This design comes from an exercise in tuning for small area, a short achievable clock period and few clock cycles per item on the open sky130 flow, not from production work. RTL that was checked went through simulation tests only; none was proved equivalent to the original. The series may have gaps, and a smaller design here may also do less where the tests do not look. Function not checked in runs 2 to 4: the RTL went through the layout flow alone.

[design/flow/run.sh]
#!/bin/bash
# synth_recipe.tcl (not shown) runs the flow's synth.tcl, then flattens the netlist and writes it again
# the make line also repeats each setting of config.mk as NAME=value (left out here)
make -C /OpenROAD-flow-scripts/flow DESIGN_CONFIG=/design/flow/config.mk WORK_HOME=/design/flow/orfs CLKGATE_MAP_FILE= SYNTH_SCRIPT=/design/flow/synth_recipe.tcl finish
[design/flow/config.mk]
export PLATFORM = sky130hd
export DESIGN_NAME = skinny_top
export DESIGN_NICKNAME = skinny_top
export VERILOG_FILES = /design/flow/design.v
export SDC_FILE = /design/flow/constraint.sdc
export NUM_CORES = 4
export LEC_CHECK = 0
export CAP_MARGIN = 20
export CORE_MARGIN = 2
export CORE_UTILIZATION = 40
export SLEW_MARGIN = 20
[design/flow/constraint.sdc]
create_clock -name core_clock -period 10.0 [get_ports {clk_i}]
set_input_delay 2.0000 -clock core_clock [delete_from_list [all_inputs] [get_ports {clk_i}]]
set_output_delay 2.0000 -clock core_clock [all_outputs]
set_load 0.01 [all_outputs]
[design/flow/design.v]
module skinny_top ( 
   cipher_o, done_o,
   input_i, key_i, tweak1_i, tweak2_i, clk_i, rst_i, start_i
   ) ;
   output [127:0] cipher_o;
   output reg 	  done_o;
   input [127:0]  input_i, key_i, tweak1_i, tweak2_i;
   input 	  clk_i, rst_i, start_i;
   reg [127:0] 	  state;
   reg [127:0] 	  key;
	wire [127:0]     next_key;
   reg [127:0] 	  tweak1;
	wire [127:0]     next_tweak1;
   reg [127:0] 	  tweak2;
	wire [127:0]     next_tweak2;
   reg [5:0] 	  constant;
   wire [127:0]   sb, atk, shr, mxc, rkey; 
	assign cipher_o = state;
   always @ (posedge clk_i) begin
      if (!rst_i) begin
	 done_o <= 1;
	 constant <= 6'h01;
      end
      else if (start_i) begin
	 constant <= 6'h01;
	 state <= input_i;
	 key <= key_i;
	 tweak1 <= tweak1_i;
	 tweak2 <= tweak2_i;	 
	 done_o <= 0;	 
      end
      else if (done_o == 0) begin
	 constant <= {constant[4:0],constant[5]^constant[4]^1'b1};
	 state <= mxc;
	 key <= next_key;
	 tweak1 <= next_tweak1;
	 tweak2 <= next_tweak2;
	 if (constant == 6'h1a) begin
	    done_o <= 1;	    
	 end
      end
   end  
   key_expansion tk3 (.ko(next_key), .ki(key));
   tweak2_expansion tk2 (.ko(next_tweak2), .ki(tweak2));
   tweak1_expansion tk1 (.ko(next_tweak1), .ki(tweak1));
   assign rkey = {key[127:64],64'h0} ^ {tweak1[127:64],64'h0} ^ {tweak2[127:64],64'h0}^
		 {4'h0,constant[3:0],24'h0,6'h0,constant[5:4],24'h0,8'h02,56'h0};
   skinny_sbox8_logic sbox00 (.so(sb[  7:  0]), .si(state[  7:  0]));
   skinny_sbox8_logic sbox01 (.so(sb[ 15:  8]), .si(state[ 15:  8]));
   skinny_sbox8_logic sbox02 (.so(sb[ 23: 16]), .si(state[ 23: 16]));
   skinny_sbox8_logic sbox03 (.so(sb[ 31: 24]), .si(state[ 31: 24]));
   skinny_sbox8_logic sbox04 (.so(sb[ 39: 32]), .si(state[ 39: 32]));
   skinny_sbox8_logic sbox05 (.so(sb[ 47: 40]), .si(state[ 47: 40]));
   skinny_sbox8_logic sbox06 (.so(sb[ 55: 48]), .si(state[ 55: 48]));
   skinny_sbox8_logic sbox07 (.so(sb[ 63: 56]), .si(state[ 63: 56]));
   skinny_sbox8_logic sbox08 (.so(sb[ 71: 64]), .si(state[ 71: 64]));
   skinny_sbox8_logic sbox09 (.so(sb[ 79: 72]), .si(state[ 79: 72]));
   skinny_sbox8_logic sbox10 (.so(sb[ 87: 80]), .si(state[ 87: 80]));
   skinny_sbox8_logic sbox11 (.so(sb[ 95: 88]), .si(state[ 95: 88]));
   skinny_sbox8_logic sbox12 (.so(sb[103: 96]), .si(state[103: 96]));
   skinny_sbox8_logic sbox13 (.so(sb[111:104]), .si(state[111:104]));
   skinny_sbox8_logic sbox14 (.so(sb[119:112]), .si(state[119:112]));
   skinny_sbox8_logic sbox15 (.so(sb[127:120]), .si(state[127:120]));
   assign atk = rkey ^ sb;
   assign shr[127:96] =  atk[127:96];
   assign shr[ 95:64] = {atk[ 71:64],atk[95:72]};
   assign shr[ 63:32] = {atk[ 47:32],atk[63:48]};
   assign shr[ 31: 0] = {atk[ 23: 0],atk[31:24]};
   assign mxc[ 95:64] = shr[127:96];
   assign mxc[ 63:32] = shr[ 95:64] ^ shr[63:32];
   assign mxc[ 31: 0] = shr[127:96] ^ shr[63:32];
   assign mxc[127:96] = shr[ 31: 0] ^ mxc[31: 0]; 
endmodule  
module key_expansion ( 
   ko,
   ki
   ) ;
   output [127:0] ko;
   input  [127:0] ki;
   wire [127:0]   kp;
   assign kp[127:120] = ki[ 55: 48];
   assign kp[119:112] = ki[  7:  0];
   assign kp[111:104] = ki[ 63: 56];
   assign kp[103: 96] = ki[ 23: 16];
   assign kp[ 95: 88] = ki[ 47: 40];
   assign kp[ 87: 80] = ki[ 15:  8];
   assign kp[ 79: 72] = ki[ 31: 24];
   assign kp[ 71: 64] = ki[ 39: 32];
   assign kp[ 63: 56] = ki[127:120];
   assign kp[ 55: 48] = ki[119:112];
   assign kp[ 47: 40] = ki[111:104];
   assign kp[ 39: 32] = ki[103: 96];
   assign kp[ 31: 24] = ki[ 95: 88];
   assign kp[ 23: 16] = ki[ 87: 80];
   assign kp[ 15:  8] = ki[ 79: 72];
   assign kp[  7:  0] = ki[ 71: 64];
   assign ko[127:120] = {kp[120]^kp[126],kp[127:121]};
   assign ko[119:112] = {kp[112]^kp[118],kp[119:113]};
   assign ko[111:104] = {kp[104]^kp[110],kp[111:105]};
   assign ko[103: 96] = {kp[ 96]^kp[102],kp[103: 97]};
   assign ko[ 95: 88] = {kp[ 88]^kp[ 94],kp[ 95: 89]};
   assign ko[ 87: 80] = {kp[ 80]^kp[ 86],kp[ 87: 81]};
   assign ko[ 79: 72] = {kp[ 72]^kp[ 78],kp[ 79: 73]};
   assign ko[ 71: 64] = {kp[ 64]^kp[ 70],kp[ 71: 65]};
   assign ko[ 63:  0] = kp[ 63:  0];
endmodule  
module tweak2_expansion ( 
   ko,
   ki
   ) ;
   output [127:0] ko;
   input  [127:0] ki;
   wire [127:0]   kp;
   assign kp[127:120] = ki[ 55: 48];
   assign kp[119:112] = ki[  7:  0];
   assign kp[111:104] = ki[ 63: 56];
   assign kp[103: 96] = ki[ 23: 16];
   assign kp[ 95: 88] = ki[ 47: 40];
   assign kp[ 87: 80] = ki[ 15:  8];
   assign kp[ 79: 72] = ki[ 31: 24];
   assign kp[ 71: 64] = ki[ 39: 32];
   assign kp[ 63: 56] = ki[127:120];
   assign kp[ 55: 48] = ki[119:112];
   assign kp[ 47: 40] = ki[111:104];
   assign kp[ 39: 32] = ki[103: 96];
   assign kp[ 31: 24] = ki[ 95: 88];
   assign kp[ 23: 16] = ki[ 87: 80];
   assign kp[ 15:  8] = ki[ 79: 72];
   assign kp[  7:  0] = ki[ 71: 64];
   assign ko[127:120] = {kp[126:120],kp[127]^kp[125]};   
   assign ko[119:112] = {kp[118:112],kp[119]^kp[117]};   
   assign ko[111:104] = {kp[110:104],kp[111]^kp[109]};   
   assign ko[103: 96] = {kp[102: 96],kp[103]^kp[101]};   
   assign ko[ 95: 88] = {kp[ 94: 88],kp[ 95]^kp[ 93]};   
   assign ko[ 87: 80] = {kp[ 86: 80],kp[ 87]^kp[ 85]};   
   assign ko[ 79: 72] = {kp[ 78: 72],kp[ 79]^kp[ 77]};   
   assign ko[ 71: 64] = {kp[ 70: 64],kp[ 71]^kp[ 69]};   
   assign ko[ 63:  0] = kp[ 63:  0];
endmodule  
module tweak1_expansion ( 
   ko,
   ki
   ) ;
   output [127:0] ko;
   input  [127:0] ki;
   wire [127:0]   kp;
   assign kp[127:120] = ki[ 55: 48];
   assign kp[119:112] = ki[  7:  0];
   assign kp[111:104] = ki[ 63: 56];
   assign kp[103: 96] = ki[ 23: 16];
   assign kp[ 95: 88] = ki[ 47: 40];
   assign kp[ 87: 80] = ki[ 15:  8];
   assign kp[ 79: 72] = ki[ 31: 24];
   assign kp[ 71: 64] = ki[ 39: 32];
   assign kp[ 63: 56] = ki[127:120];
   assign kp[ 55: 48] = ki[119:112];
   assign kp[ 47: 40] = ki[111:104];
   assign kp[ 39: 32] = ki[103: 96];
   assign kp[ 31: 24] = ki[ 95: 88];
   assign kp[ 23: 16] = ki[ 87: 80];
   assign kp[ 15:  8] = ki[ 79: 72];
   assign kp[  7:  0] = ki[ 71: 64];
   assign ko = kp;
endmodule  
module skinny_sbox8_logic (
                     so,
                     si
                     ) ;
   output [7:0] so;
   input [7:0]  si;
   wire [7:0]   a;
   skinny_sbox8_cfn b764 (a[0],si[7],si[6],si[4]);
   skinny_sbox8_cfn b320 (a[1],si[3],si[2],si[0]);
   skinny_sbox8_cfn b216 (a[2],si[2],si[1],si[6]);
   skinny_sbox8_cfn b015 (a[3], a[0], a[1],si[5]);
   skinny_sbox8_cfn b131 (a[4], a[1],si[3],si[1]);
   skinny_sbox8_cfn b237 (a[5], a[2], a[3],si[7]);
   skinny_sbox8_cfn b303 (a[6], a[3], a[0],si[3]);
   skinny_sbox8_cfn b452 (a[7], a[4], a[5],si[2]);
   assign so[6] = a[0];
   assign so[5] = a[1];
   assign so[2] = a[2];
   assign so[7] = a[3];
   assign so[3] = a[4];
   assign so[1] = a[5];
   assign so[4] = a[6];
   assign so[0] = a[7];
endmodule  
module skinny_sbox8_cfn (
                         f,
                         x, y, z
                         ) ;
   output f;
   input  x, y, z;
   assign f = ((~x) & (~y)) ^ z;
endmodule  
### Gate families picked out, run 1

Bar = 100 um.
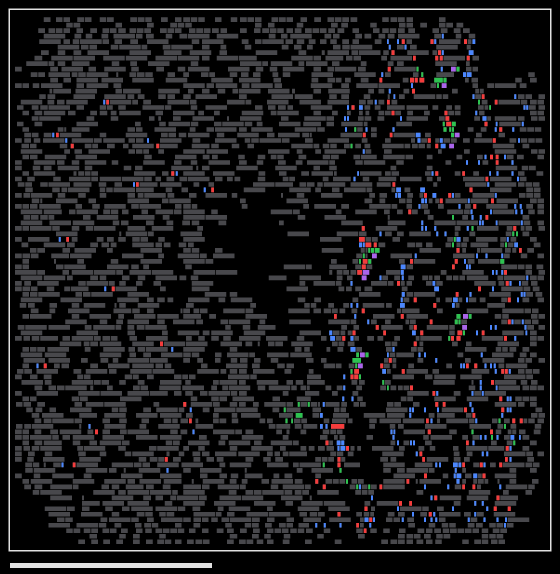
blue -> NAND gates  # cells 257
red -> inverting AOI/OAI gates  # cells 156
green -> NOR gates  # cells 60
purple -> AND-OR and OR-AND gates  # cells 11
Cell Count, Final, Fillers Out: 3590
multi-input gate share of total cell area: 0.3030

### I/O pins on the die edge, run 1

Bar = 100 um. Pins as bars across the die edge, other pins in gray.
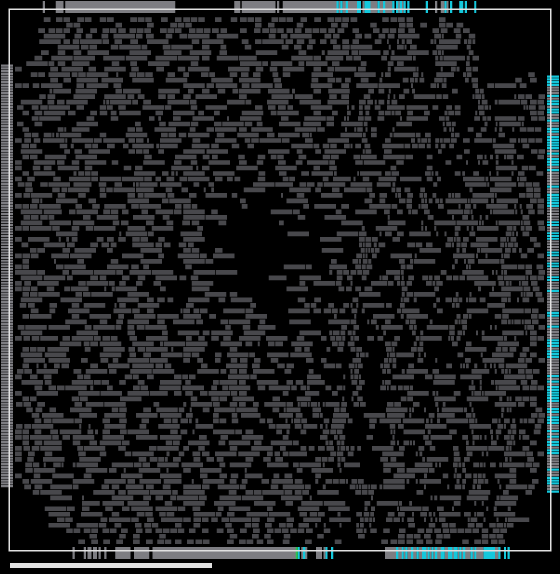
green -> `start_i`  # pins 1, direction input, edge bottom
cyan -> `cipher_o`  # pins 128, direction output, edge 73 right, 33 bottom, 22 top
all pins by edge = 176 bottom, 162 top, 154 left, 152 right
I/O Buffers: 643
Chip Height: 267.2 um
Die W: 267.2 um

### Track usage over the die, run 1

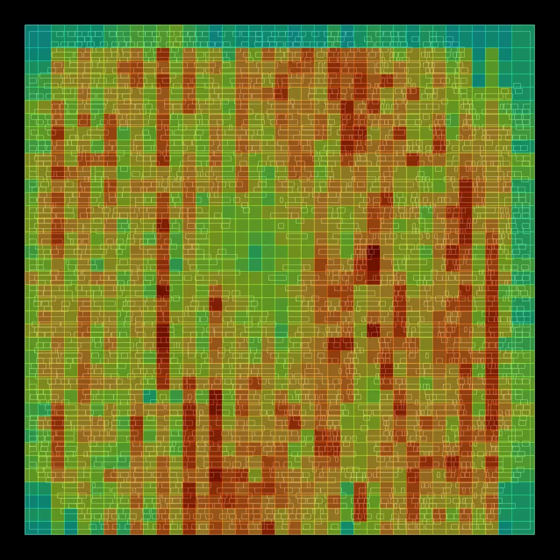
GR Util met1: 0.3464
total track usage: 0.2784

==> summary.md, run 1 <==
| Metric | Value |
|---|---|
| Dpl hpwl | `~81 mm` |
| Gpl congestion | `slightly above 0.9` |
| Status | `no timing/DRC/antenna violations` |
| Initial Util | `0.4041` |
| GR peak layer | `met2` |
| Crit. path cell count | `5` |
| Synth warn | `1` |
| Unrepaired setup endpoints after global routing | `false` |
| Maxcap violations | `0` |
| Hold_sp | `tweak1[60]` |
| Inverters, non-clock | `4` |
| Core Region | `just under 70000 um2` |
| Antenna violations before repair | `34` |
| Ports | `about 640` |
| CP delay by family, top | `buffers and inverters` |
| Routing usage on met2 | `0.4788` |
| Synth cell count leaders | `512 x edfxtp_1, 385 x mux2_2, 315 x xnor2_1` |
| Asr flop ratio synth | `0` |
| R2R Setup Slk | `approximately 6.5 ns` |
| DR WL met2 | `approximately 50 mm` |
| CP arrival | `between 5 and 6 ns` |
| Crit Path Class | `input port to flip-flop` |
| Crit start category | `input port` |
| Multi-input gate area | `10920 um2` |
| Final Hold Viols | `0` |
| Synth-to-Final Area Change | `30.04%` |
| Worst slew pin tran | `1.170 ns` |
| Num rows | `96` |
| Seq. cell area | `about 16000 um2` |
| Largest class | `registers` |
| Fin. max-slew vios | `0` |
| Cts hold-fix bufs | `0` |
| N_diodes | `12` |
| Main flop type after synthesis | `edfxtp_1` |
| Total wire length | `just over 100 mm` |
| CTS sink cnt | `around 520` |
| Worst-skew pair later-pin latency | `0.64 ns` |
| Post-Route Skew | `about 0.032 ns` |
| Non-clock buffer share of cell area | `0.1826` |
| TritonCTS clock tree | `built` |
| Syn_area_per_cell | `between 10 and 15 um2` |
| Routed len/inst | `between 20 and 30 um` |
| Nonclk buf count | `about 650` |
| Req. time, crit path | `10.39 ns` |
| ClkCell Share | `0.04996` |
| Buffer count from post-CTS setup fixing | `0` |
| Die Area | `approximately 71000 um2` |
| First DRT Iteration DRCs | `roughly 1.7k` |
Testbench counts for the RTL of run 1, summed over its fixed seeds: cycles 10,504, items 256.
### Met4 routing, run 1

Bar = 100 um.
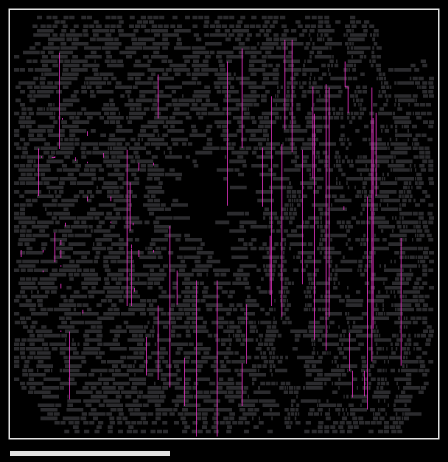

==> run 1 -> run 2 <==
==> design/flow/design.v (replaced) <==
module skinny_top (
   output [127:0] cipher_o,
   output reg     done_o,
   input  [127:0] input_i, key_i, tweak1_i, tweak2_i,
   input          clk_i, rst_i, start_i
   ) ;
   reg [127:0] state, tk1, tk2, tk3;
   reg [5:0]   rc;
   wire [127:0] s  [0:2];
   wire [127:0] t1 [0:2];
   wire [127:0] t2 [0:2];
   wire [127:0] t3 [0:2];
   wire [5:0]   c  [0:2];
   assign cipher_o = state;
   assign s[0] = state;
   assign t1[0] = tk1;
   assign t2[0] = tk2;
   assign t3[0] = tk3;
   assign c[0] = rc;
   genvar g;
   generate for (g = 0; g < 2; g = g + 1) begin : rnd
      skinny_round r (.so(s[g+1]), .si(s[g]), .t1(t1[g]), .t2(t2[g]), .t3(t3[g]), .rc(c[g]));
      skinny_tks ts (.t1o(t1[g+1]), .t2o(t2[g+1]), .t3o(t3[g+1]), .t1(t1[g]), .t2(t2[g]), .t3(t3[g]));
      assign c[g+1] = {c[g][4:0], c[g][5]^c[g][4]^1'b1};
   end endgenerate
   always @(posedge clk_i) begin
      if (!rst_i) begin
         done_o <= 1'b1;
         rc <= 6'h01;
      end else if (start_i) begin
         done_o <= 1'b0;
         rc <= 6'h01;
      end else begin
         rc <= c[2];
         if (rc == 6'h2d) done_o <= 1'b1;
      end
   end
   always @(posedge clk_i) begin
      if (start_i) state <= input_i;
      else if (!done_o) state <= s[2];
   end
   always @(posedge clk_i) begin
      if (start_i) begin
         tk1 <= tweak1_i;
         tk2 <= tweak2_i;
         tk3 <= key_i;
      end else begin
         tk1 <= t1[2];
         tk2 <= t2[2];
         tk3 <= t3[2];
      end
   end
endmodule
module skinny_round (
   output [127:0] so,
   input  [127:0] si, t1, t2, t3,
   input  [5:0]   rc
   ) ;
   wire [127:0] sb, atk;
   wire [31:0]  r0, r1, r2, r3, x02;
   genvar i;
   generate for (i = 0; i < 16; i = i + 1) begin : sbl
      skinny_sbox8_logic sb8 (.so(sb[8*i+7:8*i]), .si(si[8*i+7:8*i]));
   end endgenerate
   assign atk = sb ^ {t1[127:64] ^ t2[127:64] ^ t3[127:64], 64'h0} ^
                {4'h0, rc[3:0], 24'h0, 6'h0, rc[5:4], 24'h0, 8'h02, 56'h0};
   assign r0 = atk[127:96];
   assign r1 = {atk[71:64], atk[95:72]};
   assign r2 = {atk[47:32], atk[63:48]};
   assign r3 = {atk[23:0],  atk[31:24]};
   assign x02 = r0 ^ r2;
   assign so = {x02 ^ r3, r0, r1 ^ r2, x02};
endmodule
module skinny_tks (
   output [127:0] t1o, t2o, t3o,
   input  [127:0] t1, t2, t3
   ) ;
   wire [127:0] p1, p2, p3;
   skinny_perm pm1 (.ko(p1), .ki(t1));
   skinny_perm pm2 (.ko(p2), .ki(t2));
   skinny_perm pm3 (.ko(p3), .ki(t3));
   assign t1o = p1;
   genvar i;
   generate for (i = 8; i < 16; i = i + 1) begin : lf
      assign t2o[8*i+7:8*i] = {p2[8*i+6:8*i], p2[8*i+7] ^ p2[8*i+5]};
      assign t3o[8*i+7:8*i] = {p3[8*i] ^ p3[8*i+6], p3[8*i+7:8*i+1]};
   end endgenerate
   assign t2o[63:0] = p2[63:0];
   assign t3o[63:0] = p3[63:0];
endmodule
module skinny_perm (
   output [127:0] ko,
   input  [127:0] ki
   ) ;
   assign ko = {ki[ 55: 48], ki[  7:  0], ki[ 63: 56], ki[ 23: 16],
                ki[ 47: 40], ki[ 15:  8], ki[ 31: 24], ki[ 39: 32],
                ki[127:120], ki[119:112], ki[111:104], ki[103: 96],
                ki[ 95: 88], ki[ 87: 80], ki[ 79: 72], ki[ 71: 64]};
endmodule
module skinny_sbox8_logic (
   output [7:0] so,
   input  [7:0] si
   ) ;
   wire [7:0] a;
   assign a[0] = ~(si[7] | si[6]) ^ si[4];
   assign a[1] = ~(si[3] | si[2]) ^ si[0];
   assign a[2] = ~(si[2] | si[1]) ^ si[6];
   assign a[3] = ~(a[0]  | a[1])  ^ si[5];
   assign a[4] = ~(a[1]  | si[3]) ^ si[1];
   assign a[5] = ~(a[2]  | a[3])  ^ si[7];
   assign a[6] = ~(a[3]  | a[0])  ^ si[3];
   assign a[7] = ~(a[4]  | a[5])  ^ si[2];
   assign so = {a[3], a[0], a[1], a[6], a[4], a[2], a[5], a[7]};
endmodule
--- a/design/flow/config.mk
+++ b/design/flow/config.mk
@@ -8,4 +8,5 @@
 export CAP_MARGIN = 20
 export CORE_MARGIN = 2
 export CORE_UTILIZATION = 40
+export SETUP_SLACK_MARGIN = 5
 export SLEW_MARGIN = 20
### Met4 routing, run 2

Bar = 100 um.
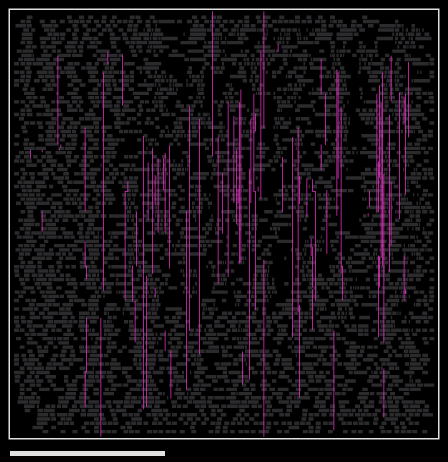
longest straight run = 175 um
wire length on this layer = 5020 um

### Gate families picked out, run 2

Bar = 100 um.
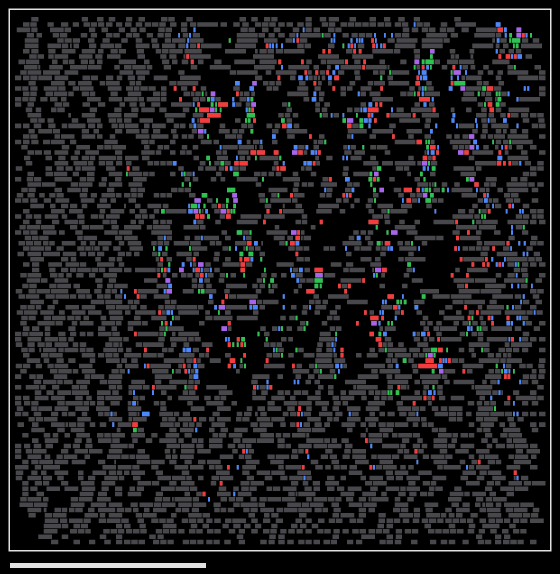
purple -> AND-OR and OR-AND gates  # cells 40
blue -> NAND gates  # cells 293
red -> inverting AOI/OAI gates  # cells 224
green -> NOR gates  # cells 195
multi-input gate share of total cell area: 0.4546
Cell Count, Final, Fillers Out: 4384

==> run 2 against run 1 <==
Non-clock buffer count increased by 14. Critical path depth increased by 10. Global-route usage increased by 7.0 points. Routed wire length increased by 34%. Highest routed layer unchanged. Critical endpoint is now state[24]. Final area increased by 9.2%. Utilization increased by 1.4 points. Sequential cell count unchanged. Cell count increased by 22%. Synthesized cell count increased by 31%. Critical path type is now flip-flop to flip-flop. Sequential share of layout area decreased by 13 points.
==> summary.md, run 2 <==
| Metric | Value |
|---|---|
| First DRT Iteration DRCs | `roughly 2.4k` |
| Total wire length | `roughly 140 mm` |
| CP delay by family, top | `XOR/XNOR gates` |
| Synth-to-Final Area Change | `33.60%` |
| CTS sink cnt | `519` |
| Crit. path cell count | `15` |
| CP arrival | `5.30 ns` |
| Synth cell count leaders | `570 x xnor2_1, 408 x mux2_2, 391 x dfxtp_1` |
| Num rows | `slightly below 100` |
| Dpl hpwl | `around 110 mm` |
| Req. time, crit path | `between 10 and 15 ns` |
| R2R Setup Slk | `~5.1 ns` |
| Routing usage on met2 | `0.5974` |
| Asr flop ratio synth | `0` |
| Fin. max-slew vios | `0` |
| Synth Instances | `about 2.7k` |
| TritonCTS clock tree | `built` |
| N_diodes | `4` |
| Largest class | `multi-input gates` |
| Status | `no timing/DRC/antenna violations` |
| Worst-skew pair later-pin latency | `a little under 0.7 ns` |
| Post-Route Skew | `0.07409 ns` |
| Seq. cell area | `11670 um2` |
| Antenna violations before repair | `14` |
| Routed len/inst | `31.11 um` |
| Ports | `about 640` |
| Inverters, non-clock | `19` |
| Total track usage | `0.3482` |
| Hold_sp | `tk2[114]` |
| DR WL met2 | `about 65 mm` |
| GR peak layer | `met2` |
| Initial Util | `0.4036` |
| Core Region | `approximately 73000 um2` |
| Worst slew pin tran | `1.205 ns` |
| Final Hold Viols | `0` |
| Maxcap violations | `0` |
| Synth warn | `1` |
| Syn_area_per_cell | `~11 um2` |
| Crit Path Class | `flip-flop to flip-flop` |
| Buffer count from post-CTS setup fixing | `0` |
| Crit start category | `flip-flop` |
| Gpl congestion | `0.9960` |
### I/O pins on the die edge, run 2

Bar = 100 um. Pins as bars across the die edge, other pins in gray.
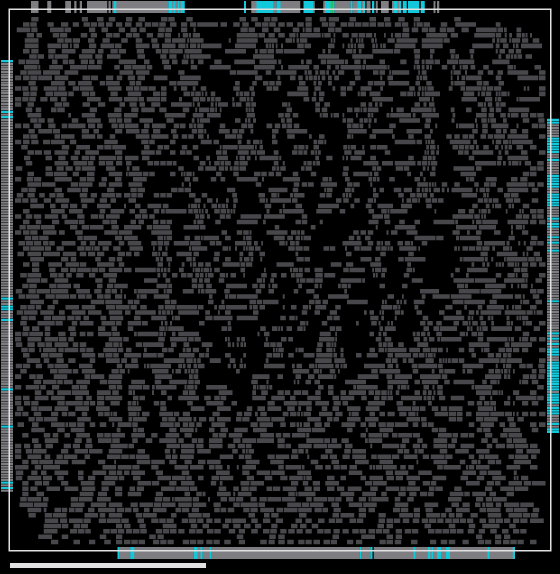
green -> `start_i`  # pins 1, direction input, edge top
cyan -> `cipher_o`  # pins 128, direction output, edge 53 right, 46 top, 18 bottom, 11 left
all pins by edge = 219 bottom, 162 left, 145 top, 118 right
Chip Height: 275.3 um
Die W: 275.3 um

### Track usage over the die, run 2

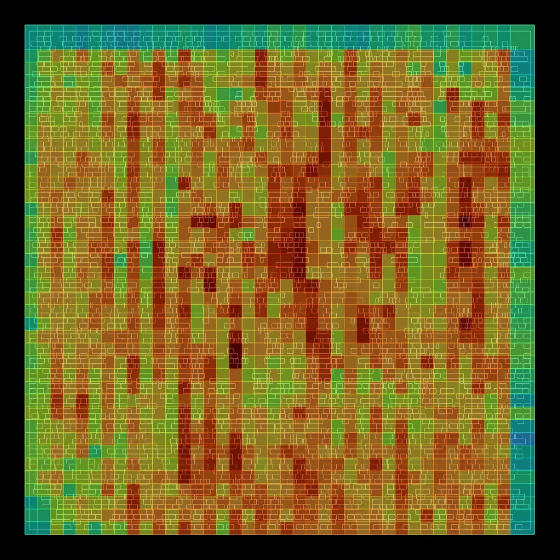

==> run 2 -> run 3 <==
==> design/flow/flow/run.sh (new file) <==
#!/bin/bash
set -euo pipefail
export BUFFER_PORTS_ARGS="-buffer_cell sky130_fd_sc_hd__buf_1"
bash standard.sh SETUP_SLACK_MARGIN=6 finish > make_finish.log 2>&1
==> design/flow/standard.sh (new file) <==
#!/bin/bash
# synth_recipe.tcl (not shown) runs the flow's synth.tcl, then flattens the netlist and writes it again
# the make line also repeats each setting of config.mk as NAME=value (left out here)
make -C /OpenROAD-flow-scripts/flow DESIGN_CONFIG=/design/flow/config.mk WORK_HOME=/design/flow/orfs CLKGATE_MAP_FILE= SYNTH_SCRIPT=/design/flow/synth_recipe.tcl "${@:-finish}"
--- a/design/flow/config.mk
+++ b/design/flow/config.mk
@@ -8,5 +8,4 @@
 export CAP_MARGIN = 20
 export CORE_MARGIN = 2
 export CORE_UTILIZATION = 40
-export SETUP_SLACK_MARGIN = 5
 export SLEW_MARGIN = 20
removed: design/flow/run.sh
### Track usage over the die, run 3

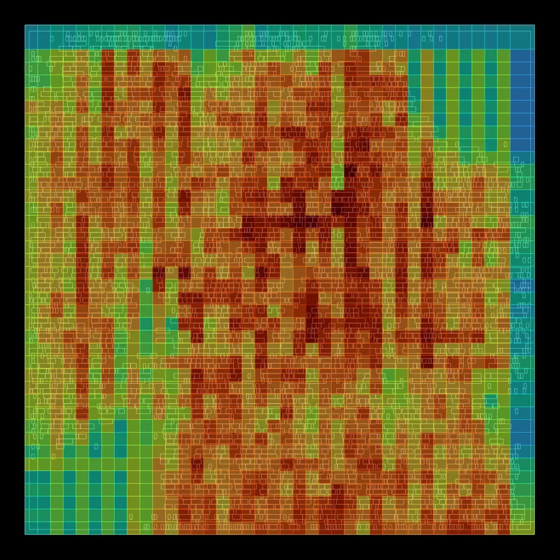
total track usage: 0.3383
GRT met3 Usage: 0.07838
GR Util met1: 0.4089
routed len/inst: 28.51 um
GR peak layer: met2

### I/O nets highlighted, run 3

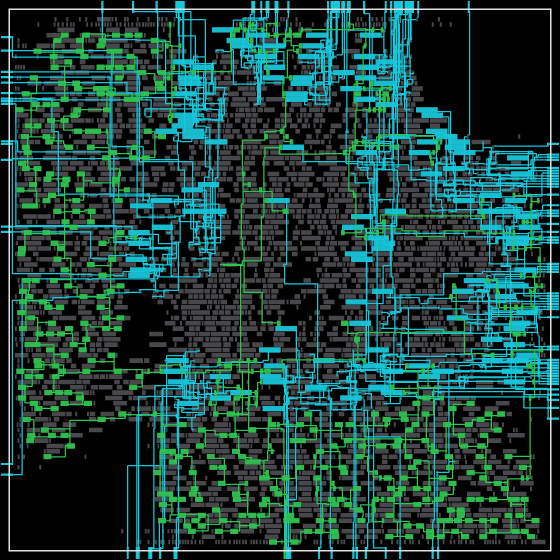
cyan -> `cipher_o`  # direction output, end cells 128, buffers 190, wire 14600 um
green -> `start_i`  # direction input, end cells 546, buffers 5, wire 5190 um
Ports: 644

### I/O pins on the die edge, run 3

Bar = 100 um. Pins as bars across the die edge, other pins in gray.
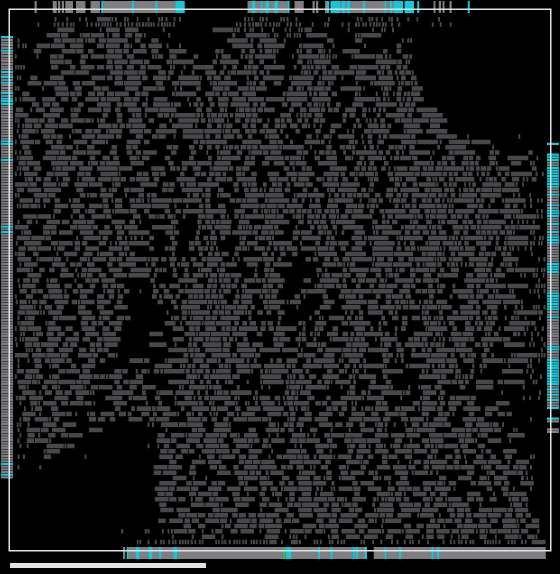
green -> `start_i`  # pins 1, direction input, edge bottom
cyan -> `cipher_o`  # pins 128, direction output, edge 51 right, 41 top, 20 bottom, 16 left

==> run 3 against run 2 <==
Still clean. Routed wire length decreased by 2.1%. Area after synthesis unchanged. Die area unchanged. Sequential share of layout area decreased by 0.88 points. Sequential cell count unchanged.
==> summary.md, run 3 <==
| Metric | Value |
|---|---|
| Metal-1 WL | `51.10 mm` |
| Routing usage on met2 | `0.5676` |
| Largest class | `multi-input gates` |
| Peak fanout along the critical path | `5` |
| Post-Synthesis Net Count | `around 3.3k` |
| Synth Instances | `roughly 2.7k` |
| Final Hold Viols | `0` |
| Post-Route Skew | `between 0.04 and 0.05 ns` |
| Worst Path Buf+Inv | `0` |
| Crit Path Class | `flip-flop to flip-flop` |
| Dpl hpwl | `107.2 mm` |
| Core Region | `between 70000 and 80000 um2` |
| CTS sink cnt | `roughly 520` |
| Num rows | `~100` |
| Seq. cell area | `between 10000 and 15000 um2` |
| Syn_area_per_cell | `10.76 um2` |
| DRT antenna net count | `0` |
| Asr flop ratio synth | `0` |
| Crit start category | `flip-flop` |
| Gpl congestion | `approximately 1.0` |
| R2R Setup Slk | `approximately 5.4 ns` |
| TritonCTS clock tree | `built` |
| Nonclk buf count | `between 900 and 1k` |
| Routed vias/inst | `between 5 and 6` |
| Worst-skew pair later-pin latency | `around 0.65 ns` |
| Fin. max-slew vios | `0` |
| Inverters, non-clock | `19` |
| CTS Root Cell | `clkbuf_16` |
| I/O Buffers | `roughly 640` |
| Final #Nets | `4186` |
| Synth cell count leaders | `570 x xnor2_1, 408 x mux2_2, 391 x dfxtp_1` |
| CP max stage cell | `or4_4` |
| Highest Signal Layer | `met5` |
| Compound-Gate Fraction of Synth Area | `0.05710` |
| N_diodes | `10` |
| Maxcap violations | `0` |
| Vias | `approximately 25k` |
| Multi-input gate share of total cell area | `0.5082` |
| Clock buffer cells | `86` |
| CP arrival | `around 5 ns` |
| Top cells by area, synth | `dfxtp_1 27%, xnor2_1 17%, mux2_2 16%` |
| Hold depth | `1` |
| Hold_sp | `tk3[117]` |
| DP Area | `~33000 um2` |
| EDFF count, synth | `about 130` |
| First DRT Iteration DRCs | `a little over 2k` |
| Worst slew pin tran | `1.246 ns` |
| Worst relative slew slack | `0.1696` |
| Synth warn | `1` |
| Req. time, crit path | `about 10 ns` |
| Multi-input gate area | `roughly 21000 um2` |
| Post-CTS sizing | `between 300 and 400` |
| Post-synthesis cell type count | `just over 90` |
| Buffer count from post-CTS setup fixing | `220` |
| Number of remaining DRC errors | `0` |
| Die W | `between 200 and 300 um` |
| Cts hold-fix bufs | `0` |
| Cell Count, Final, Fillers Out | `roughly 4.7k` |
| DR WL met2 | `63.32 mm` |
| Antenna violations before repair | `22` |
| Tapcell count | `approximately 960` |
| Largest net degree at the start of global routing | `183` |
| Synth-to-Final Area Change | `37.82%` |
| Unrepaired setup endpoints after global routing | `true` |
| Status | `no timing/DRC/antenna violations` |
| Total wire length | `133.5 mm` |
| Die Area | `75810 um2` |
| Register area share after synthesis | `0.3963` |
| Crit. path cell count | `14` |
| Hold Worst Slack | `around 0.49 ns` |
| First-pass GRT wire length | `~180 mm` |
| Fmax | `218.4 MHz` |
| Chip Height | `275.3 um` |
| Synth top area share | `0.2658` |
| Setup violations, final | `0` |
| Initial Util | `0.4036` |
| Non-clock buffer share of cell area | `0.1226` |
| CP delay by family, top | `simple AND/OR/NAND/NOR gates` |
| Fraction of area in registers | `0.2878` |
| R2r endpoint | `state[112]` |
| Synth Area in XOR/XNOR | `0.2714` |
| Fin crit period | `~4.6 ns` |
| Main flop type after synthesis | `dfxtp_1` |
| ClkCell Share | `0.04929` |
| CTS Buf Count | `between 50 and 60` |
| Crit path to | `state[112]` |
| Share of layout cells above drive strength 1 | `0.3284` |
| Met3 wire len | `about 11 mm` |
### Gate families picked out, run 3

Bar = 100 um.
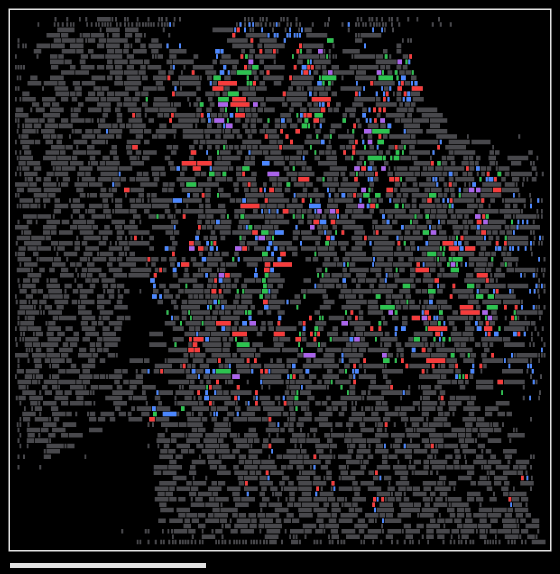

==> run 3 -> run 4 <==
--- a/design/flow/design.v
+++ b/design/flow/design.v
@@ -6,11 +6,11 @@
    ) ;
    reg [127:0] state, tk1, tk2, tk3;
    reg [5:0]   rc;
-   wire [127:0] s  [0:2];
-   wire [127:0] t1 [0:2];
-   wire [127:0] t2 [0:2];
-   wire [127:0] t3 [0:2];
-   wire [5:0]   c  [0:2];
+   wire [127:0] s  [0:1];
+   wire [127:0] t1 [0:1];
+   wire [127:0] t2 [0:1];
+   wire [127:0] t3 [0:1];
+   wire [5:0]   c  [0:1];
    assign cipher_o = state;
    assign s[0] = state;
    assign t1[0] = tk1;
@@ -18,7 +18,7 @@
    assign t3[0] = tk3;
    assign c[0] = rc;
    genvar g;
-   generate for (g = 0; g < 2; g = g + 1) begin : rnd
+   generate for (g = 0; g < 1; g = g + 1) begin : rnd
       skinny_round r (.so(s[g+1]), .si(s[g]), .t1(t1[g]), .t2(t2[g]), .t3(t3[g]), .rc(c[g]));
       skinny_tks ts (.t1o(t1[g+1]), .t2o(t2[g+1]), .t3o(t3[g+1]), .t1(t1[g]), .t2(t2[g]), .t3(t3[g]));
       assign c[g+1] = {c[g][4:0], c[g][5]^c[g][4]^1'b1};
@@ -31,13 +31,13 @@
          done_o <= 1'b0;
          rc <= 6'h01;
       end else begin
-         rc <= c[2];
-         if (rc == 6'h2d) done_o <= 1'b1;
+         rc <= c[1];
+         if (rc == 6'h1a) done_o <= 1'b1;
       end
    end
    always @(posedge clk_i) begin
       if (start_i) state <= input_i;
-      else if (!done_o) state <= s[2];
+      else if (!done_o) state <= s[1];
    end
    always @(posedge clk_i) begin
       if (start_i) begin
@@ -45,9 +45,9 @@
          tk2 <= tweak2_i;
          tk3 <= key_i;
       end else begin
-         tk1 <= t1[2];
-         tk2 <= t2[2];
-         tk3 <= t3[2];
+         tk1 <= t1[1];
+         tk2 <= t2[1];
+         tk3 <= t3[1];
       end
    end
 endmodule
==> design/flow/run.sh (new file) <==
#!/bin/bash
# synth_recipe.tcl (not shown) runs the flow's synth.tcl, then flattens the netlist and writes it again
# the make line also repeats each setting of config.mk as NAME=value (left out here)
make -C /OpenROAD-flow-scripts/flow DESIGN_CONFIG=/design/flow/config.mk WORK_HOME=/design/flow/orfs CLKGATE_MAP_FILE= SYNTH_SCRIPT=/design/flow/synth_recipe.tcl finish
--- a/design/flow/config.mk
+++ b/design/flow/config.mk
@@ -8,4 +8,5 @@
 export CAP_MARGIN = 20
 export CORE_MARGIN = 2
 export CORE_UTILIZATION = 40
+export SETUP_SLACK_MARGIN = 5
 export SLEW_MARGIN = 20
removed: design/flow/flow/run.sh
removed: design/flow/standard.sh
### Gate families picked out, run 4

Bar = 50 um.
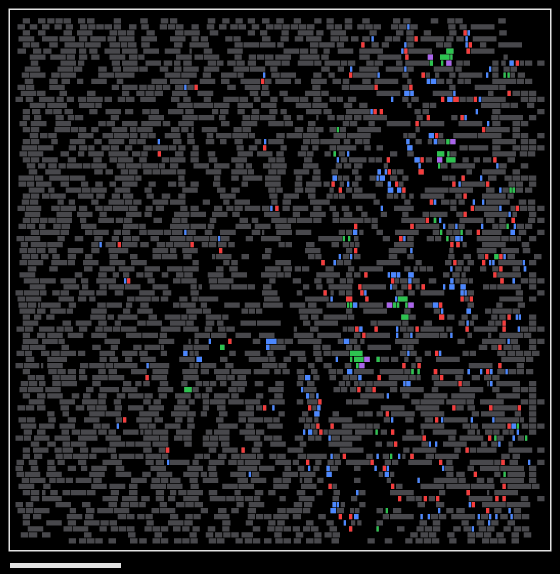
green -> NOR gates  # cells 48
purple -> AND-OR and OR-AND gates  # cells 8
red -> inverting AOI/OAI gates  # cells 143
blue -> NAND gates  # cells 183

### Met4 routing, run 4

Bar = 50 um.
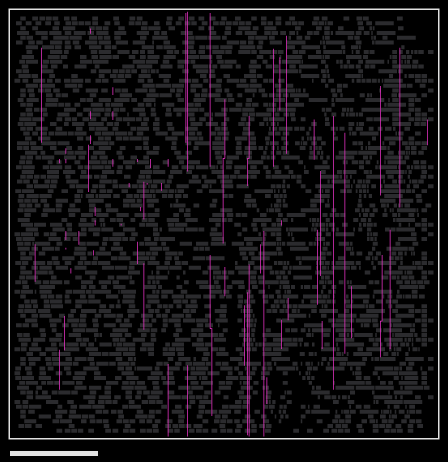
main direction = vertical
share of all routed wire = 2.4%
nets with wire on the layer = 44
longest straight run = 155 um
wire length on this layer = 2150 um
vias: 16.87k
total wire length: 91.46 mm

==> run 4 against run 3 <==
Largest cell class is now registers. Worst setup slack better by 0.38 ns. First-iteration DRC count is 42% lower. Clock-buffer cell count is 4 lower. Routed wire length is 32% lower.
==> summary.md, run 4 <==
| Metric | Value |
|---|---|
| Buffer count from post-CTS setup fixing | `0` |
| Multi-input gate share of total cell area | `0.3401` |
| Crit start category | `input port` |
| Worst Path Buf+Inv | `2` |
| CP arrival | `4.43 ns` |
| First-pass GRT wire length | `125.0 mm` |
| Cell Count, Final, Fillers Out | `around 3.3k` |
| Crit. path cell count | `3` |
| Req. time, crit path | `slightly above 10 ns` |
| TritonCTS clock tree | `built` |
| R2R Setup Slk | `between 6 and 7 ns` |
| Routed vias/inst | `about 5` |
| EDFF count, synth | `approximately 130` |
| Routed len/inst | `27.44 um` |
| Clock transition at path regs | `0.06 ns` |
| Critical path startpoint | `start_i` |
| Register area share after synthesis | `0.5115` |
| Fmax | `between 200 and 250 MHz` |
| Gpl congestion | `between 0.9 and 1` |
| Fin crit period | `4.198 ns` |
| CTS Root Cell | `clkbuf_16` |
| Setup violations, final | `0` |
| CTS sink cnt | `around 520` |
| Num rows | `87` |
| Nonclk buf count | `between 600 and 700` |
| Post-synthesis cell type count | `34` |
| Multi-input gate area | `between 10000 and 15000 um2` |
| Ports | `around 640` |
| Compound-Gate Fraction of Synth Area | `0.03449` |
| Maximum clock path buffer count | `3` |
| Maxcap violations | `0` |
| Final Hold Viols | `0` |
| Die W | `between 200 and 250 um` |
| Chip Height | `between 200 and 250 um` |
| Highest Signal Layer | `met5` |
| Unrepaired setup endpoints after global routing | `false` |
| Syn_area_per_cell | `about 12 um2` |
| Hold depth | `1` |
| Crit path to | `state[87]` |
| Synth top area share | `0.3430` |
| ClkCell Share | `0.06038` |
| Crit Path Class | `input port to flip-flop` |
| Dpl hpwl | `approximately 75 mm` |
| Final #Nets | `approximately 3.0k` |
| First DRT Iteration DRCs | `1192` |
| Core Region | `between 50000 and 60000 um2` |
| Post-CTS sizing | `0` |
| Seq. cell area | `approximately 12000 um2` |
| Number of remaining DRC errors | `0` |
| Largest net degree at the start of global routing | `approximately 210` |
| GR peak layer | `met2` |
| Main flop type after synthesis | `dfxtp_1` |
| Initial Util | `0.4047` |
| Hold crit path type | `flip-flop to flip-flop` |
| Clock buffer cells | `between 80 and 90` |
| CTS Buf Count | `56` |
| Hold Worst Slack | `0.4378 ns` |
| Comb_multi_in | `~1.3k` |
| Fraction of area in registers | `0.3652` |
| Post-synthesis adder-cell area fraction | `0.0005483` |
| Total Neg Setup Slack | `0 ns` |
| Status | `no timing/DRC/antenna violations` |
| Peak fanout along the critical path | `~140` |
| Synth-to-Final Area Change | `40.04%` |
| Post-Route Skew | `roughly 0.021 ns` |
| Synth Area in XOR/XNOR | `0.1610` |
| Cts hold-fix bufs | `0` |
| Tapcell count | `756` |
| I/O Buffers | `about 640` |
| FF+latch count, synth | `roughly 520` |
| R2r endpoint | `state[48]` |
| CP delay by family, top | `buffers and inverters` |
| Synth area leader | `dfxtp_1` |
| DR WL met2 | `45.63 mm` |
| CP max stage cell | `nand2b_4` |
| Largest class | `registers` |
| Main combinational cell family by area after synthesis | `multiplexers` |
| Share of layout cells above drive strength 1 | `0.2037` |
| Antenna violations before repair | `32` |
| Asr flop ratio synth | `0` |
| Top cells by area, synth | `dfxtp_1 34%, mux2_2 20%, edfxtp_1 17%` |
| Synth Instances | `between 1.5k and 2k` |
| Metal-1 WL | `roughly 37 mm` |
| Met3 wire len | `6.640 mm` |
| Post-Synthesis Net Count | `2404` |
| Hold_sp | `tk2[2]` |
| DP Area | `~30000 um2` |
| Die Area | `between 50000 and 60000 um2` |
| DRT antenna net count | `0` |
| Fin. max-slew vios | `0` |
| Non-clock buffer share of cell area | `0.2033` |
| Flip-flop and latch count | `between 500 and 600` |
| Worst relative slew slack | `0.2624` |
| Worst-skew pair later-pin latency | `0.62 ns` |
| Worst slew pin tran | `roughly 1.1 ns` |
| Synth cell count leaders | `414 x mux2_2, 391 x dfxtp_1, 306 x xnor2_1` |
| Inverters, non-clock | `3` |
| N_diodes | `14` |
| Synth warn | `1` |
### Track usage over the die, run 4

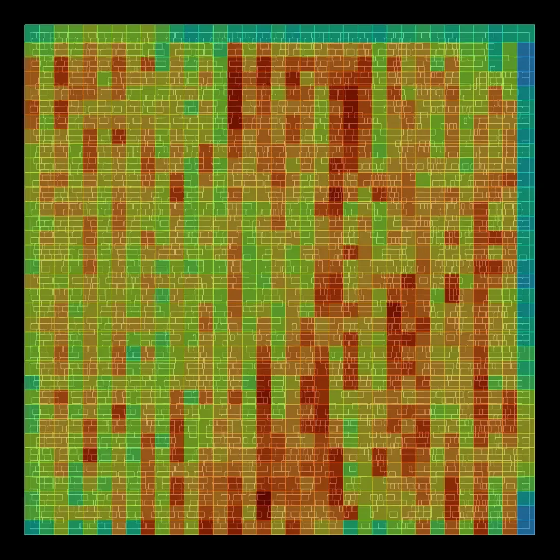
GR Util met1: 0.3605
total track usage: 0.2996
GRT met3 Usage: 0.08038
routing usage on met2: 0.5301

### I/O pins on the die edge, run 4

Bar = 50 um. Pins as bars across the die edge, other pins in gray.
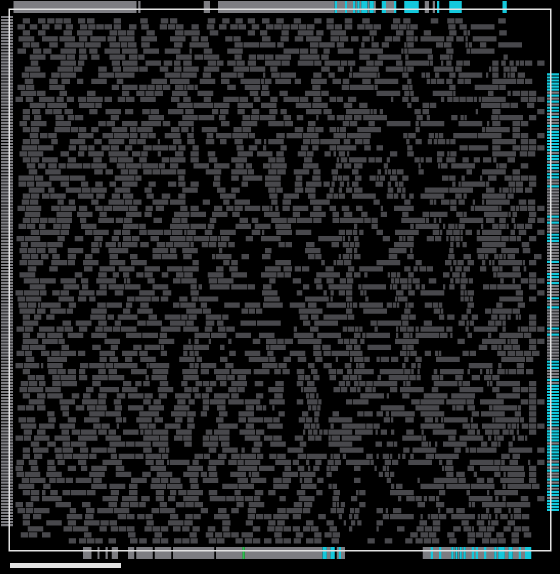

==> run 4 -> run 5 <==
--- a/design/flow/design.v
+++ b/design/flow/design.v
@@ -6,11 +6,12 @@
    ) ;
    reg [127:0] state, tk1, tk2, tk3;
    reg [5:0]   rc;
-   wire [127:0] s  [0:1];
-   wire [127:0] t1 [0:1];
-   wire [127:0] t2 [0:1];
-   wire [127:0] t3 [0:1];
-   wire [5:0]   c  [0:1];
+   reg         busy;    
+   wire [127:0] s  [0:2];
+   wire [127:0] t1 [0:2];
+   wire [127:0] t2 [0:2];
+   wire [127:0] t3 [0:2];
+   wire [5:0]   c  [0:2];
    assign cipher_o = state;
    assign s[0] = state;
    assign t1[0] = tk1;
@@ -18,7 +19,7 @@
    assign t3[0] = tk3;
    assign c[0] = rc;
    genvar g;
-   generate for (g = 0; g < 1; g = g + 1) begin : rnd
+   generate for (g = 0; g < 2; g = g + 1) begin : rnd
       skinny_round r (.so(s[g+1]), .si(s[g]), .t1(t1[g]), .t2(t2[g]), .t3(t3[g]), .rc(c[g]));
       skinny_tks ts (.t1o(t1[g+1]), .t2o(t2[g+1]), .t3o(t3[g+1]), .t1(t1[g]), .t2(t2[g]), .t3(t3[g]));
       assign c[g+1] = {c[g][4:0], c[g][5]^c[g][4]^1'b1};
@@ -26,29 +27,31 @@
    always @(posedge clk_i) begin
       if (!rst_i) begin
          done_o <= 1'b1;
+         busy <= 1'b0;
          rc <= 6'h01;
       end else if (start_i) begin
          done_o <= 1'b0;
+         busy <= 1'b1;
          rc <= 6'h01;
       end else begin
-         rc <= c[1];
-         if (rc == 6'h1a) done_o <= 1'b1;
+         rc <= c[2];
+         if (rc == 6'h2d) begin
+            done_o <= 1'b1;
+            busy <= 1'b0;
+         end
       end
    end
+   wire [127:0] ld   = {128{start_i}};
+   wire [127:0] run  = {128{busy}};
+   wire [127:0] idle = {128{done_o}};
+   wire [127:0] hold = {128{done_o & ~start_i}};
    always @(posedge clk_i) begin
-      if (start_i) state <= input_i;
-      else if (!done_o) state <= s[1];
+      state <= (ld & input_i) | (run & s[2]) | (hold & state);
    end
    always @(posedge clk_i) begin
-      if (start_i) begin
-         tk1 <= tweak1_i;
-         tk2 <= tweak2_i;
-         tk3 <= key_i;
-      end else begin
-         tk1 <= t1[1];
-         tk2 <= t2[1];
-         tk3 <= t3[1];
-      end
+      tk1 <= (idle & tweak1_i) | (run & t1[2]);
+      tk2 <= (idle & tweak2_i) | (run & t2[2]);
+      tk3 <= (idle & key_i)    | (run & t3[2]);
    end
 endmodule
 module skinny_round (
==> design/flow/flow/run.sh (new file) <==
#!/bin/bash
set -euo pipefail
export BUFFER_PORTS_ARGS="-buffer_cell sky130_fd_sc_hd__buf_1"
bash standard.sh SETUP_SLACK_MARGIN=0 finish > make_finish.log 2>&1
==> design/flow/standard.sh (new file) <==
#!/bin/bash
# synth_recipe.tcl (not shown) runs the flow's synth.tcl, then flattens the netlist and writes it again
# the make line also repeats each setting of config.mk as NAME=value (left out here)
make -C /OpenROAD-flow-scripts/flow DESIGN_CONFIG=/design/flow/config.mk WORK_HOME=/design/flow/orfs CLKGATE_MAP_FILE= SYNTH_SCRIPT=/design/flow/synth_recipe.tcl "${@:-finish}"
--- a/design/flow/config.mk
+++ b/design/flow/config.mk
@@ -8,5 +8,4 @@
 export CAP_MARGIN = 20
 export CORE_MARGIN = 2
 export CORE_UTILIZATION = 40
-export SETUP_SLACK_MARGIN = 5
 export SLEW_MARGIN = 20
removed: design/flow/run.sh
### I/O pins on the die edge, run 5

Bar = 100 um. Pins as bars across the die edge, other pins in gray.
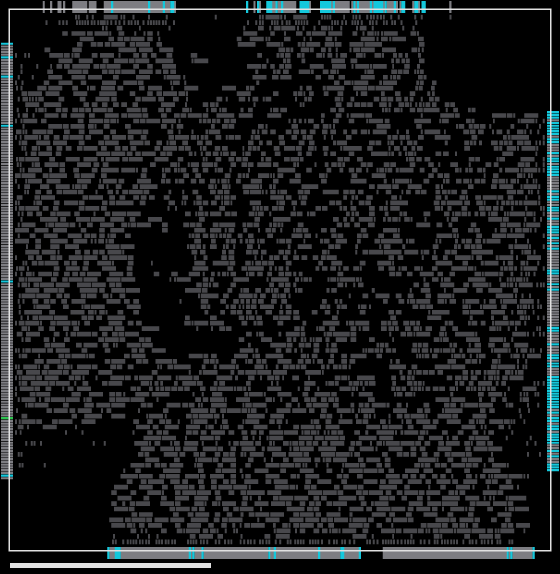
green -> `start_i`  # pins 1, direction input, edge left
cyan -> `cipher_o`  # pins 128, direction output, edge 66 right, 40 top, 16 bottom, 6 left

### I/O nets highlighted, run 5

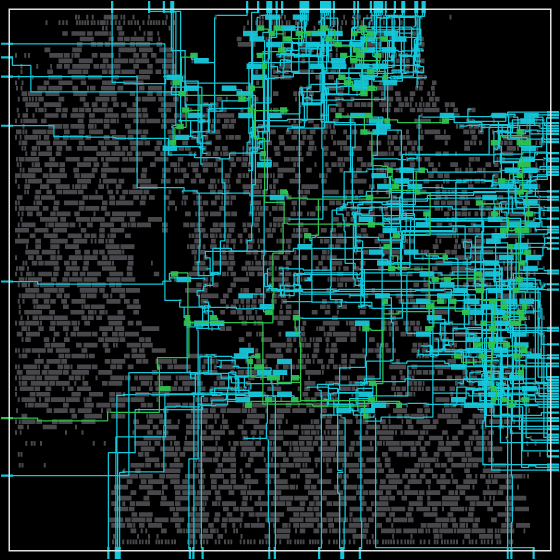

==> run 5 against run 4 <==
Clock-buffer cell count grew 7. Highest routed layer unchanged. Routed wire length is 43% higher. Die area grew 22%. Area after synthesis is 23% higher. Utilization is 9.1 points lower.
==> summary.md, run 5 <==
| Metric | Value |
|---|---|
| Non-clock buffer share of cell area | `0.07640` |
| Post-CTS sizing | `0` |
| Share of layout cells above drive strength 1 | `0.05080` |
| Fraction of area in registers | `0.3146` |
| Post-Synthesis Net Count | `3354` |
| Setup violations, final | `0` |
| ClkCell Share | `0.05807` |
| CP delay by family, top | `XOR/XNOR gates` |
| Total track usage | `0.3484` |
| Number of remaining DRC errors | `0` |
| Post-synthesis cell type count | `88` |
| Hold_sp | `tk1[112]` |
| Hold depth | `1` |
| Final Hold Viols | `0` |
| Crit path to | `state[105]` |
| Status | `no timing/DRC/antenna violations` |
| FF+latch count, synth | `520` |
| Worst Path Buf+Inv | `0` |
| Hold Worst Slack | `about 0.47 ns` |
| R2r endpoint | `state[105]` |
| Dpl hpwl | `~110 mm` |
| Largest net degree at the start of global routing | `approximately 210` |
| Gpl congestion | `1.008` |
| First DRT Iteration DRCs | `3380` |
| CTS Root Cell | `clkbuf_16` |
| Synth warn | `1` |
| Seq. cell area | `between 10000 and 15000 um2` |
| Metal-1 WL | `around 53 mm` |
| Unrepaired setup endpoints after global routing | `false` |
| Chip Height | `268.7 um` |
| CTS Buf Count | `57` |
| Die W | `between 200 and 300 um` |
| Asr flop ratio synth | `0` |
| Comb_multi_in | `roughly 2.0k` |
| GR Util met1 | `0.4525` |
| Total Neg Setup Slack | `0 ns` |
| Multi-input gate area | `about 17000 um2` |
| Cell Count, Final, Fillers Out | `around 4.4k` |
| Compound-Gate Fraction of Synth Area | `0.2133` |
| Fmax | `approximately 190 MHz` |
| Synth Area in XOR/XNOR | `0.2875` |
| DRT antenna net count | `0` |
| Antenna violations before repair | `16` |
| Crit start category | `flip-flop` |
| Maxcap violations | `0` |
| Worst slew pin tran | `1.140 ns` |
| CP max stage cell | `a211oi_2` |
| Routed len/inst | `between 20 and 30 um` |
| Largest class | `multi-input gates` |
| Post-synthesis adder-cell area fraction | `0.0004463` |
| R2R Setup Slk | `4.77 ns` |
| Crit. path cell count | `14` |
| Critical path startpoint | `state[66]` |
| Routed vias/inst | `around 5.6` |
| Tapcell count | `between 900 and 1k` |
| Routing usage on met2 | `0.5648` |
| Main flop type after synthesis | `dfxtp_1` |
Testbench counts for the RTL of run 5, summed over its fixed seeds: cycles 5,384, items 256.
### Gate families picked out, run 5

Bar = 100 um.
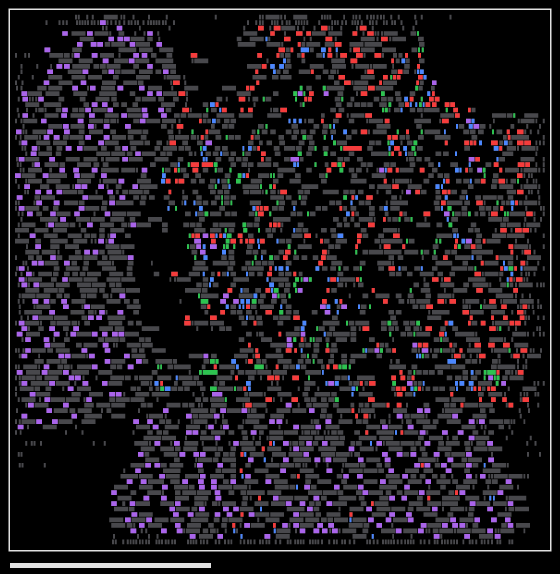
most common cell after layout, fill and taps aside: buf_1
multi-input gate share of total cell area: 0.5009

### Track usage over the die, run 5

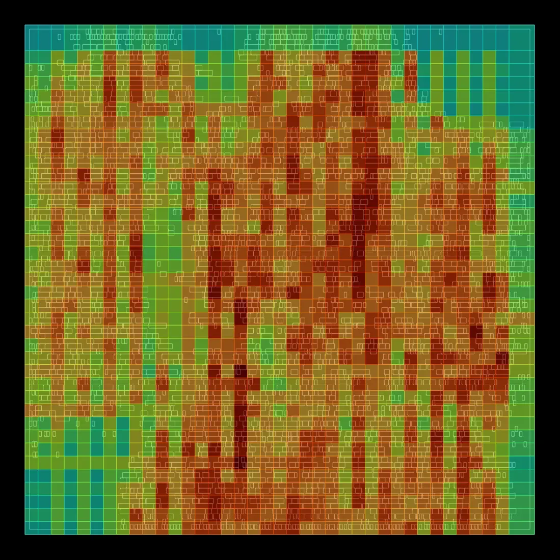

==> run 5 -> run 6 <==
--- a/design/flow/config.mk
+++ b/design/flow/config.mk
@@ -5,6 +5,7 @@
 export SDC_FILE = /design/flow/constraint.sdc
 export NUM_CORES = 4
 export LEC_CHECK = 0
+export ABC_AREA = 1
 export CAP_MARGIN = 20
 export CORE_MARGIN = 2
 export CORE_UTILIZATION = 40
### Track usage over the die, run 6

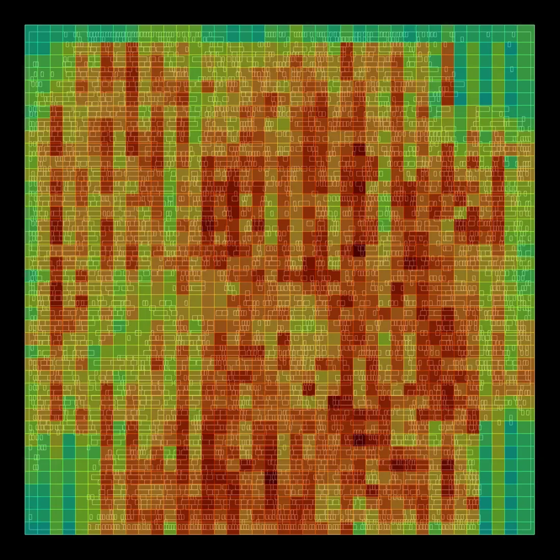
GRT met3 Usage: 0.05902
final core occ: 0.4761
GR Util met1: 0.4764
routed len/inst: 26.72 um
total track usage: 0.3693

### I/O nets highlighted, run 6

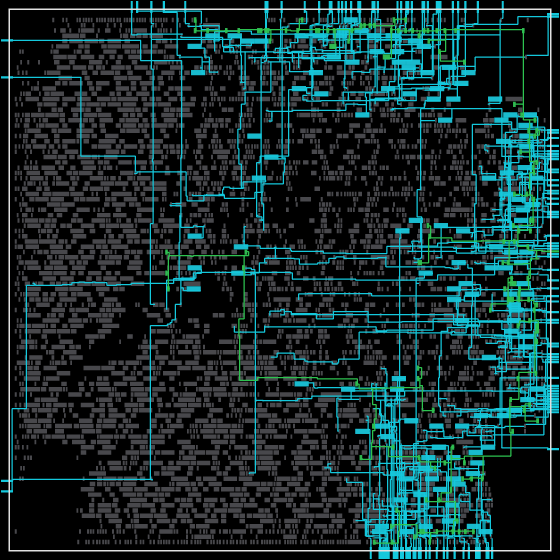
cyan -> `cipher_o`  # direction output, end cells 128, buffers 129, wire 11900 um
green -> `start_i`  # direction input, end cells 130, buffers 3, wire 1410 um

==> run 6 against run 5 <==
Non-clock buffer count up 5. Utilization up 0.072 points. Sequential cell count unchanged. Global-route usage up 2.1 points. Critical path depth down 2. Synthesized cell count up 39%. Via count up 22%.
==> summary.md, run 6 <==
| Metric | Value |
|---|---|
| First DRT Iteration DRCs | `between 3k and 4k` |
| Synth Area in XOR/XNOR | `0.1676` |
| DP Area | `approximately 33000 um2` |
| Die W | `about 280 um` |
| Met3 wire len | `11.37 mm` |
| Unrepaired setup endpoints after global routing | `false` |
| Multi-input gate share of total cell area | `0.5036` |
| Status | `no timing/DRC/antenna violations` |
| Syn_area_per_cell | `7.637 um2` |
| Number of remaining DRC errors | `0` |
| Hold Worst Slack | `~0.46 ns` |
| Most common cell after layout, fill and taps aside | `nand2_1` |
| Gpl congestion | `around 1.0` |
| I/O Buffers | `643` |
| DRT antenna net count | `0` |
| Fin. max-slew vios | `0` |
| Total Neg Setup Slack | `0 ns` |
| Total wire length | `148.6 mm` |
| Post-synthesis cell type count | `46` |
| Worst relative slew slack | `0.2489` |
| Core Region | `around 75000 um2` |
| Cell Count, Final, Fillers Out | `about 5.6k` |
| Maximum clock path buffer count | `3` |
| CTS sink cnt | `520` |
| Num rows | `100` |
| EDFF count, synth | `0` |
| Register area share after synthesis | `0.3453` |
| Die Area | `approximately 78000 um2` |
| Main combinational cell family by area after synthesis | `simple AND/OR/NAND/NOR gates` |
| Main flop type after synthesis | `dfxtp_1` |
| Clock buffer cells | `a little under 80` |
| Final #Nets | `5054` |
| Initial Util | `0.4042` |
| Crit. path cell count | `12` |
| N_diodes | `8` |
| Post-synthesis adder-cell area fraction | `0.0004151` |
| Crit path to | `state[110]` |
| Synth Instances | `slightly below 4k` |
| Routing usage on met2 | `0.5950` |
| Inverters, non-clock | `around 360` |
| Largest class | `multi-input gates` |
| CTS Root Cell | `clkbuf_16` |
| Post-Synthesis Net Count | `4463` |
| Asr flop ratio synth | `0` |
| Maxcap violations | `0` |
| TritonCTS clock tree | `built` |
| Hold crit path type | `flip-flop to flip-flop` |
| Cts hold-fix bufs | `0` |
| Synth cell count leaders | `1111 x nand2_1, 520 x dfxtp_1, 380 x nand3_1` |
| Ports | `644` |
| Metal-1 WL | `61.49 mm` |
| Tapcell count | `slightly below 1k` |
| Final Hold Viols | `0` |
| Seq. cell area | `approximately 10000 um2` |
| Synth warn | `1` |
| Chip Height | `about 280 um` |
| R2r endpoint | `state[110]` |
### Met4 routing, run 6

Bar = 100 um.
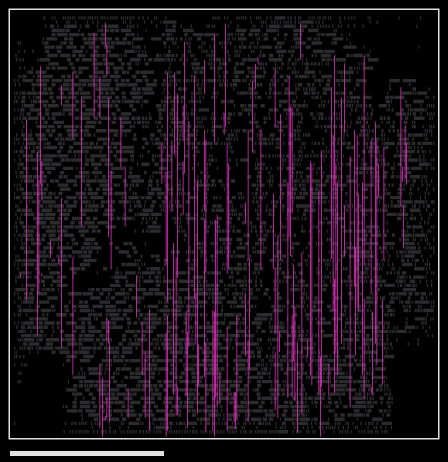
wire length on this layer = 8980 um
longest straight run = 163 um
share of all routed wire = 6.0%
nets with wire on the layer = 115

### Gate families picked out, run 6

Bar = 100 um.
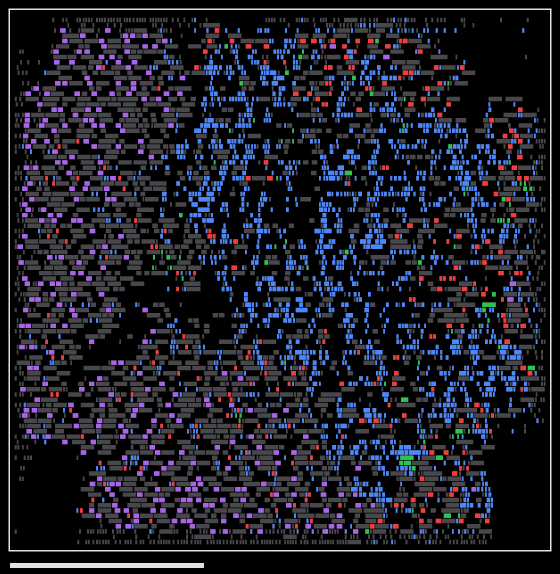

==> run 6 -> run 7 <==
==> design/flow/flow/run.sh (replaced) <==
#!/bin/bash
set -euo pipefail
export BUFFER_PORTS_ARGS="-buffer_cell sky130_fd_sc_hd__buf_1"
bash standard.sh SETUP_SLACK_MARGIN=5 finish > make_finish.log 2>&1
--- a/design/flow/config.mk
+++ b/design/flow/config.mk
@@ -5,7 +5,6 @@
 export SDC_FILE = /design/flow/constraint.sdc
 export NUM_CORES = 4
 export LEC_CHECK = 0
-export ABC_AREA = 1
 export CAP_MARGIN = 20
 export CORE_MARGIN = 2
 export CORE_UTILIZATION = 40
### Gate families picked out, run 7

Bar = 100 um.
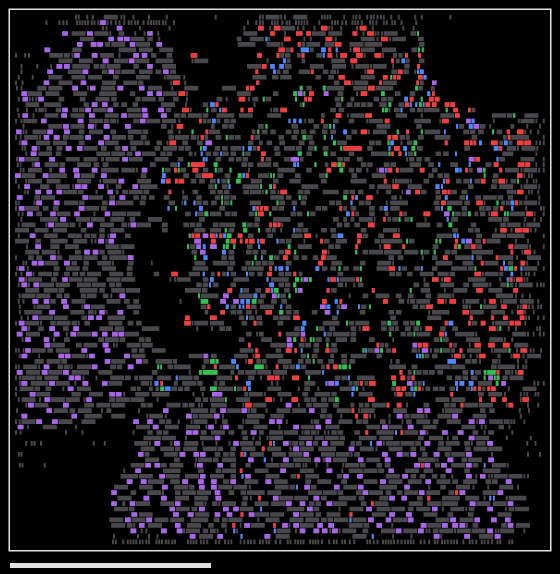
blue -> NAND gates  # cells 180
green -> NOR gates  # cells 176
purple -> AND-OR and OR-AND gates  # cells 407, where spread over the die
red -> inverting AOI/OAI gates  # cells 332

### I/O pins on the die edge, run 7

Bar = 100 um. Pins as bars across the die edge, other pins in gray.
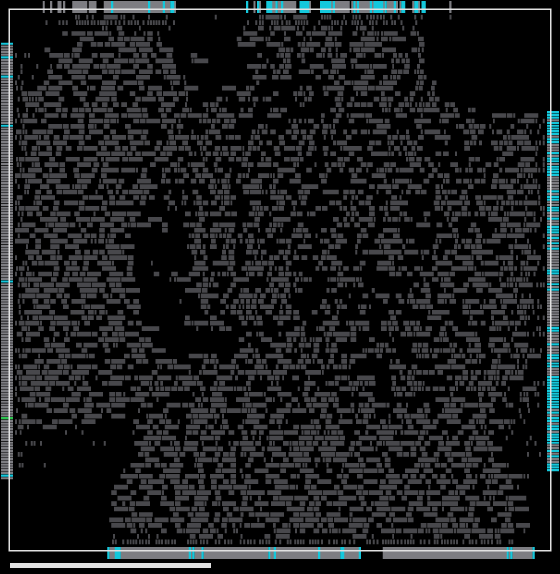
Die W: 268.7 um
Chip Height: 268.7 um

### I/O nets highlighted, run 7

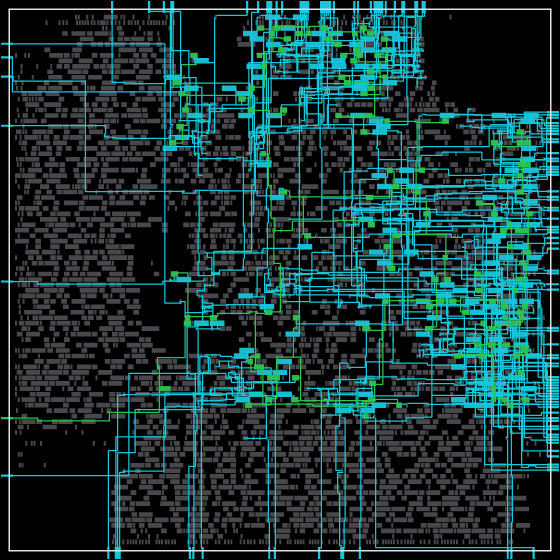

==> run 7 against run 6 <==
Utilization is essentially flat. Largest cell class unchanged. Fmax shrank 15%. Cell count shrank 21%. Via count shrank 18%. Worst setup slack lost 0.71 ns. Area after synthesis shrank 7.0%. Final area shrank 6.6%.
==> summary.md, run 7 <==
| Metric | Value |
|---|---|
| Status | `no timing/DRC/antenna violations` |
| Maxcap violations | `0` |
| Share of layout cells above drive strength 1 | `0.05254` |
| Largest class | `multi-input gates` |
| Hold_sp | `tk1[112]` |
| Worst slew pin tran | `around 1.2 ns` |
| DR WL met2 | `about 60 mm` |
| Critical path startpoint | `state[42]` |
| GR peak layer | `met2` |
| Worst-skew pair later-pin latency | `0.65 ns` |
| CP arrival | `about 5.4 ns` |
| R2r endpoint | `state[108]` |
| Met3 wire len | `11.79 mm` |
| Routed vias/inst | `5.652` |
| Core Region | `69660 um2` |
| Gpl congestion | `1.008` |
| Main flop type after synthesis | `dfxtp_1` |
| Synth Area in XOR/XNOR | `0.2875` |
| Cell Count, Final, Fillers Out | `about 4.4k` |
| Fraction of area in registers | `0.3141` |
| Num rows | `slightly below 100` |
| Total wire length | `~130 mm` |
| DRT antenna net count | `0` |
| Buffer count from post-CTS setup fixing | `0` |
| Crit path to | `state[108]` |
| Asr flop ratio synth | `0` |
| Antenna violations before repair | `16` |
| R2R Setup Slk | `5.10 ns` |
| Clock buffer cells | `slightly below 90` |
| CP delay by family, top | `XOR/XNOR gates` |
| Nonclk buf count | `653` |
| Tapcell count | `between 900 and 1k` |
| Synth Instances | `2838` |
| Setup violations, final | `0` |
| I/O Buffers | `between 600 and 700` |
| CTS Buf Count | `57` |
| Post-CTS sizing | `1` |
| TritonCTS clock tree | `built` |
| Clock transition at path regs | `approximately 0.060 ns` |
| Top cells by area, synth | `dfxtp_1 37%, xnor2_1 18%, a22o_1 12%` |
| ClkCell Share | `0.05798` |
| Largest net degree at the start of global routing | `211` |
| Ports | `644` |
| Fmax | `204.2 MHz` |
| Routing usage on met2 | `0.5653` |
| Syn_area_per_cell | `about 9.9 um2` |
| N_diodes | `14` |
| EDFF count, synth | `0` |
| Post-Route Skew | `between 0.05 and 0.06 ns` |
| Metal-1 WL | `roughly 53 mm` |
| FF+latch count, synth | `520` |
| Comb_multi_in | `a little over 2k` |
| Synth top area share | `0.3713` |
| Fin. max-slew vios | `0` |
| Maximum clock path buffer count | `3` |
| Peak fanout along the critical path | `10` |
| Seq. cell area | `around 10000 um2` |
| Post-synthesis cell type count | `just under 90` |
| Synth-to-Final Area Change | `18.32%` |
| Hold Worst Slack | `around 0.47 ns` |
| Crit. path cell count | `14` |
| Unrepaired setup endpoints after global routing | `true` |
| Register area share after synthesis | `0.3713` |
| Routed len/inst | `29.67 um` |
| Main combinational cell family by area after synthesis | `XOR/XNOR gates` |
| Final core occ | `0.4761` |
| Non-clock buffer share of cell area | `0.07627` |
| GRT met3 Usage | `0.06475` |
| Inverters, non-clock | `120` |
| Post-synthesis adder-cell area fraction | `0.0004463` |
| Worst Path Buf+Inv | `0` |
| Post-Synthesis Net Count | `roughly 3.4k` |
| Die Area | `roughly 72000 um2` |
| Multi-input gate area | `16640 um2` |
| First DRT Iteration DRCs | `3536` |
| Hold crit path type | `flip-flop to flip-flop` |
| Crit start category | `flip-flop` |
| DP Area | `slightly above 30000 um2` |
| Cts hold-fix bufs | `0` |
| GR Util met1 | `0.4525` |
| Synth cell count leaders | `576 x xnor2_1, 520 x dfxtp_1, 370 x a22o_1` |
| Highest Signal Layer | `met5` |
| Total track usage | `0.3483` |
| Crit Path Class | `flip-flop to flip-flop` |
### Track usage over the die, run 7

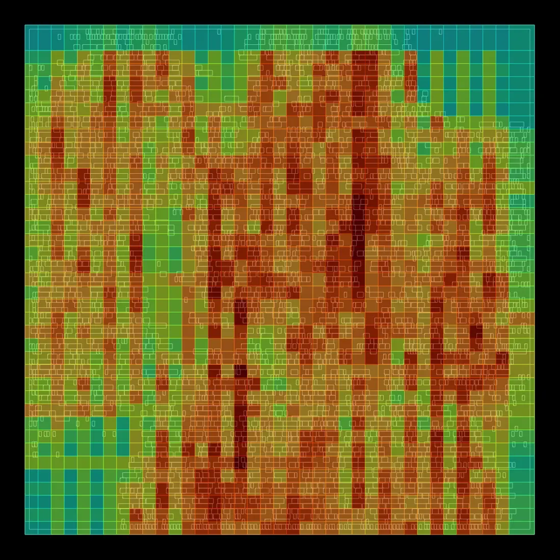

==> run 7 -> run 8 <==
==> design/flow/flow/run.sh (replaced) <==
#!/bin/bash
set -euo pipefail
export BUFFER_PORTS_ARGS="-buffer_cell sky130_fd_sc_hd__buf_1"
bash standard.sh SETUP_SLACK_MARGIN=5.5 finish > make_finish.log 2>&1
### Track usage over the die, run 8

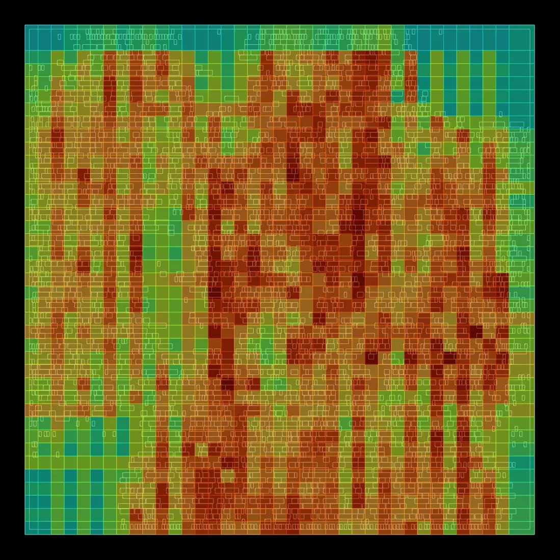
routed len/inst: 29.67 um
final core occ: 0.4894

### I/O nets highlighted, run 8

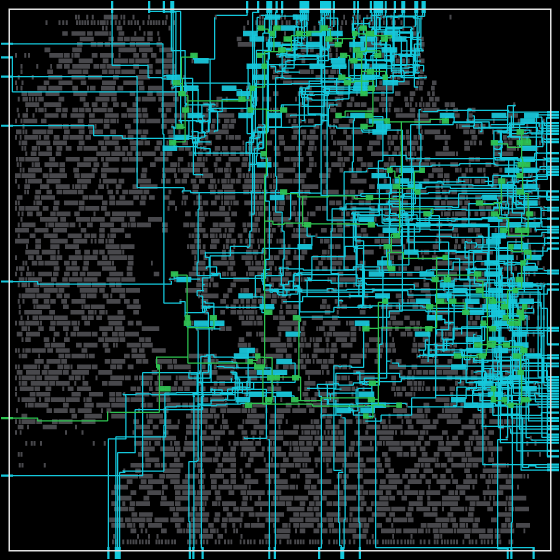
cyan -> `cipher_o`  # direction output, end cells 128, buffers 128, wire 16900 um
green -> `start_i`  # direction input, end cells 132, buffers 2, wire 1990 um

### Gate families picked out, run 8

Bar = 100 um.
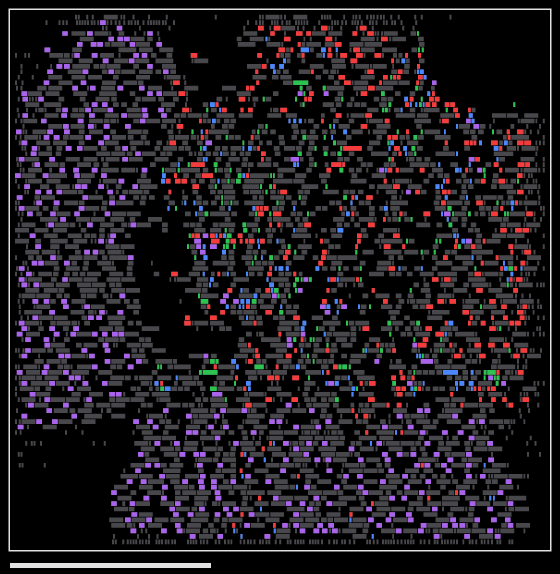
red -> inverting AOI/OAI gates  # cells 332
purple -> AND-OR and OR-AND gates  # cells 407, where spread over the die
green -> NOR gates  # cells 176
blue -> NAND gates  # cells 180

==> run 8 against run 7 <==
Clock-buffer cell count unchanged. Hold slack improved by 0.0032 ns. Final area up 2.8%. Sequential share of layout area decreased by 0.79 points. Critical path type unchanged. Largest cell class unchanged.
==> summary.md, run 8 <==
| Metric | Value |
|---|---|
| Synth-to-Final Area Change | `21.60%` |
| Fin crit period | `about 4.5 ns` |
| Ports | `between 600 and 700` |
| Inverters, non-clock | `120` |
| Flip-flop and latch count | `520` |
| Asr flop ratio synth | `0` |
| CTS Root Cell | `clkbuf_16` |
| Routing usage on met2 | `0.5612` |
| Maxcap violations | `0` |
| Crit. path cell count | `13` |
| Buffer count from post-CTS setup fixing | `6` |
| Top cells by area, synth | `dfxtp_1 37%, xnor2_1 18%, a22o_1 12%` |
| First DRT Iteration DRCs | `approximately 3.3k` |
| Synth warn | `1` |
| Post-synthesis adder-cell area fraction | `0.0004463` |
| First-pass GRT wire length | `approximately 180 mm` |
| Die W | `between 200 and 300 um` |
| Nonclk buf count | `679` |
| EDFF count, synth | `0` |
| Synth top area share | `0.3713` |
| Total Neg Setup Slack | `0 ns` |
| CTS sink cnt | `520` |
| Routed vias/inst | `approximately 5.6` |
| Fin. max-slew vios | `0` |
| Synth Instances | `about 2.8k` |
| Status | `no timing/DRC/antenna violations` |
| Final #Nets | `approximately 3.9k` |
| Multi-input gate area | `roughly 17000 um2` |
| Post-Synthesis Net Count | `approximately 3.4k` |
| Largest class | `multi-input gates` |
| Non-clock buffer share of cell area | `0.08030` |
| Cell Count, Final, Fillers Out | `~4.4k` |
| CP arrival | `around 5 ns` |
| Worst slew pin tran | `~1.2 ns` |
| Hold depth | `1` |
| Fmax | `~220 MHz` |
| Metal-1 WL | `around 53 mm` |
| Post-synthesis cell type count | `88` |
| Seq. cell area | `between 10000 and 15000 um2` |
| Syn_area_per_cell | `between 9 and 10 um2` |
| Highest Signal Layer | `met5` |
| Post-CTS sizing | `36` |
| Worst relative slew slack | `0.2154` |
| Initial Util | `0.4024` |
| Final Hold Viols | `0` |
| Worst-skew pair later-pin latency | `~0.65 ns` |
| DR WL met2 | `59.90 mm` |
| Synth cell count leaders | `576 x xnor2_1, 520 x dfxtp_1, 370 x a22o_1` |
| Crit path to | `state[32]` |
| Hold Worst Slack | `0.4747 ns` |
| Crit Path Class | `flip-flop to flip-flop` |
| GR Util met1 | `0.4554` |
| Main combinational cell family by area after synthesis | `XOR/XNOR gates` |
| Unrepaired setup endpoints after global routing | `true` |
| CTS Buf Count | `57` |
| Critical path startpoint | `state[110]` |
| Comb_multi_in | `just over 2k` |
| Antenna violations before repair | `15` |
| Post-Route Skew | `about 0.050 ns` |
| Worst Path Buf+Inv | `0` |
| Total track usage | `0.3489` |
| Main flop type after synthesis | `dfxtp_1` |
| Clock buffer cells | `89` |
| Peak fanout along the critical path | `5` |
| Cts hold-fix bufs | `0` |
| Clock transition at path regs | `~0.060 ns` |
| Num rows | `97` |
| Dpl hpwl | `106.7 mm` |
| DP Area | `approximately 31000 um2` |
| CP delay by family, top | `XOR/XNOR gates` |
| CP max stage cell | `xnor2_1` |
| GRT met3 Usage | `0.06274` |
| Total wire length | `around 130 mm` |
| Register area share after synthesis | `0.3713` |
| Largest net degree at the start of global routing | `211` |
| Gpl congestion | `a little over 1` |
| Setup violations, final | `0` |
| Hold crit path type | `flip-flop to flip-flop` |
| Tapcell count | `940` |
| N_diodes | `15` |
| Die Area | `roughly 72000 um2` |
| Share of layout cells above drive strength 1 | `0.08672` |
### Met4 routing, run 8

Bar = 100 um.
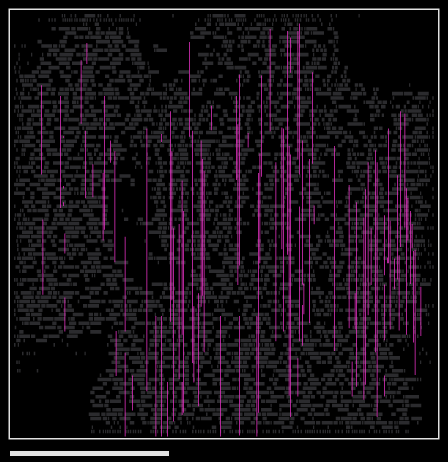

==> run 8 -> run 9 <==
==> design/flow/flow/run.sh (replaced) <==
#!/bin/bash
set -euo pipefail
export BUFFER_PORTS_ARGS="-buffer_cell sky130_fd_sc_hd__buf_1"
bash standard.sh SETUP_SLACK_MARGIN=6 finish > make_finish.log 2>&1
--- a/design/flow/config.mk
+++ b/design/flow/config.mk
@@ -5,6 +5,7 @@
 export SDC_FILE = /design/flow/constraint.sdc
 export NUM_CORES = 4
 export LEC_CHECK = 0
+export ABC_AREA = 1
 export CAP_MARGIN = 20
 export CORE_MARGIN = 2
 export CORE_UTILIZATION = 40
### Met4 routing, run 9

Bar = 100 um.
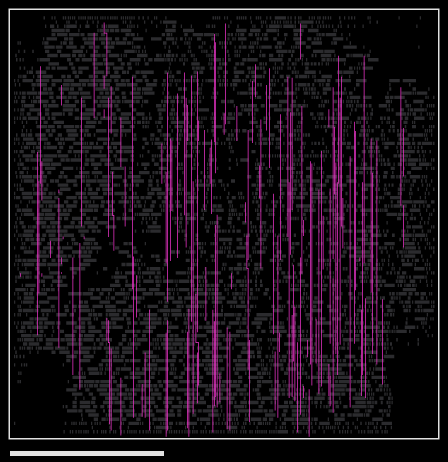
share of all routed wire = 6.0%
wire length on this layer = 8910 um
longest straight run = 169 um

### I/O nets highlighted, run 9

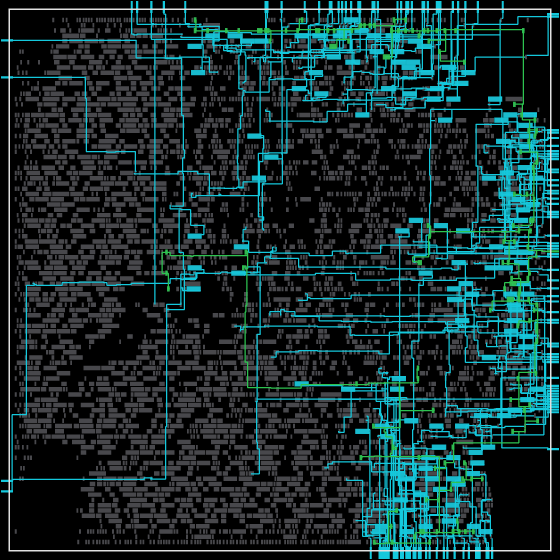

==> run 9 against run 8 <==
Sequential cell count did not move. Routed wire length is 14% higher. Critical endpoint is now state[33]. Utilization decreased by 1.1 points. Non-clock buffer count is 18 lower. Area after synthesis is 7.5% higher. Die area grew 7.4%. Register-to-register slack improved by 0.57 ns. Highest routed layer unchanged. First-iteration DRC count decreased by 5.9%. Clock skew fell by 0.012 ns. Hold slack lost 0.016 ns. Cell count grew 26%. Still clean. Largest cell class unchanged. Worst setup slack better by 0.57 ns.
==> summary.md, run 9 <==
| Metric | Value |
|---|---|
| Worst Path Buf+Inv | `1` |
| Hold crit path type | `flip-flop to flip-flop` |
| Total track usage | `0.3701` |
| Gpl congestion | `1.035` |
| Vias | `around 31k` |
| Multi-input gate area | `~18000 um2` |
| R2r endpoint | `state[33]` |
| Req. time, crit path | `about 11 ns` |
| Fmax | `around 250 MHz` |
| GR Util met1 | `0.4811` |
| Nonclk buf count | `661` |
| Non-clock buffer share of cell area | `0.07197` |
| Syn_area_per_cell | `7.637 um2` |
| Main combinational cell family by area after synthesis | `simple AND/OR/NAND/NOR gates` |
| CTS Buf Count | `58` |
| Crit start category | `flip-flop` |
| Final Hold Viols | `0` |
| Worst-skew pair later-pin latency | `approximately 0.65 ns` |
| CP max stage cell | `xnor2_1` |
| Die W | `about 280 um` |
| Synth Area in XOR/XNOR | `0.1676` |
| Final #Nets | `5057` |
| Fin crit period | `3.943 ns` |
| Critical path startpoint | `state[111]` |
| Peak fanout along the critical path | `8` |
| Synth area leader | `dfxtp_1` |
| Die Area | `between 70000 and 80000 um2` |
| ClkCell Share | `0.05795` |
| Worst relative slew slack | `0.2361` |
| Antenna violations before repair | `15` |
| Cts hold-fix bufs | `0` |
| Tapcell count | `between 900 and 1k` |
| Synth top area share | `0.3453` |
| CTS Root Cell | `clkbuf_16` |
| Setup violations, final | `0` |
| Metal-1 WL | `61.18 mm` |
| Status | `no timing/DRC/antenna violations` |
| Top cells by area, synth | `dfxtp_1 35%, nand2_1 14%, a22o_1 8.3%` |
| Main flop type after synthesis | `dfxtp_1` |
| Unrepaired setup endpoints after global routing | `true` |
| Fraction of area in registers | `0.2922` |
| Synth Instances | `between 3k and 4k` |
| Routed vias/inst | `~5.5` |
| Most common cell after layout, fill and taps aside | `nand2_1` |
| Asr flop ratio synth | `0` |
| FF+latch count, synth | `520` |
| Buffer count from post-CTS setup fixing | `1` |
| CTS sink cnt | `520` |
| R2R Setup Slk | `just over 6 ns` |
| Crit path to | `state[33]` |
| Highest Signal Layer | `met5` |
| DRT antenna net count | `0` |
| TritonCTS clock tree | `built` |
| Post-CTS sizing | `1` |
| Maximum clock path buffer count | `3` |
| Clock transition at path regs | `roughly 0.060 ns` |
| Core Region | `74570 um2` |
| Hold depth | `2` |
| Dpl hpwl | `~130 mm` |
| Register area share after synthesis | `0.3453` |
| Share of layout cells above drive strength 1 | `0.1018` |
| Synth cell count leaders | `1111 x nand2_1, 520 x dfxtp_1, 380 x nand3_1` |
| Synth-to-Final Area Change | `18.41%` |
| DP Area | `~33000 um2` |
| CP delay by family, top | `simple AND/OR/NAND/NOR gates` |
| Post-synthesis adder-cell area fraction | `0.0004151` |
| Met3 wire len | `approximately 12 mm` |
| Total Neg Setup Slack | `0 ns` |
| Hold_sp | `tk3[109]` |
| First DRT Iteration DRCs | `between 3k and 4k` |
| Fin. max-slew vios | `0` |
| Hold Worst Slack | `about 0.46 ns` |
| Largest class | `multi-input gates` |
| GR peak layer | `met2` |
| GRT met3 Usage | `0.05390` |
| Compound-Gate Fraction of Synth Area | `0.1369` |
| Number of remaining DRC errors | `0` |
| EDFF count, synth | `0` |
| Post-Route Skew | `0.03841 ns` |
| Initial Util | `0.4042` |
| Crit Path Class | `flip-flop to flip-flop` |
| Seq. cell area | `approximately 10000 um2` |
| Comb_multi_in | `2936` |
| Cell Count, Final, Fillers Out | `~5.6k` |
| CP arrival | `~4.5 ns` |
| Post-Synthesis Net Count | `4463` |
| Chip Height | `278.5 um` |
| N_diodes | `9` |
| Post-synthesis cell type count | `between 40 and 50` |
| I/O Buffers | `~640` |
| Maxcap violations | `0` |
### I/O pins on the die edge, run 9

Bar = 100 um. Pins as bars across the die edge, other pins in gray.
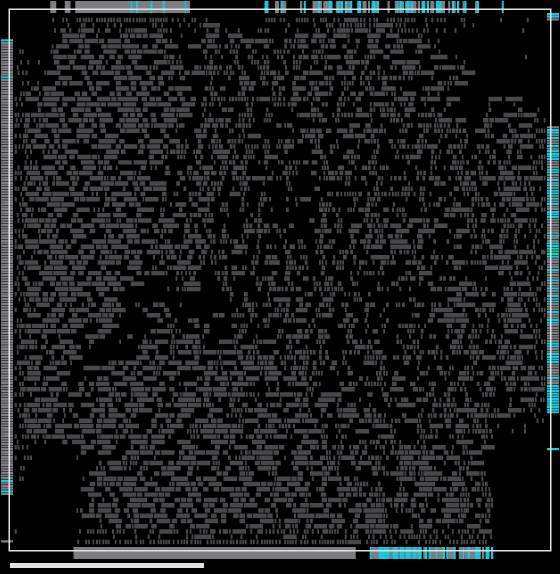
cyan -> `cipher_o`  # pins 128, direction output, edge 54 right, 37 top, 33 bottom, 4 left
green -> `start_i`  # pins 1, direction input, edge right
all pins by edge = 219 bottom, 174 left, 138 top, 113 right

### Track usage over the die, run 9

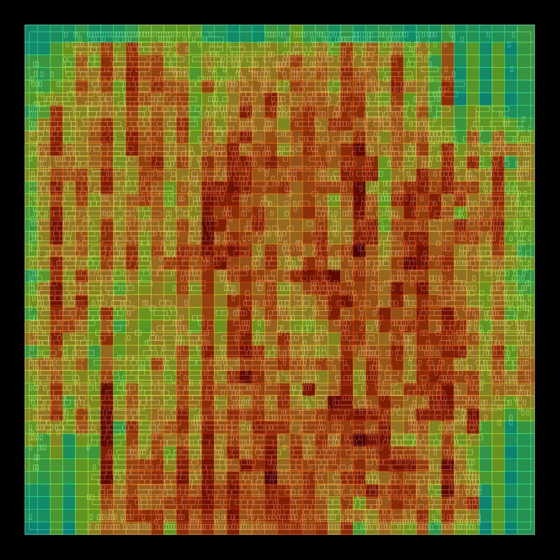

==> run 9 -> run 10 <==
==> design/flow/flow/run.sh (replaced) <==
#!/bin/bash
set -euo pipefail
export BUFFER_PORTS_ARGS="-buffer_cell sky130_fd_sc_hd__buf_1"
bash standard.sh SETUP_SLACK_MARGIN=7 finish > make_finish.log 2>&1
### Track usage over the die, run 10

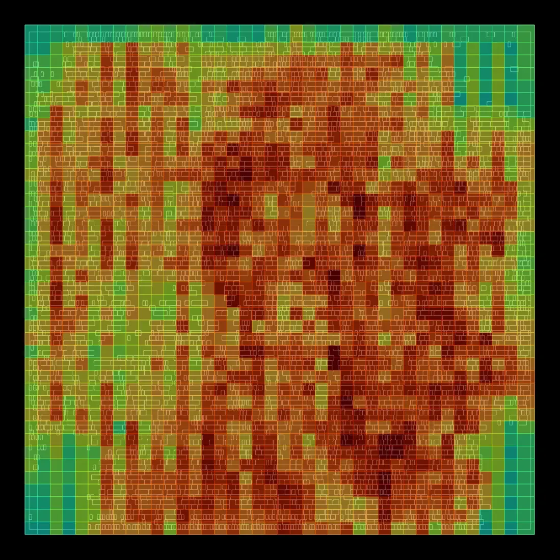
final core occ: 0.6277
routed len/inst: 26.97 um
routing usage on met2: 0.6226

### Gate families picked out, run 10

Bar = 100 um.
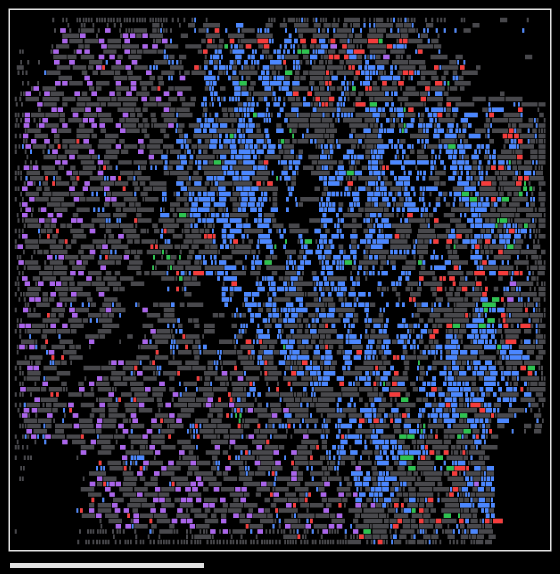
green -> NOR gates  # cells 79
blue -> NAND gates  # cells 1762
purple -> AND-OR and OR-AND gates  # cells 293
red -> inverting AOI/OAI gates  # cells 250, where spread over the die
most common cell after layout, fill and taps aside: nand2_1
Cell Count, Final, Fillers Out: 6007
multi-input gate share of total cell area: 0.5086

### I/O nets highlighted, run 10

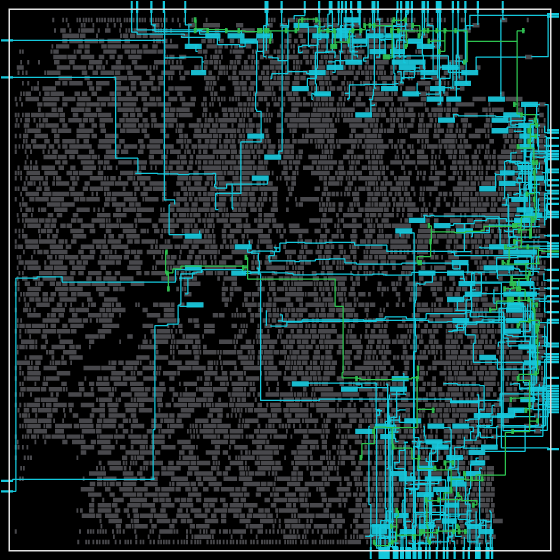
cyan -> `cipher_o`  # direction output, end cells 128, buffers 133, wire 9310 um
green -> `start_i`  # direction input, end cells 130, buffers 3, wire 1420 um

==> run 10 against run 9 <==
Via count rose by 9.9%. Synthesized cell count stayed put. Utilization increased by 15 points. Clock-buffer cell count did not move. Fmax up 20%. Routed wire length up 8.7%. Register-to-register slack better by 0.66 ns. Sequential cell count unchanged. Critical path type unchanged.
==> summary.md, run 10 <==
| Metric | Value |
|---|---|
| Post-Synthesis Net Count | `4463` |
| Post-CTS sizing | `approximately 1.1k` |
| Multi-input gate area | `~24000 um2` |
| Status | `no timing/DRC/antenna violations` |
| Fmax | `around 300 MHz` |
| DP Worst Slack | `5.844 ns` |
| I/O Buffers | `around 640` |
| Peak fanout along the critical path | `8` |
| Worst-skew pair later-pin latency | `~0.65 ns` |
| Synth area leader | `dfxtp_1` |
| Main flop type after synthesis | `dfxtp_1` |
| EDFF count, synth | `0` |
| Worst slew pin tran | `1.154 ns` |
| Comb_multi_in | `2937` |
| R2r worst-path depth | `21` |
| Synth top area share | `0.3453` |
| GR Util met1 | `0.4864` |
| Crit Path Class | `flip-flop to flip-flop` |
| DP Area | `33410 um2` |
| Req. time, crit path | `10.50 ns` |
| Maxcap violations | `0` |
| Core Region | `approximately 75000 um2` |
| First-pass GRT wire length | `around 210 mm` |
| Non-clock buffer share of cell area | `0.1585` |
| First DRT Iteration DRCs | `~3.5k` |
| Mux cell area share after synthesis | `0` |
| Worst Path Buf+Inv | `2` |
| Buffer count from post-CTS setup fixing | `~260` |
| Fraction of area in registers | `0.2312` |
| Routed vias/inst | `between 5 and 6` |
| Placed insts | `between 5k and 6k` |
| Cts hold-fix bufs | `0` |
| GR peak layer | `met2` |
| Setup violations, final | `0` |
| DRT antenna net count | `0` |
| Clock buffer cells | `slightly below 80` |
| Synth-to-Final Area Change | `55.28%` |
| Total track usage | `0.3867` |
| FF+latch count, synth | `520` |
| Crit start category | `flip-flop` |
| Final #Nets | `~5.5k` |
| Metal-1 WL | `around 62 mm` |
| CP delay by family, top | `simple AND/OR/NAND/NOR gates` |
| TritonCTS clock tree | `built` |
| Vias | `approximately 34k` |
| Seq. cell area | `between 10000 and 15000 um2` |
| ClkCell Share | `0.04419` |
| DR WL met2 | `around 73 mm` |
| Synth cell count leaders | `1111 x nand2_1, 520 x dfxtp_1, 380 x nand3_1` |
| Total wire length | `162.0 mm` |
| Hold crit path type | `flip-flop to flip-flop` |
| Largest class | `multi-input gates` |
| Fin crit period | `~3.3 ns` |
| CTS Buf Count | `58` |
| Fin. max-slew vios | `0` |
| GRT met3 Usage | `0.06615` |
| Final Hold Viols | `0` |
| Gpl congestion | `1.035` |
| Chip Height | `278.5 um` |
| Top cells by area, synth | `dfxtp_1 35%, nand2_1 14%, a22o_1 8.3%` |
| Crit. path cell count | `21` |
| Antenna violations before repair | `12` |
| Flip-flop and latch count | `between 500 and 600` |
| Post-Route Skew | `0.05002 ns` |
| R2R Setup Slk | `a little under 7 ns` |
| Worst relative slew slack | `0.2254` |
| Post-synthesis cell type count | `46` |
| N_diodes | `9` |
| Register area share after synthesis | `0.3453` |
| Highest Signal Layer | `met5` |
| Hold depth | `2` |
| Crit path to | `state[33]` |
| Inverters, non-clock | `about 360` |
| CP max stage cell | `dfxtp_4` |
| Synth Instances | `between 3k and 4k` |
| Main combinational cell family by area after synthesis | `simple AND/OR/NAND/NOR gates` |
| Hold Worst Slack | `between 0.4 and 0.5 ns` |
| CTS sink cnt | `520` |
| Compound-Gate Fraction of Synth Area | `0.1369` |
| Initial Util | `0.4042` |
| Hold_sp | `tk1[11]` |
| Met3 wire len | `roughly 15 mm` |
| Syn_area_per_cell | `around 7.6 um2` |
| Ports | `644` |
| R2r endpoint | `state[33]` |
| Crit-path cells | `buf_6 -> nor2_4 -> nor2_4 -> nor2_8 -> nand2_2 -> nand2_4 -> nand4_1 -> nand2_2 -> nand3_2 -> nand2_4 -> buf_12 -> xor2_4 -> nand2_2 -> xor2_4 -> nand2_2 -> xor2_2 -> xor2_1 -> nor2_1 -> nor2_1 -> nand2_1 -> nand3_1` |
| Simple-Gate Fraction of Synth Area | `0.2881` |
| Num rows | `100` |
| Clock transition at path regs | `~0.07 ns` |
| Asr flop ratio synth | `0` |
| Tapcell count | `969` |
| Dpl hpwl | `between 100 and 150 mm` |
| Die W | `between 200 and 300 um` |
| Share of layout cells above drive strength 1 | `0.3983` |
| Max H-tree Level | `2` |
| Die Area | `between 70000 and 80000 um2` |
| Maximum clock path buffer count | `3` |
| Synth Area in XOR/XNOR | `0.1676` |
| Nonclk buf count | `between 1k and 1.5k` |
| Number of remaining DRC errors | `0` |
| Total Neg Setup Slack | `0 ns` |
### Met4 routing, run 10

Bar = 100 um.
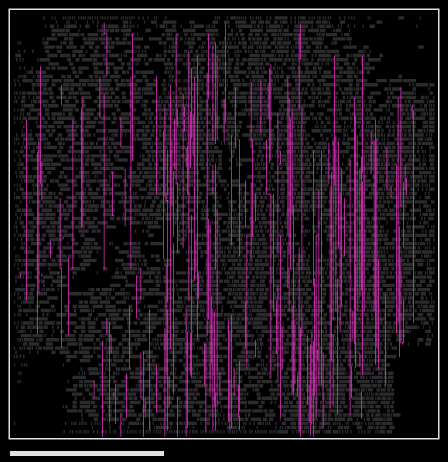

==> run 10 -> run 11 <==
==> design/flow/flow/run.sh (replaced) <==
#!/bin/bash
set -euo pipefail
export BUFFER_PORTS_ARGS="-buffer_cell sky130_fd_sc_hd__buf_1"
bash standard.sh SETUP_SLACK_MARGIN=6.8 finish > make_finish.log 2>&1
### Met4 routing, run 11

Bar = 100 um.
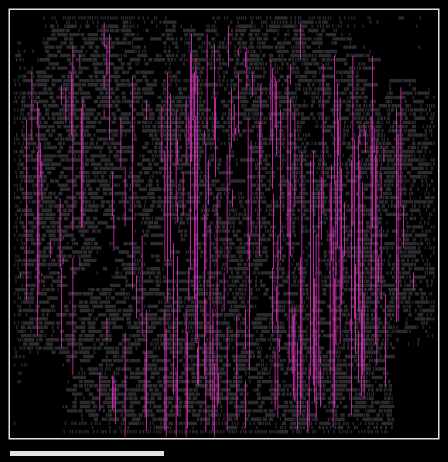
nets with wire on the layer = 154
longest straight run = 170 um

### I/O pins on the die edge, run 11

Bar = 100 um. Pins as bars across the die edge, other pins in gray.
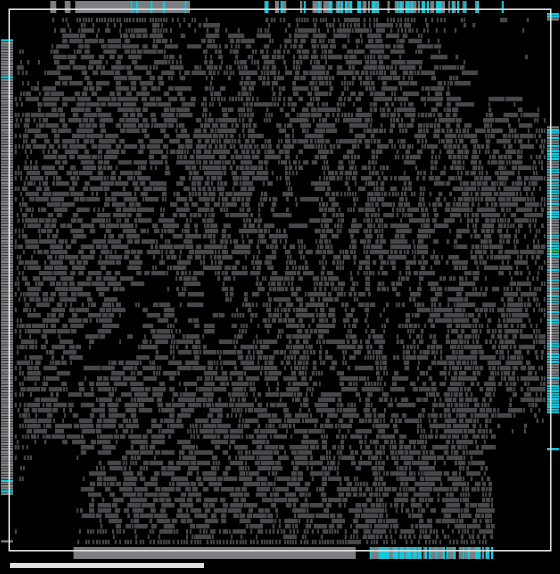
green -> `start_i`  # pins 1, direction input, edge right
cyan -> `cipher_o`  # pins 128, direction output, edge 54 right, 37 top, 33 bottom, 4 left
all pins by edge = 219 bottom, 174 left, 138 top, 113 right

### I/O nets highlighted, run 11

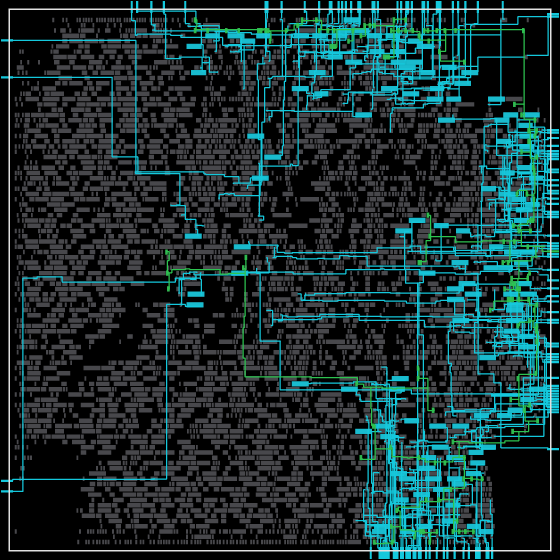

==> run 11 against run 10 <==
Still clean. Non-clock buffer count down 209. Via count is 4.3% lower. Sequential share of layout area up 2.5 points. Clock skew decreased by 0.0067 ns. Critical path depth decreased by 19. Die area unchanged. Clock-buffer cell count is the same. Synthesized cell count unchanged. Fmax about the same. Critical path type is now flip-flop to output port.
==> summary.md, run 11 <==
| Metric | Value |
|---|---|
| First DRT Iteration DRCs | `~3.3k` |
| Synth top area share | `0.3453` |
| Hold crit path type | `flip-flop to flip-flop` |
| CTS sink cnt | `between 500 and 600` |
| Hold depth | `2` |
| Routing usage on met2 | `0.6109` |
| Gpl congestion | `just over 1` |
| Crit path to | `cipher_o[91]` |
| Number of remaining DRC errors | `0` |
| Routed vias/inst | `~5.5` |
| Maximum clock path buffer count | `3` |
| Hold Worst Slack | `about 0.47 ns` |
| Most common cell after layout, fill and taps aside | `nand2_1` |
| CP delay by family, top | `flip-flops` |
| Syn_area_per_cell | `roughly 7.6 um2` |
| DRT antenna net count | `0` |
| Max H-tree Level | `2` |
| First-pass GRT wire length | `207.1 mm` |
| Fin crit period | `approximately 3.3 ns` |
| Dpl hpwl | `~130 mm` |
| Post-synthesis cell type count | `46` |
| Cts hold-fix bufs | `0` |
| R2R Setup Slk | `6.74 ns` |
| Routed len/inst | `about 27 um` |
| Clock buffer cells | `79` |
| Num rows | `100` |
| Register area share after synthesis | `0.3453` |
| Synth area leader | `dfxtp_1` |
| R2r worst-path depth | `14` |
| Met3 wire len | `approximately 13 mm` |
| Flip-flop and latch count | `between 500 and 600` |
| Fraction of area in registers | `0.2566` |
| Largest class | `multi-input gates` |
| Setup violations, final | `0` |
| Placed insts | `approximately 5.4k` |
| Main flop type after synthesis | `dfxtp_1` |
| DP Worst Slack | `about 6 ns` |
| Seq. cell area | `10710 um2` |
| Worst relative slew slack | `0.2613` |
| Req. time, crit path | `around 8.0 ns` |
| Final core occ | `0.5597` |
| Share of layout cells above drive strength 1 | `0.2862` |
| GR peak layer | `met2` |
| Inverters, non-clock | `around 360` |
| Crit-path cells | `buf_8 -> buf_6` |
| Status | `no timing/DRC/antenna violations` |
| Non-clock buffer share of cell area | `0.1148` |
| DP Area | `about 33000 um2` |
| Peak fanout along the critical path | `2` |
| Largest net degree at the start of global routing | `approximately 100` |
| TritonCTS clock tree | `built` |
| I/O Buffers | `about 640` |
| Fmax | `305.0 MHz` |
| CTS Buf Count | `between 50 and 60` |
| Post-Synthesis Net Count | `4463` |
| CTS Root Cell | `clkbuf_16` |
| Synth Area in XOR/XNOR | `0.1676` |
| Main combinational cell family by area after synthesis | `simple AND/OR/NAND/NOR gates` |
| CP arrival | `roughly 1.3 ns` |
| GR Util met1 | `0.4813` |
| Mux cell area share after synthesis | `0` |
| Multi-input gate share of total cell area | `0.5159` |
| Total wire length | `between 150 and 200 mm` |
### Track usage over the die, run 11

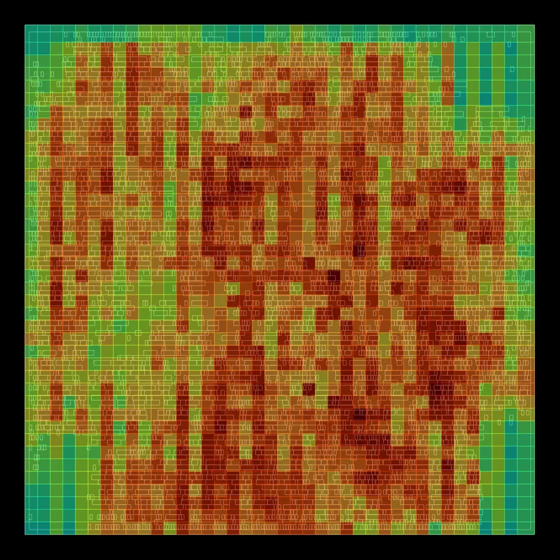

==> run 11 -> run 12 <==
==> design/flow/flow/run.sh (replaced) <==
#!/bin/bash
set -euo pipefail
export BUFFER_PORTS_ARGS="-buffer_cell sky130_fd_sc_hd__buf_1"
bash standard.sh SETUP_SLACK_MARGIN=6.5 finish > make_finish.log 2>&1
### Track usage over the die, run 12

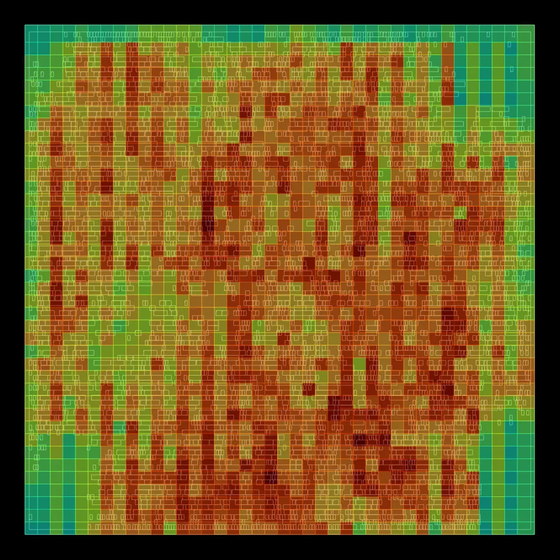
final core occ: 0.4991
GRT met3 Usage: 0.05440
total track usage: 0.3710
GR Util met1: 0.4813
routed len/inst: 26.79 um

### I/O nets highlighted, run 12

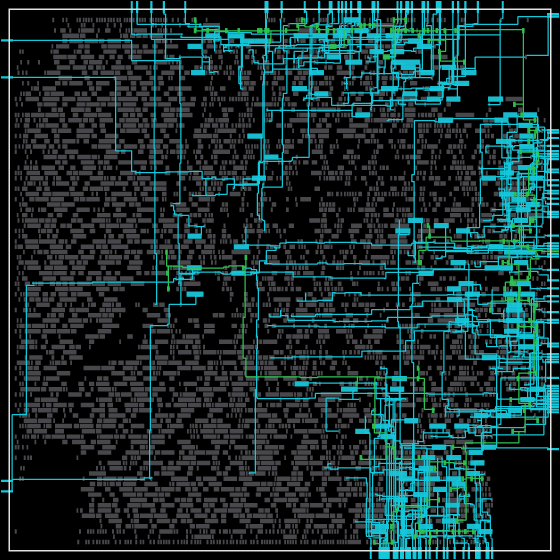

### Gate families picked out, run 12

Bar = 100 um.
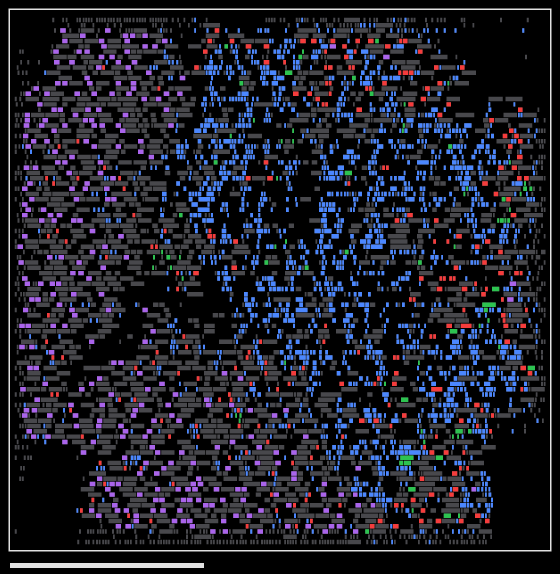
blue -> NAND gates  # cells 1761
red -> inverting AOI/OAI gates  # cells 250, where spread over the die
green -> NOR gates  # cells 79
purple -> AND-OR and OR-AND gates  # cells 293
Cell Count, Final, Fillers Out: 5604
multi-input gate share of total cell area: 0.5137

==> run 12 against run 11 <==
Still clean. Die area unchanged. Hold slack worse by 0.016 ns. Sequential cell count unchanged. Non-clock buffer count down 192. Register-to-register slack worse by 0.23 ns. First-iteration DRC count down 7.4%. Worst setup slack worse by 0.21 ns. Clock skew down 0.00081 ns. Fmax down 6.0%. Critical path depth up 14.
==> summary.md, run 12 <==
| Metric | Value |
|---|---|
| Gpl congestion | `1.035` |
| Antenna violations before repair | `17` |
| CP max stage cell | `xor2_2` |
| Nonclk buf count | `702` |
| Met3 wire len | `11.50 mm` |
| Routing usage on met2 | `0.5988` |
| Core Region | `approximately 75000 um2` |
| Post-Route Skew | `between 0.04 and 0.05 ns` |
| Seq. cell area | `around 11000 um2` |
| Chip Height | `roughly 280 um` |
| Comb_multi_in | `2936` |
| Number of remaining DRC errors | `0` |
| Status | `no timing/DRC/antenna violations` |
| R2R Setup Slk | `6.51 ns` |
| Maxcap violations | `0` |
| CTS sink cnt | `520` |
| Fraction of area in registers | `0.2823` |
| Flip-flop and latch count | `520` |
| Req. time, crit path | `about 11 ns` |
| Synth warn | `1` |
| Most common cell after layout, fill and taps aside | `nand2_1` |
| Worst-skew pair later-pin latency | `approximately 0.65 ns` |
| Buffer count from post-CTS setup fixing | `7` |
| Ports | `644` |
| Num rows | `100` |
| Post-synthesis cell type count | `46` |
| Die W | `278.5 um` |
| Synth cell count leaders | `1111 x nand2_1, 520 x dfxtp_1, 380 x nand3_1` |
| Synth area leader | `dfxtp_1` |
| Vias | `around 31k` |
| DP Area | `33410 um2` |
| TritonCTS clock tree | `built` |
| EDFF count, synth | `0` |
| Multi-input gate area | `between 15000 and 20000 um2` |
| Final Hold Viols | `0` |
| Clock transition at path regs | `0.06 ns` |
| Crit-path cells | `xnor2_1 -> xor2_2 -> xor2_2 -> xor2_2 -> xnor2_1 -> nand4_1 -> nand2_4 -> nand3_1 -> nand2_1 -> nand2_1 -> nand2_4 -> nand2_1 -> nand2_2 -> nand2_1 -> nand3_4 -> nand2_1` |
| Main combinational cell family by area after synthesis | `simple AND/OR/NAND/NOR gates` |
| Register area share after synthesis | `0.3453` |
| Worst relative slew slack | `0.2468` |
| Metal-1 WL | `approximately 60 mm` |
| Simple-Gate Fraction of Synth Area | `0.2881` |
| Compound-Gate Fraction of Synth Area | `0.1369` |
| CP delay by family, top | `XOR/XNOR gates` |
| Routed vias/inst | `roughly 5.5` |
| CP arrival | `about 4 ns` |
| Fmax | `~290 MHz` |
| Total Neg Setup Slack | `0 ns` |
| First-pass GRT wire length | `203.5 mm` |
| Post-CTS sizing | `113` |
| Peak fanout along the critical path | `4` |
| Hold crit path type | `flip-flop to flip-flop` |
| Fin crit period | `3.488 ns` |
| Fin. max-slew vios | `0` |
| I/O Buffers | `643` |
| Crit start category | `flip-flop` |
| Hold depth | `2` |
### Met4 routing, run 12

Bar = 100 um.
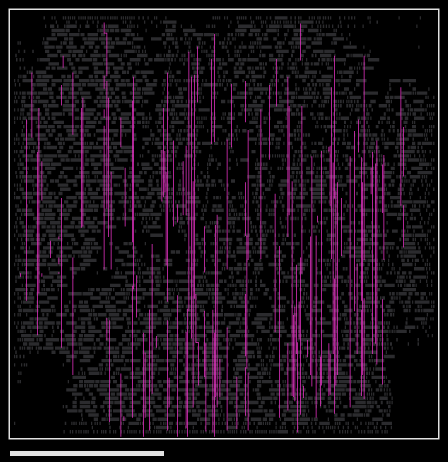

==> run 12 -> run 13 <==
==> design/flow/flow/run.sh (replaced) <==
#!/bin/bash
set -euo pipefail
export BUFFER_PORTS_ARGS="-buffer_cell sky130_fd_sc_hd__buf_1"
bash standard.sh SETUP_SLACK_MARGIN=0 finish > make_finish.log 2>&1
--- a/design/flow/config.mk
+++ b/design/flow/config.mk
@@ -8,5 +8,6 @@
 export ABC_AREA = 1
 export CAP_MARGIN = 20
 export CORE_MARGIN = 2
-export CORE_UTILIZATION = 40
+export CORE_UTILIZATION = 55
+export CTS_BUF_LIST = sky130_fd_sc_hd__clkbuf_2 sky130_fd_sc_hd__clkbuf_4 sky130_fd_sc_hd__clkbuf_8
 export SLEW_MARGIN = 20
### Met4 routing, run 13

Bar = 50 um.
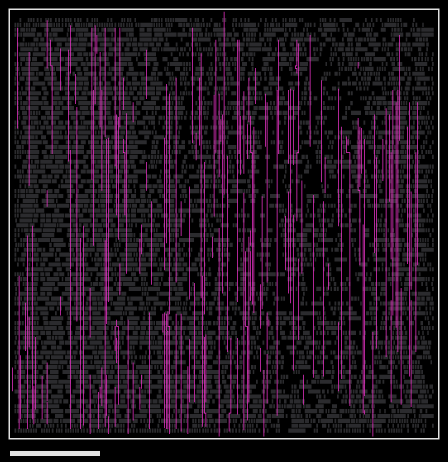
nets with wire on the layer = 153
wire length on this layer = 10100 um
share of all routed wire = 7.3%
main direction = vertical
longest straight run = 181 um
vias: 31.40k
total wire length: 138.5 mm

### Gate families picked out, run 13

Bar = 50 um.
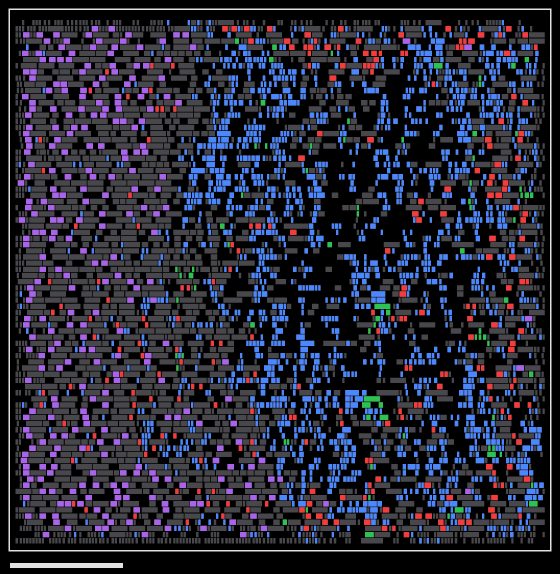
purple -> AND-OR and OR-AND gates  # cells 293
red -> inverting AOI/OAI gates  # cells 250, where spread over the die
green -> NOR gates  # cells 79
blue -> NAND gates  # cells 1761

==> run 13 against run 12 <==
Still clean on timing, DRC and antenna. Final area decreased by 6.1%. Clock-buffer cell count up 53. Die area shrank 27%. Register-to-register slack got worse by 0.82 ns. Highest routed layer unchanged.
==> summary.md, run 13 <==
| Metric | Value |
|---|---|
| CTS Buf Count | `86` |
| Non-clock buffer share of cell area | `0.07293` |
| R2R Setup Slk | `5.69 ns` |
| First DRT Iteration DRCs | `between 3k and 4k` |
| Crit-path cells | `inv_1 -> nand3_1 -> nand2_1 -> nand2_2 -> nand2_4 -> nand2_2 -> nand2_4 -> nand2_4 -> nand2_2 -> nand2_1 -> nand2_1 -> xor2_1 -> nand4_1 -> nand2_1 -> nand3b_1 -> nand2_1 -> nand2_1 -> nand2_1 -> nand2_1 -> inv_1 -> nand2_1 -> nand3_1 -> nand2_1` |
| Hold_sp | `tk1[1]` |
| Die Area | `roughly 57000 um2` |
| Syn_area_per_cell | `between 7 and 8 um2` |
| Crit Path Class | `flip-flop to flip-flop` |
| Initial Util | `0.5579` |
| Register area share after synthesis | `0.3453` |
| Status | `no timing/DRC/antenna violations` |
| Worst Path Buf+Inv | `2` |
| Num rows | `85` |
| Main combinational cell family by area after synthesis | `simple AND/OR/NAND/NOR gates` |
| Synth-to-Final Area Change | `15.88%` |
| Fin crit period | `~4.3 ns` |
| Synth warn | `1` |
| CTS Root Cell | `clkbuf_8` |
| Cts hold-fix bufs | `0` |
| Crit path to | `state[96]` |
| Cell Count, Final, Fillers Out | `about 5.3k` |
| Post-CTS sizing | `0` |
| Synth cell count leaders | `1111 x nand2_1, 520 x dfxtp_1, 380 x nand3_1` |
| TritonCTS clock tree | `built` |
| Synth Instances | `a little under 4k` |
| Fin. max-slew vios | `0` |
| Clock transition at path regs | `~0.06 ns` |
| Flip-flop and latch count | `520` |
| Post-synthesis adder-cell area fraction | `0.0004151` |
| Critical path startpoint | `state[127]` |
| First-pass GRT wire length | `189.5 mm` |
| Hold Worst Slack | `around 0.45 ns` |
| Worst-skew pair later-pin latency | `around 0.73 ns` |
| Unrepaired setup endpoints after global routing | `false` |
| Tapcell count | `696` |
| Multi-input gate share of total cell area | `0.5119` |
| ClkCell Share | `0.05237` |
| Crit start category | `flip-flop` |
| Seq. cell area | `roughly 10000 um2` |
| DRT antenna net count | `0` |
| Multi-input gate area | `between 15000 and 20000 um2` |
| Fmax | `about 230 MHz` |
| Gpl congestion | `1.072` |
| Dpl hpwl | `between 100 and 150 mm` |
| Synth top area share | `0.3453` |
| Share of layout cells above drive strength 1 | `0.1040` |
| N_diodes | `5` |
| Inverters, non-clock | `~360` |
| R2r endpoint | `state[96]` |
| Asr flop ratio synth | `0` |
| Max H-tree Level | `3` |
| Setup violations, final | `0` |
| Chip Height | `about 240 um` |
| Fraction of area in registers | `0.2982` |
| Post-Synthesis Net Count | `4463` |
| Final Hold Viols | `0` |
| DP Worst Slack | `approximately 5.9 ns` |
| Clock buffer cells | `132` |
| Worst relative slew slack | `0.2637` |
| DP Area | `between 30000 and 40000 um2` |
| Routed vias/inst | `~6` |
| Crit. path cell count | `23` |
| Main flop type after synthesis | `dfxtp_1` |
| Maxcap violations | `0` |
| Routing usage on met2 | `0.7055` |
| Highest Signal Layer | `met5` |
| Core Region | `between 50000 and 60000 um2` |
| Hold depth | `2` |
| Number of remaining DRC errors | `0` |
| Die W | `between 200 and 250 um` |
| Comb_multi_in | `2936` |
| Top cells by area, synth | `dfxtp_1 35%, nand2_1 14%, a22o_1 8.3%` |
| Ports | `about 640` |
| Placed insts | `around 5.2k` |
| Total Neg Setup Slack | `0 ns` |
| Synth area leader | `dfxtp_1` |
| FF+latch count, synth | `520` |
| Synth Area in XOR/XNOR | `0.1676` |
| EDFF count, synth | `0` |
| Req. time, crit path | `10.58 ns` |
| CP arrival | `roughly 5 ns` |
| Nonclk buf count | `about 660` |
| Post-Route Skew | `~0.033 ns` |
| Simple-Gate Fraction of Synth Area | `0.2881` |
| Compound-Gate Fraction of Synth Area | `0.1369` |
### Track usage over the die, run 13

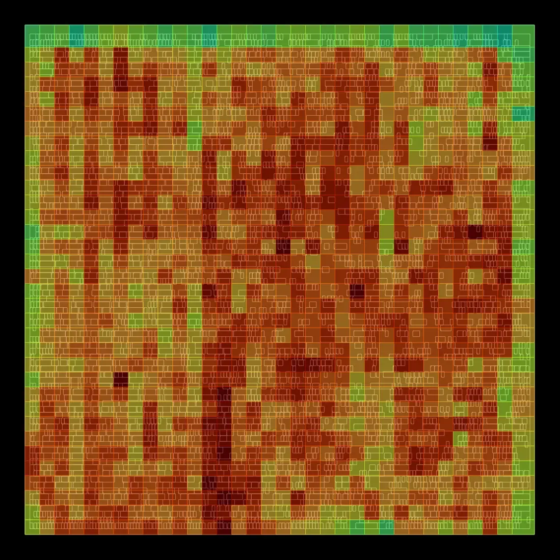
total track usage: 0.4709
routed len/inst: 25.99 um
GR Util met1: 0.6123
GRT met3 Usage: 0.1113
final core occ: 0.6465


==> layout pictures side by side <==
I/O pins on the die edge.
(a)
Bar = 100 um. Pins as bars across the die edge, other pins in gray.
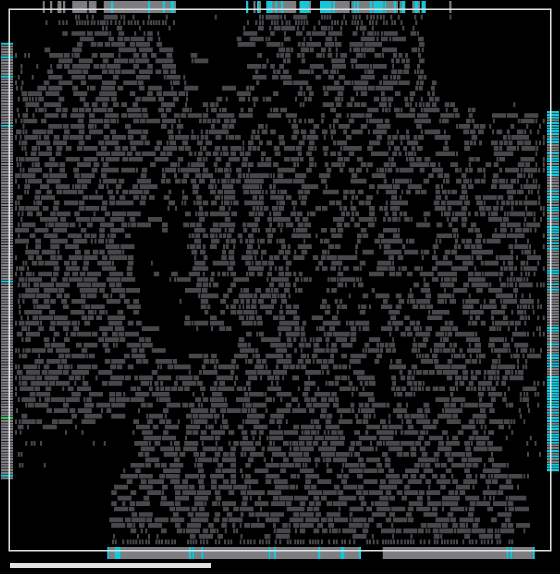
(b)
Bar = 100 um. Pins as bars across the die edge, other pins in gray.
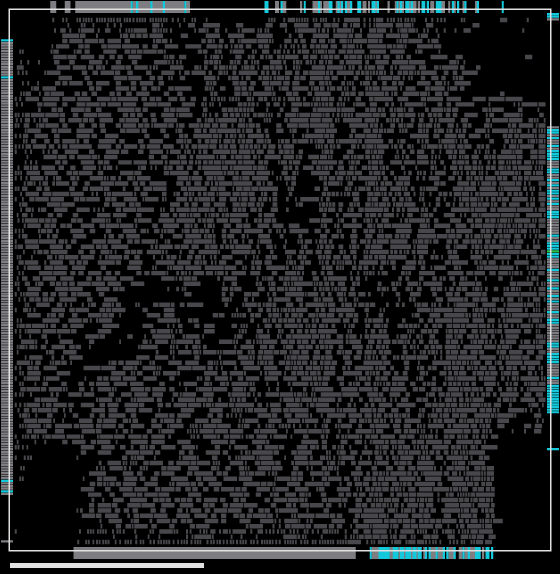
(c)
Bar = 50 um. Pins as bars across the die edge, other pins in gray.
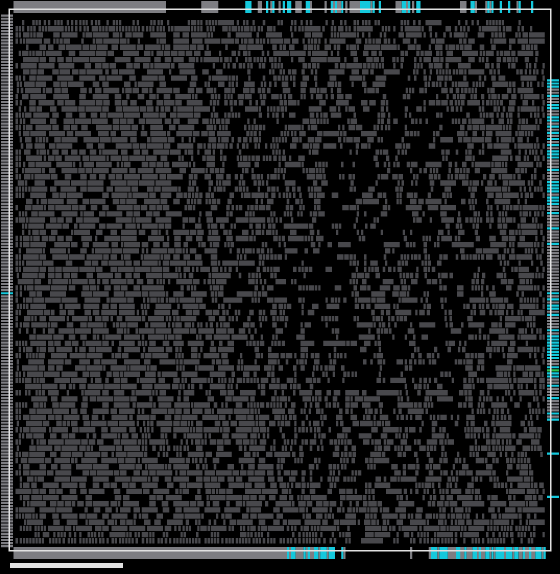
Run 10 is (b).
Run 8 is (a).
Run 13 is (c).

-- afterwards: timing with drivers on the ports --
No port has a modelled driver above. Below, the same layouts with a new extraction and two added sets of constraints. Step 1 sets driving cells, clkbuf_16 on the clock port and buf_2 on the other inputs (assumed; they add their load-dependent delay and slew). Step 2 adds t to the input delays and takes it off the output delays; t is the mean of the earliest and latest rising clock arrival at the registers after step 1. Input paths then give back, and output paths get back, about the clock's delay inside the block. Three values: ideal ports, drivers, drivers and shift; two values: the first two.
run	t, ns	setup slack, ns	worst setup path at the end
run 1	0.692	5.147 / 5.155 / 4.463	input to register
run 2	0.715	5.073 / 5.073 / 4.647	input to register
run 3	0.696	5.422 / 5.422 / 5.239	input to register
run 4	0.673	5.802 / 5.814 / 5.141	input to register
run 5	0.690	4.773 / 4.773 / 4.773	register to register
run 6	0.692	5.817 / 5.815 / 5.781	input to register
run 7	0.687	5.104 / 5.104 / 5.104	register to register
run 8	0.684	5.484 / 5.484 / 5.484	register to register
run 9	0.693	6.057 / 6.057 / 5.803	input to register
run 10	0.694	6.721 / 6.656 / 6.331	input to register
run 11	0.696	6.721 / 6.656 / 6.174	input to register
run 12	0.694	6.512 / 6.512 / 5.935	input to register
run 13	0.778	5.692 / 5.692 / 5.692	register to register
After both steps setup and hold are still met in every run listed. For run 1, which loses most, drivers alone change the setup slack by +0.008 ns; drivers and shift together by -0.684 ns.
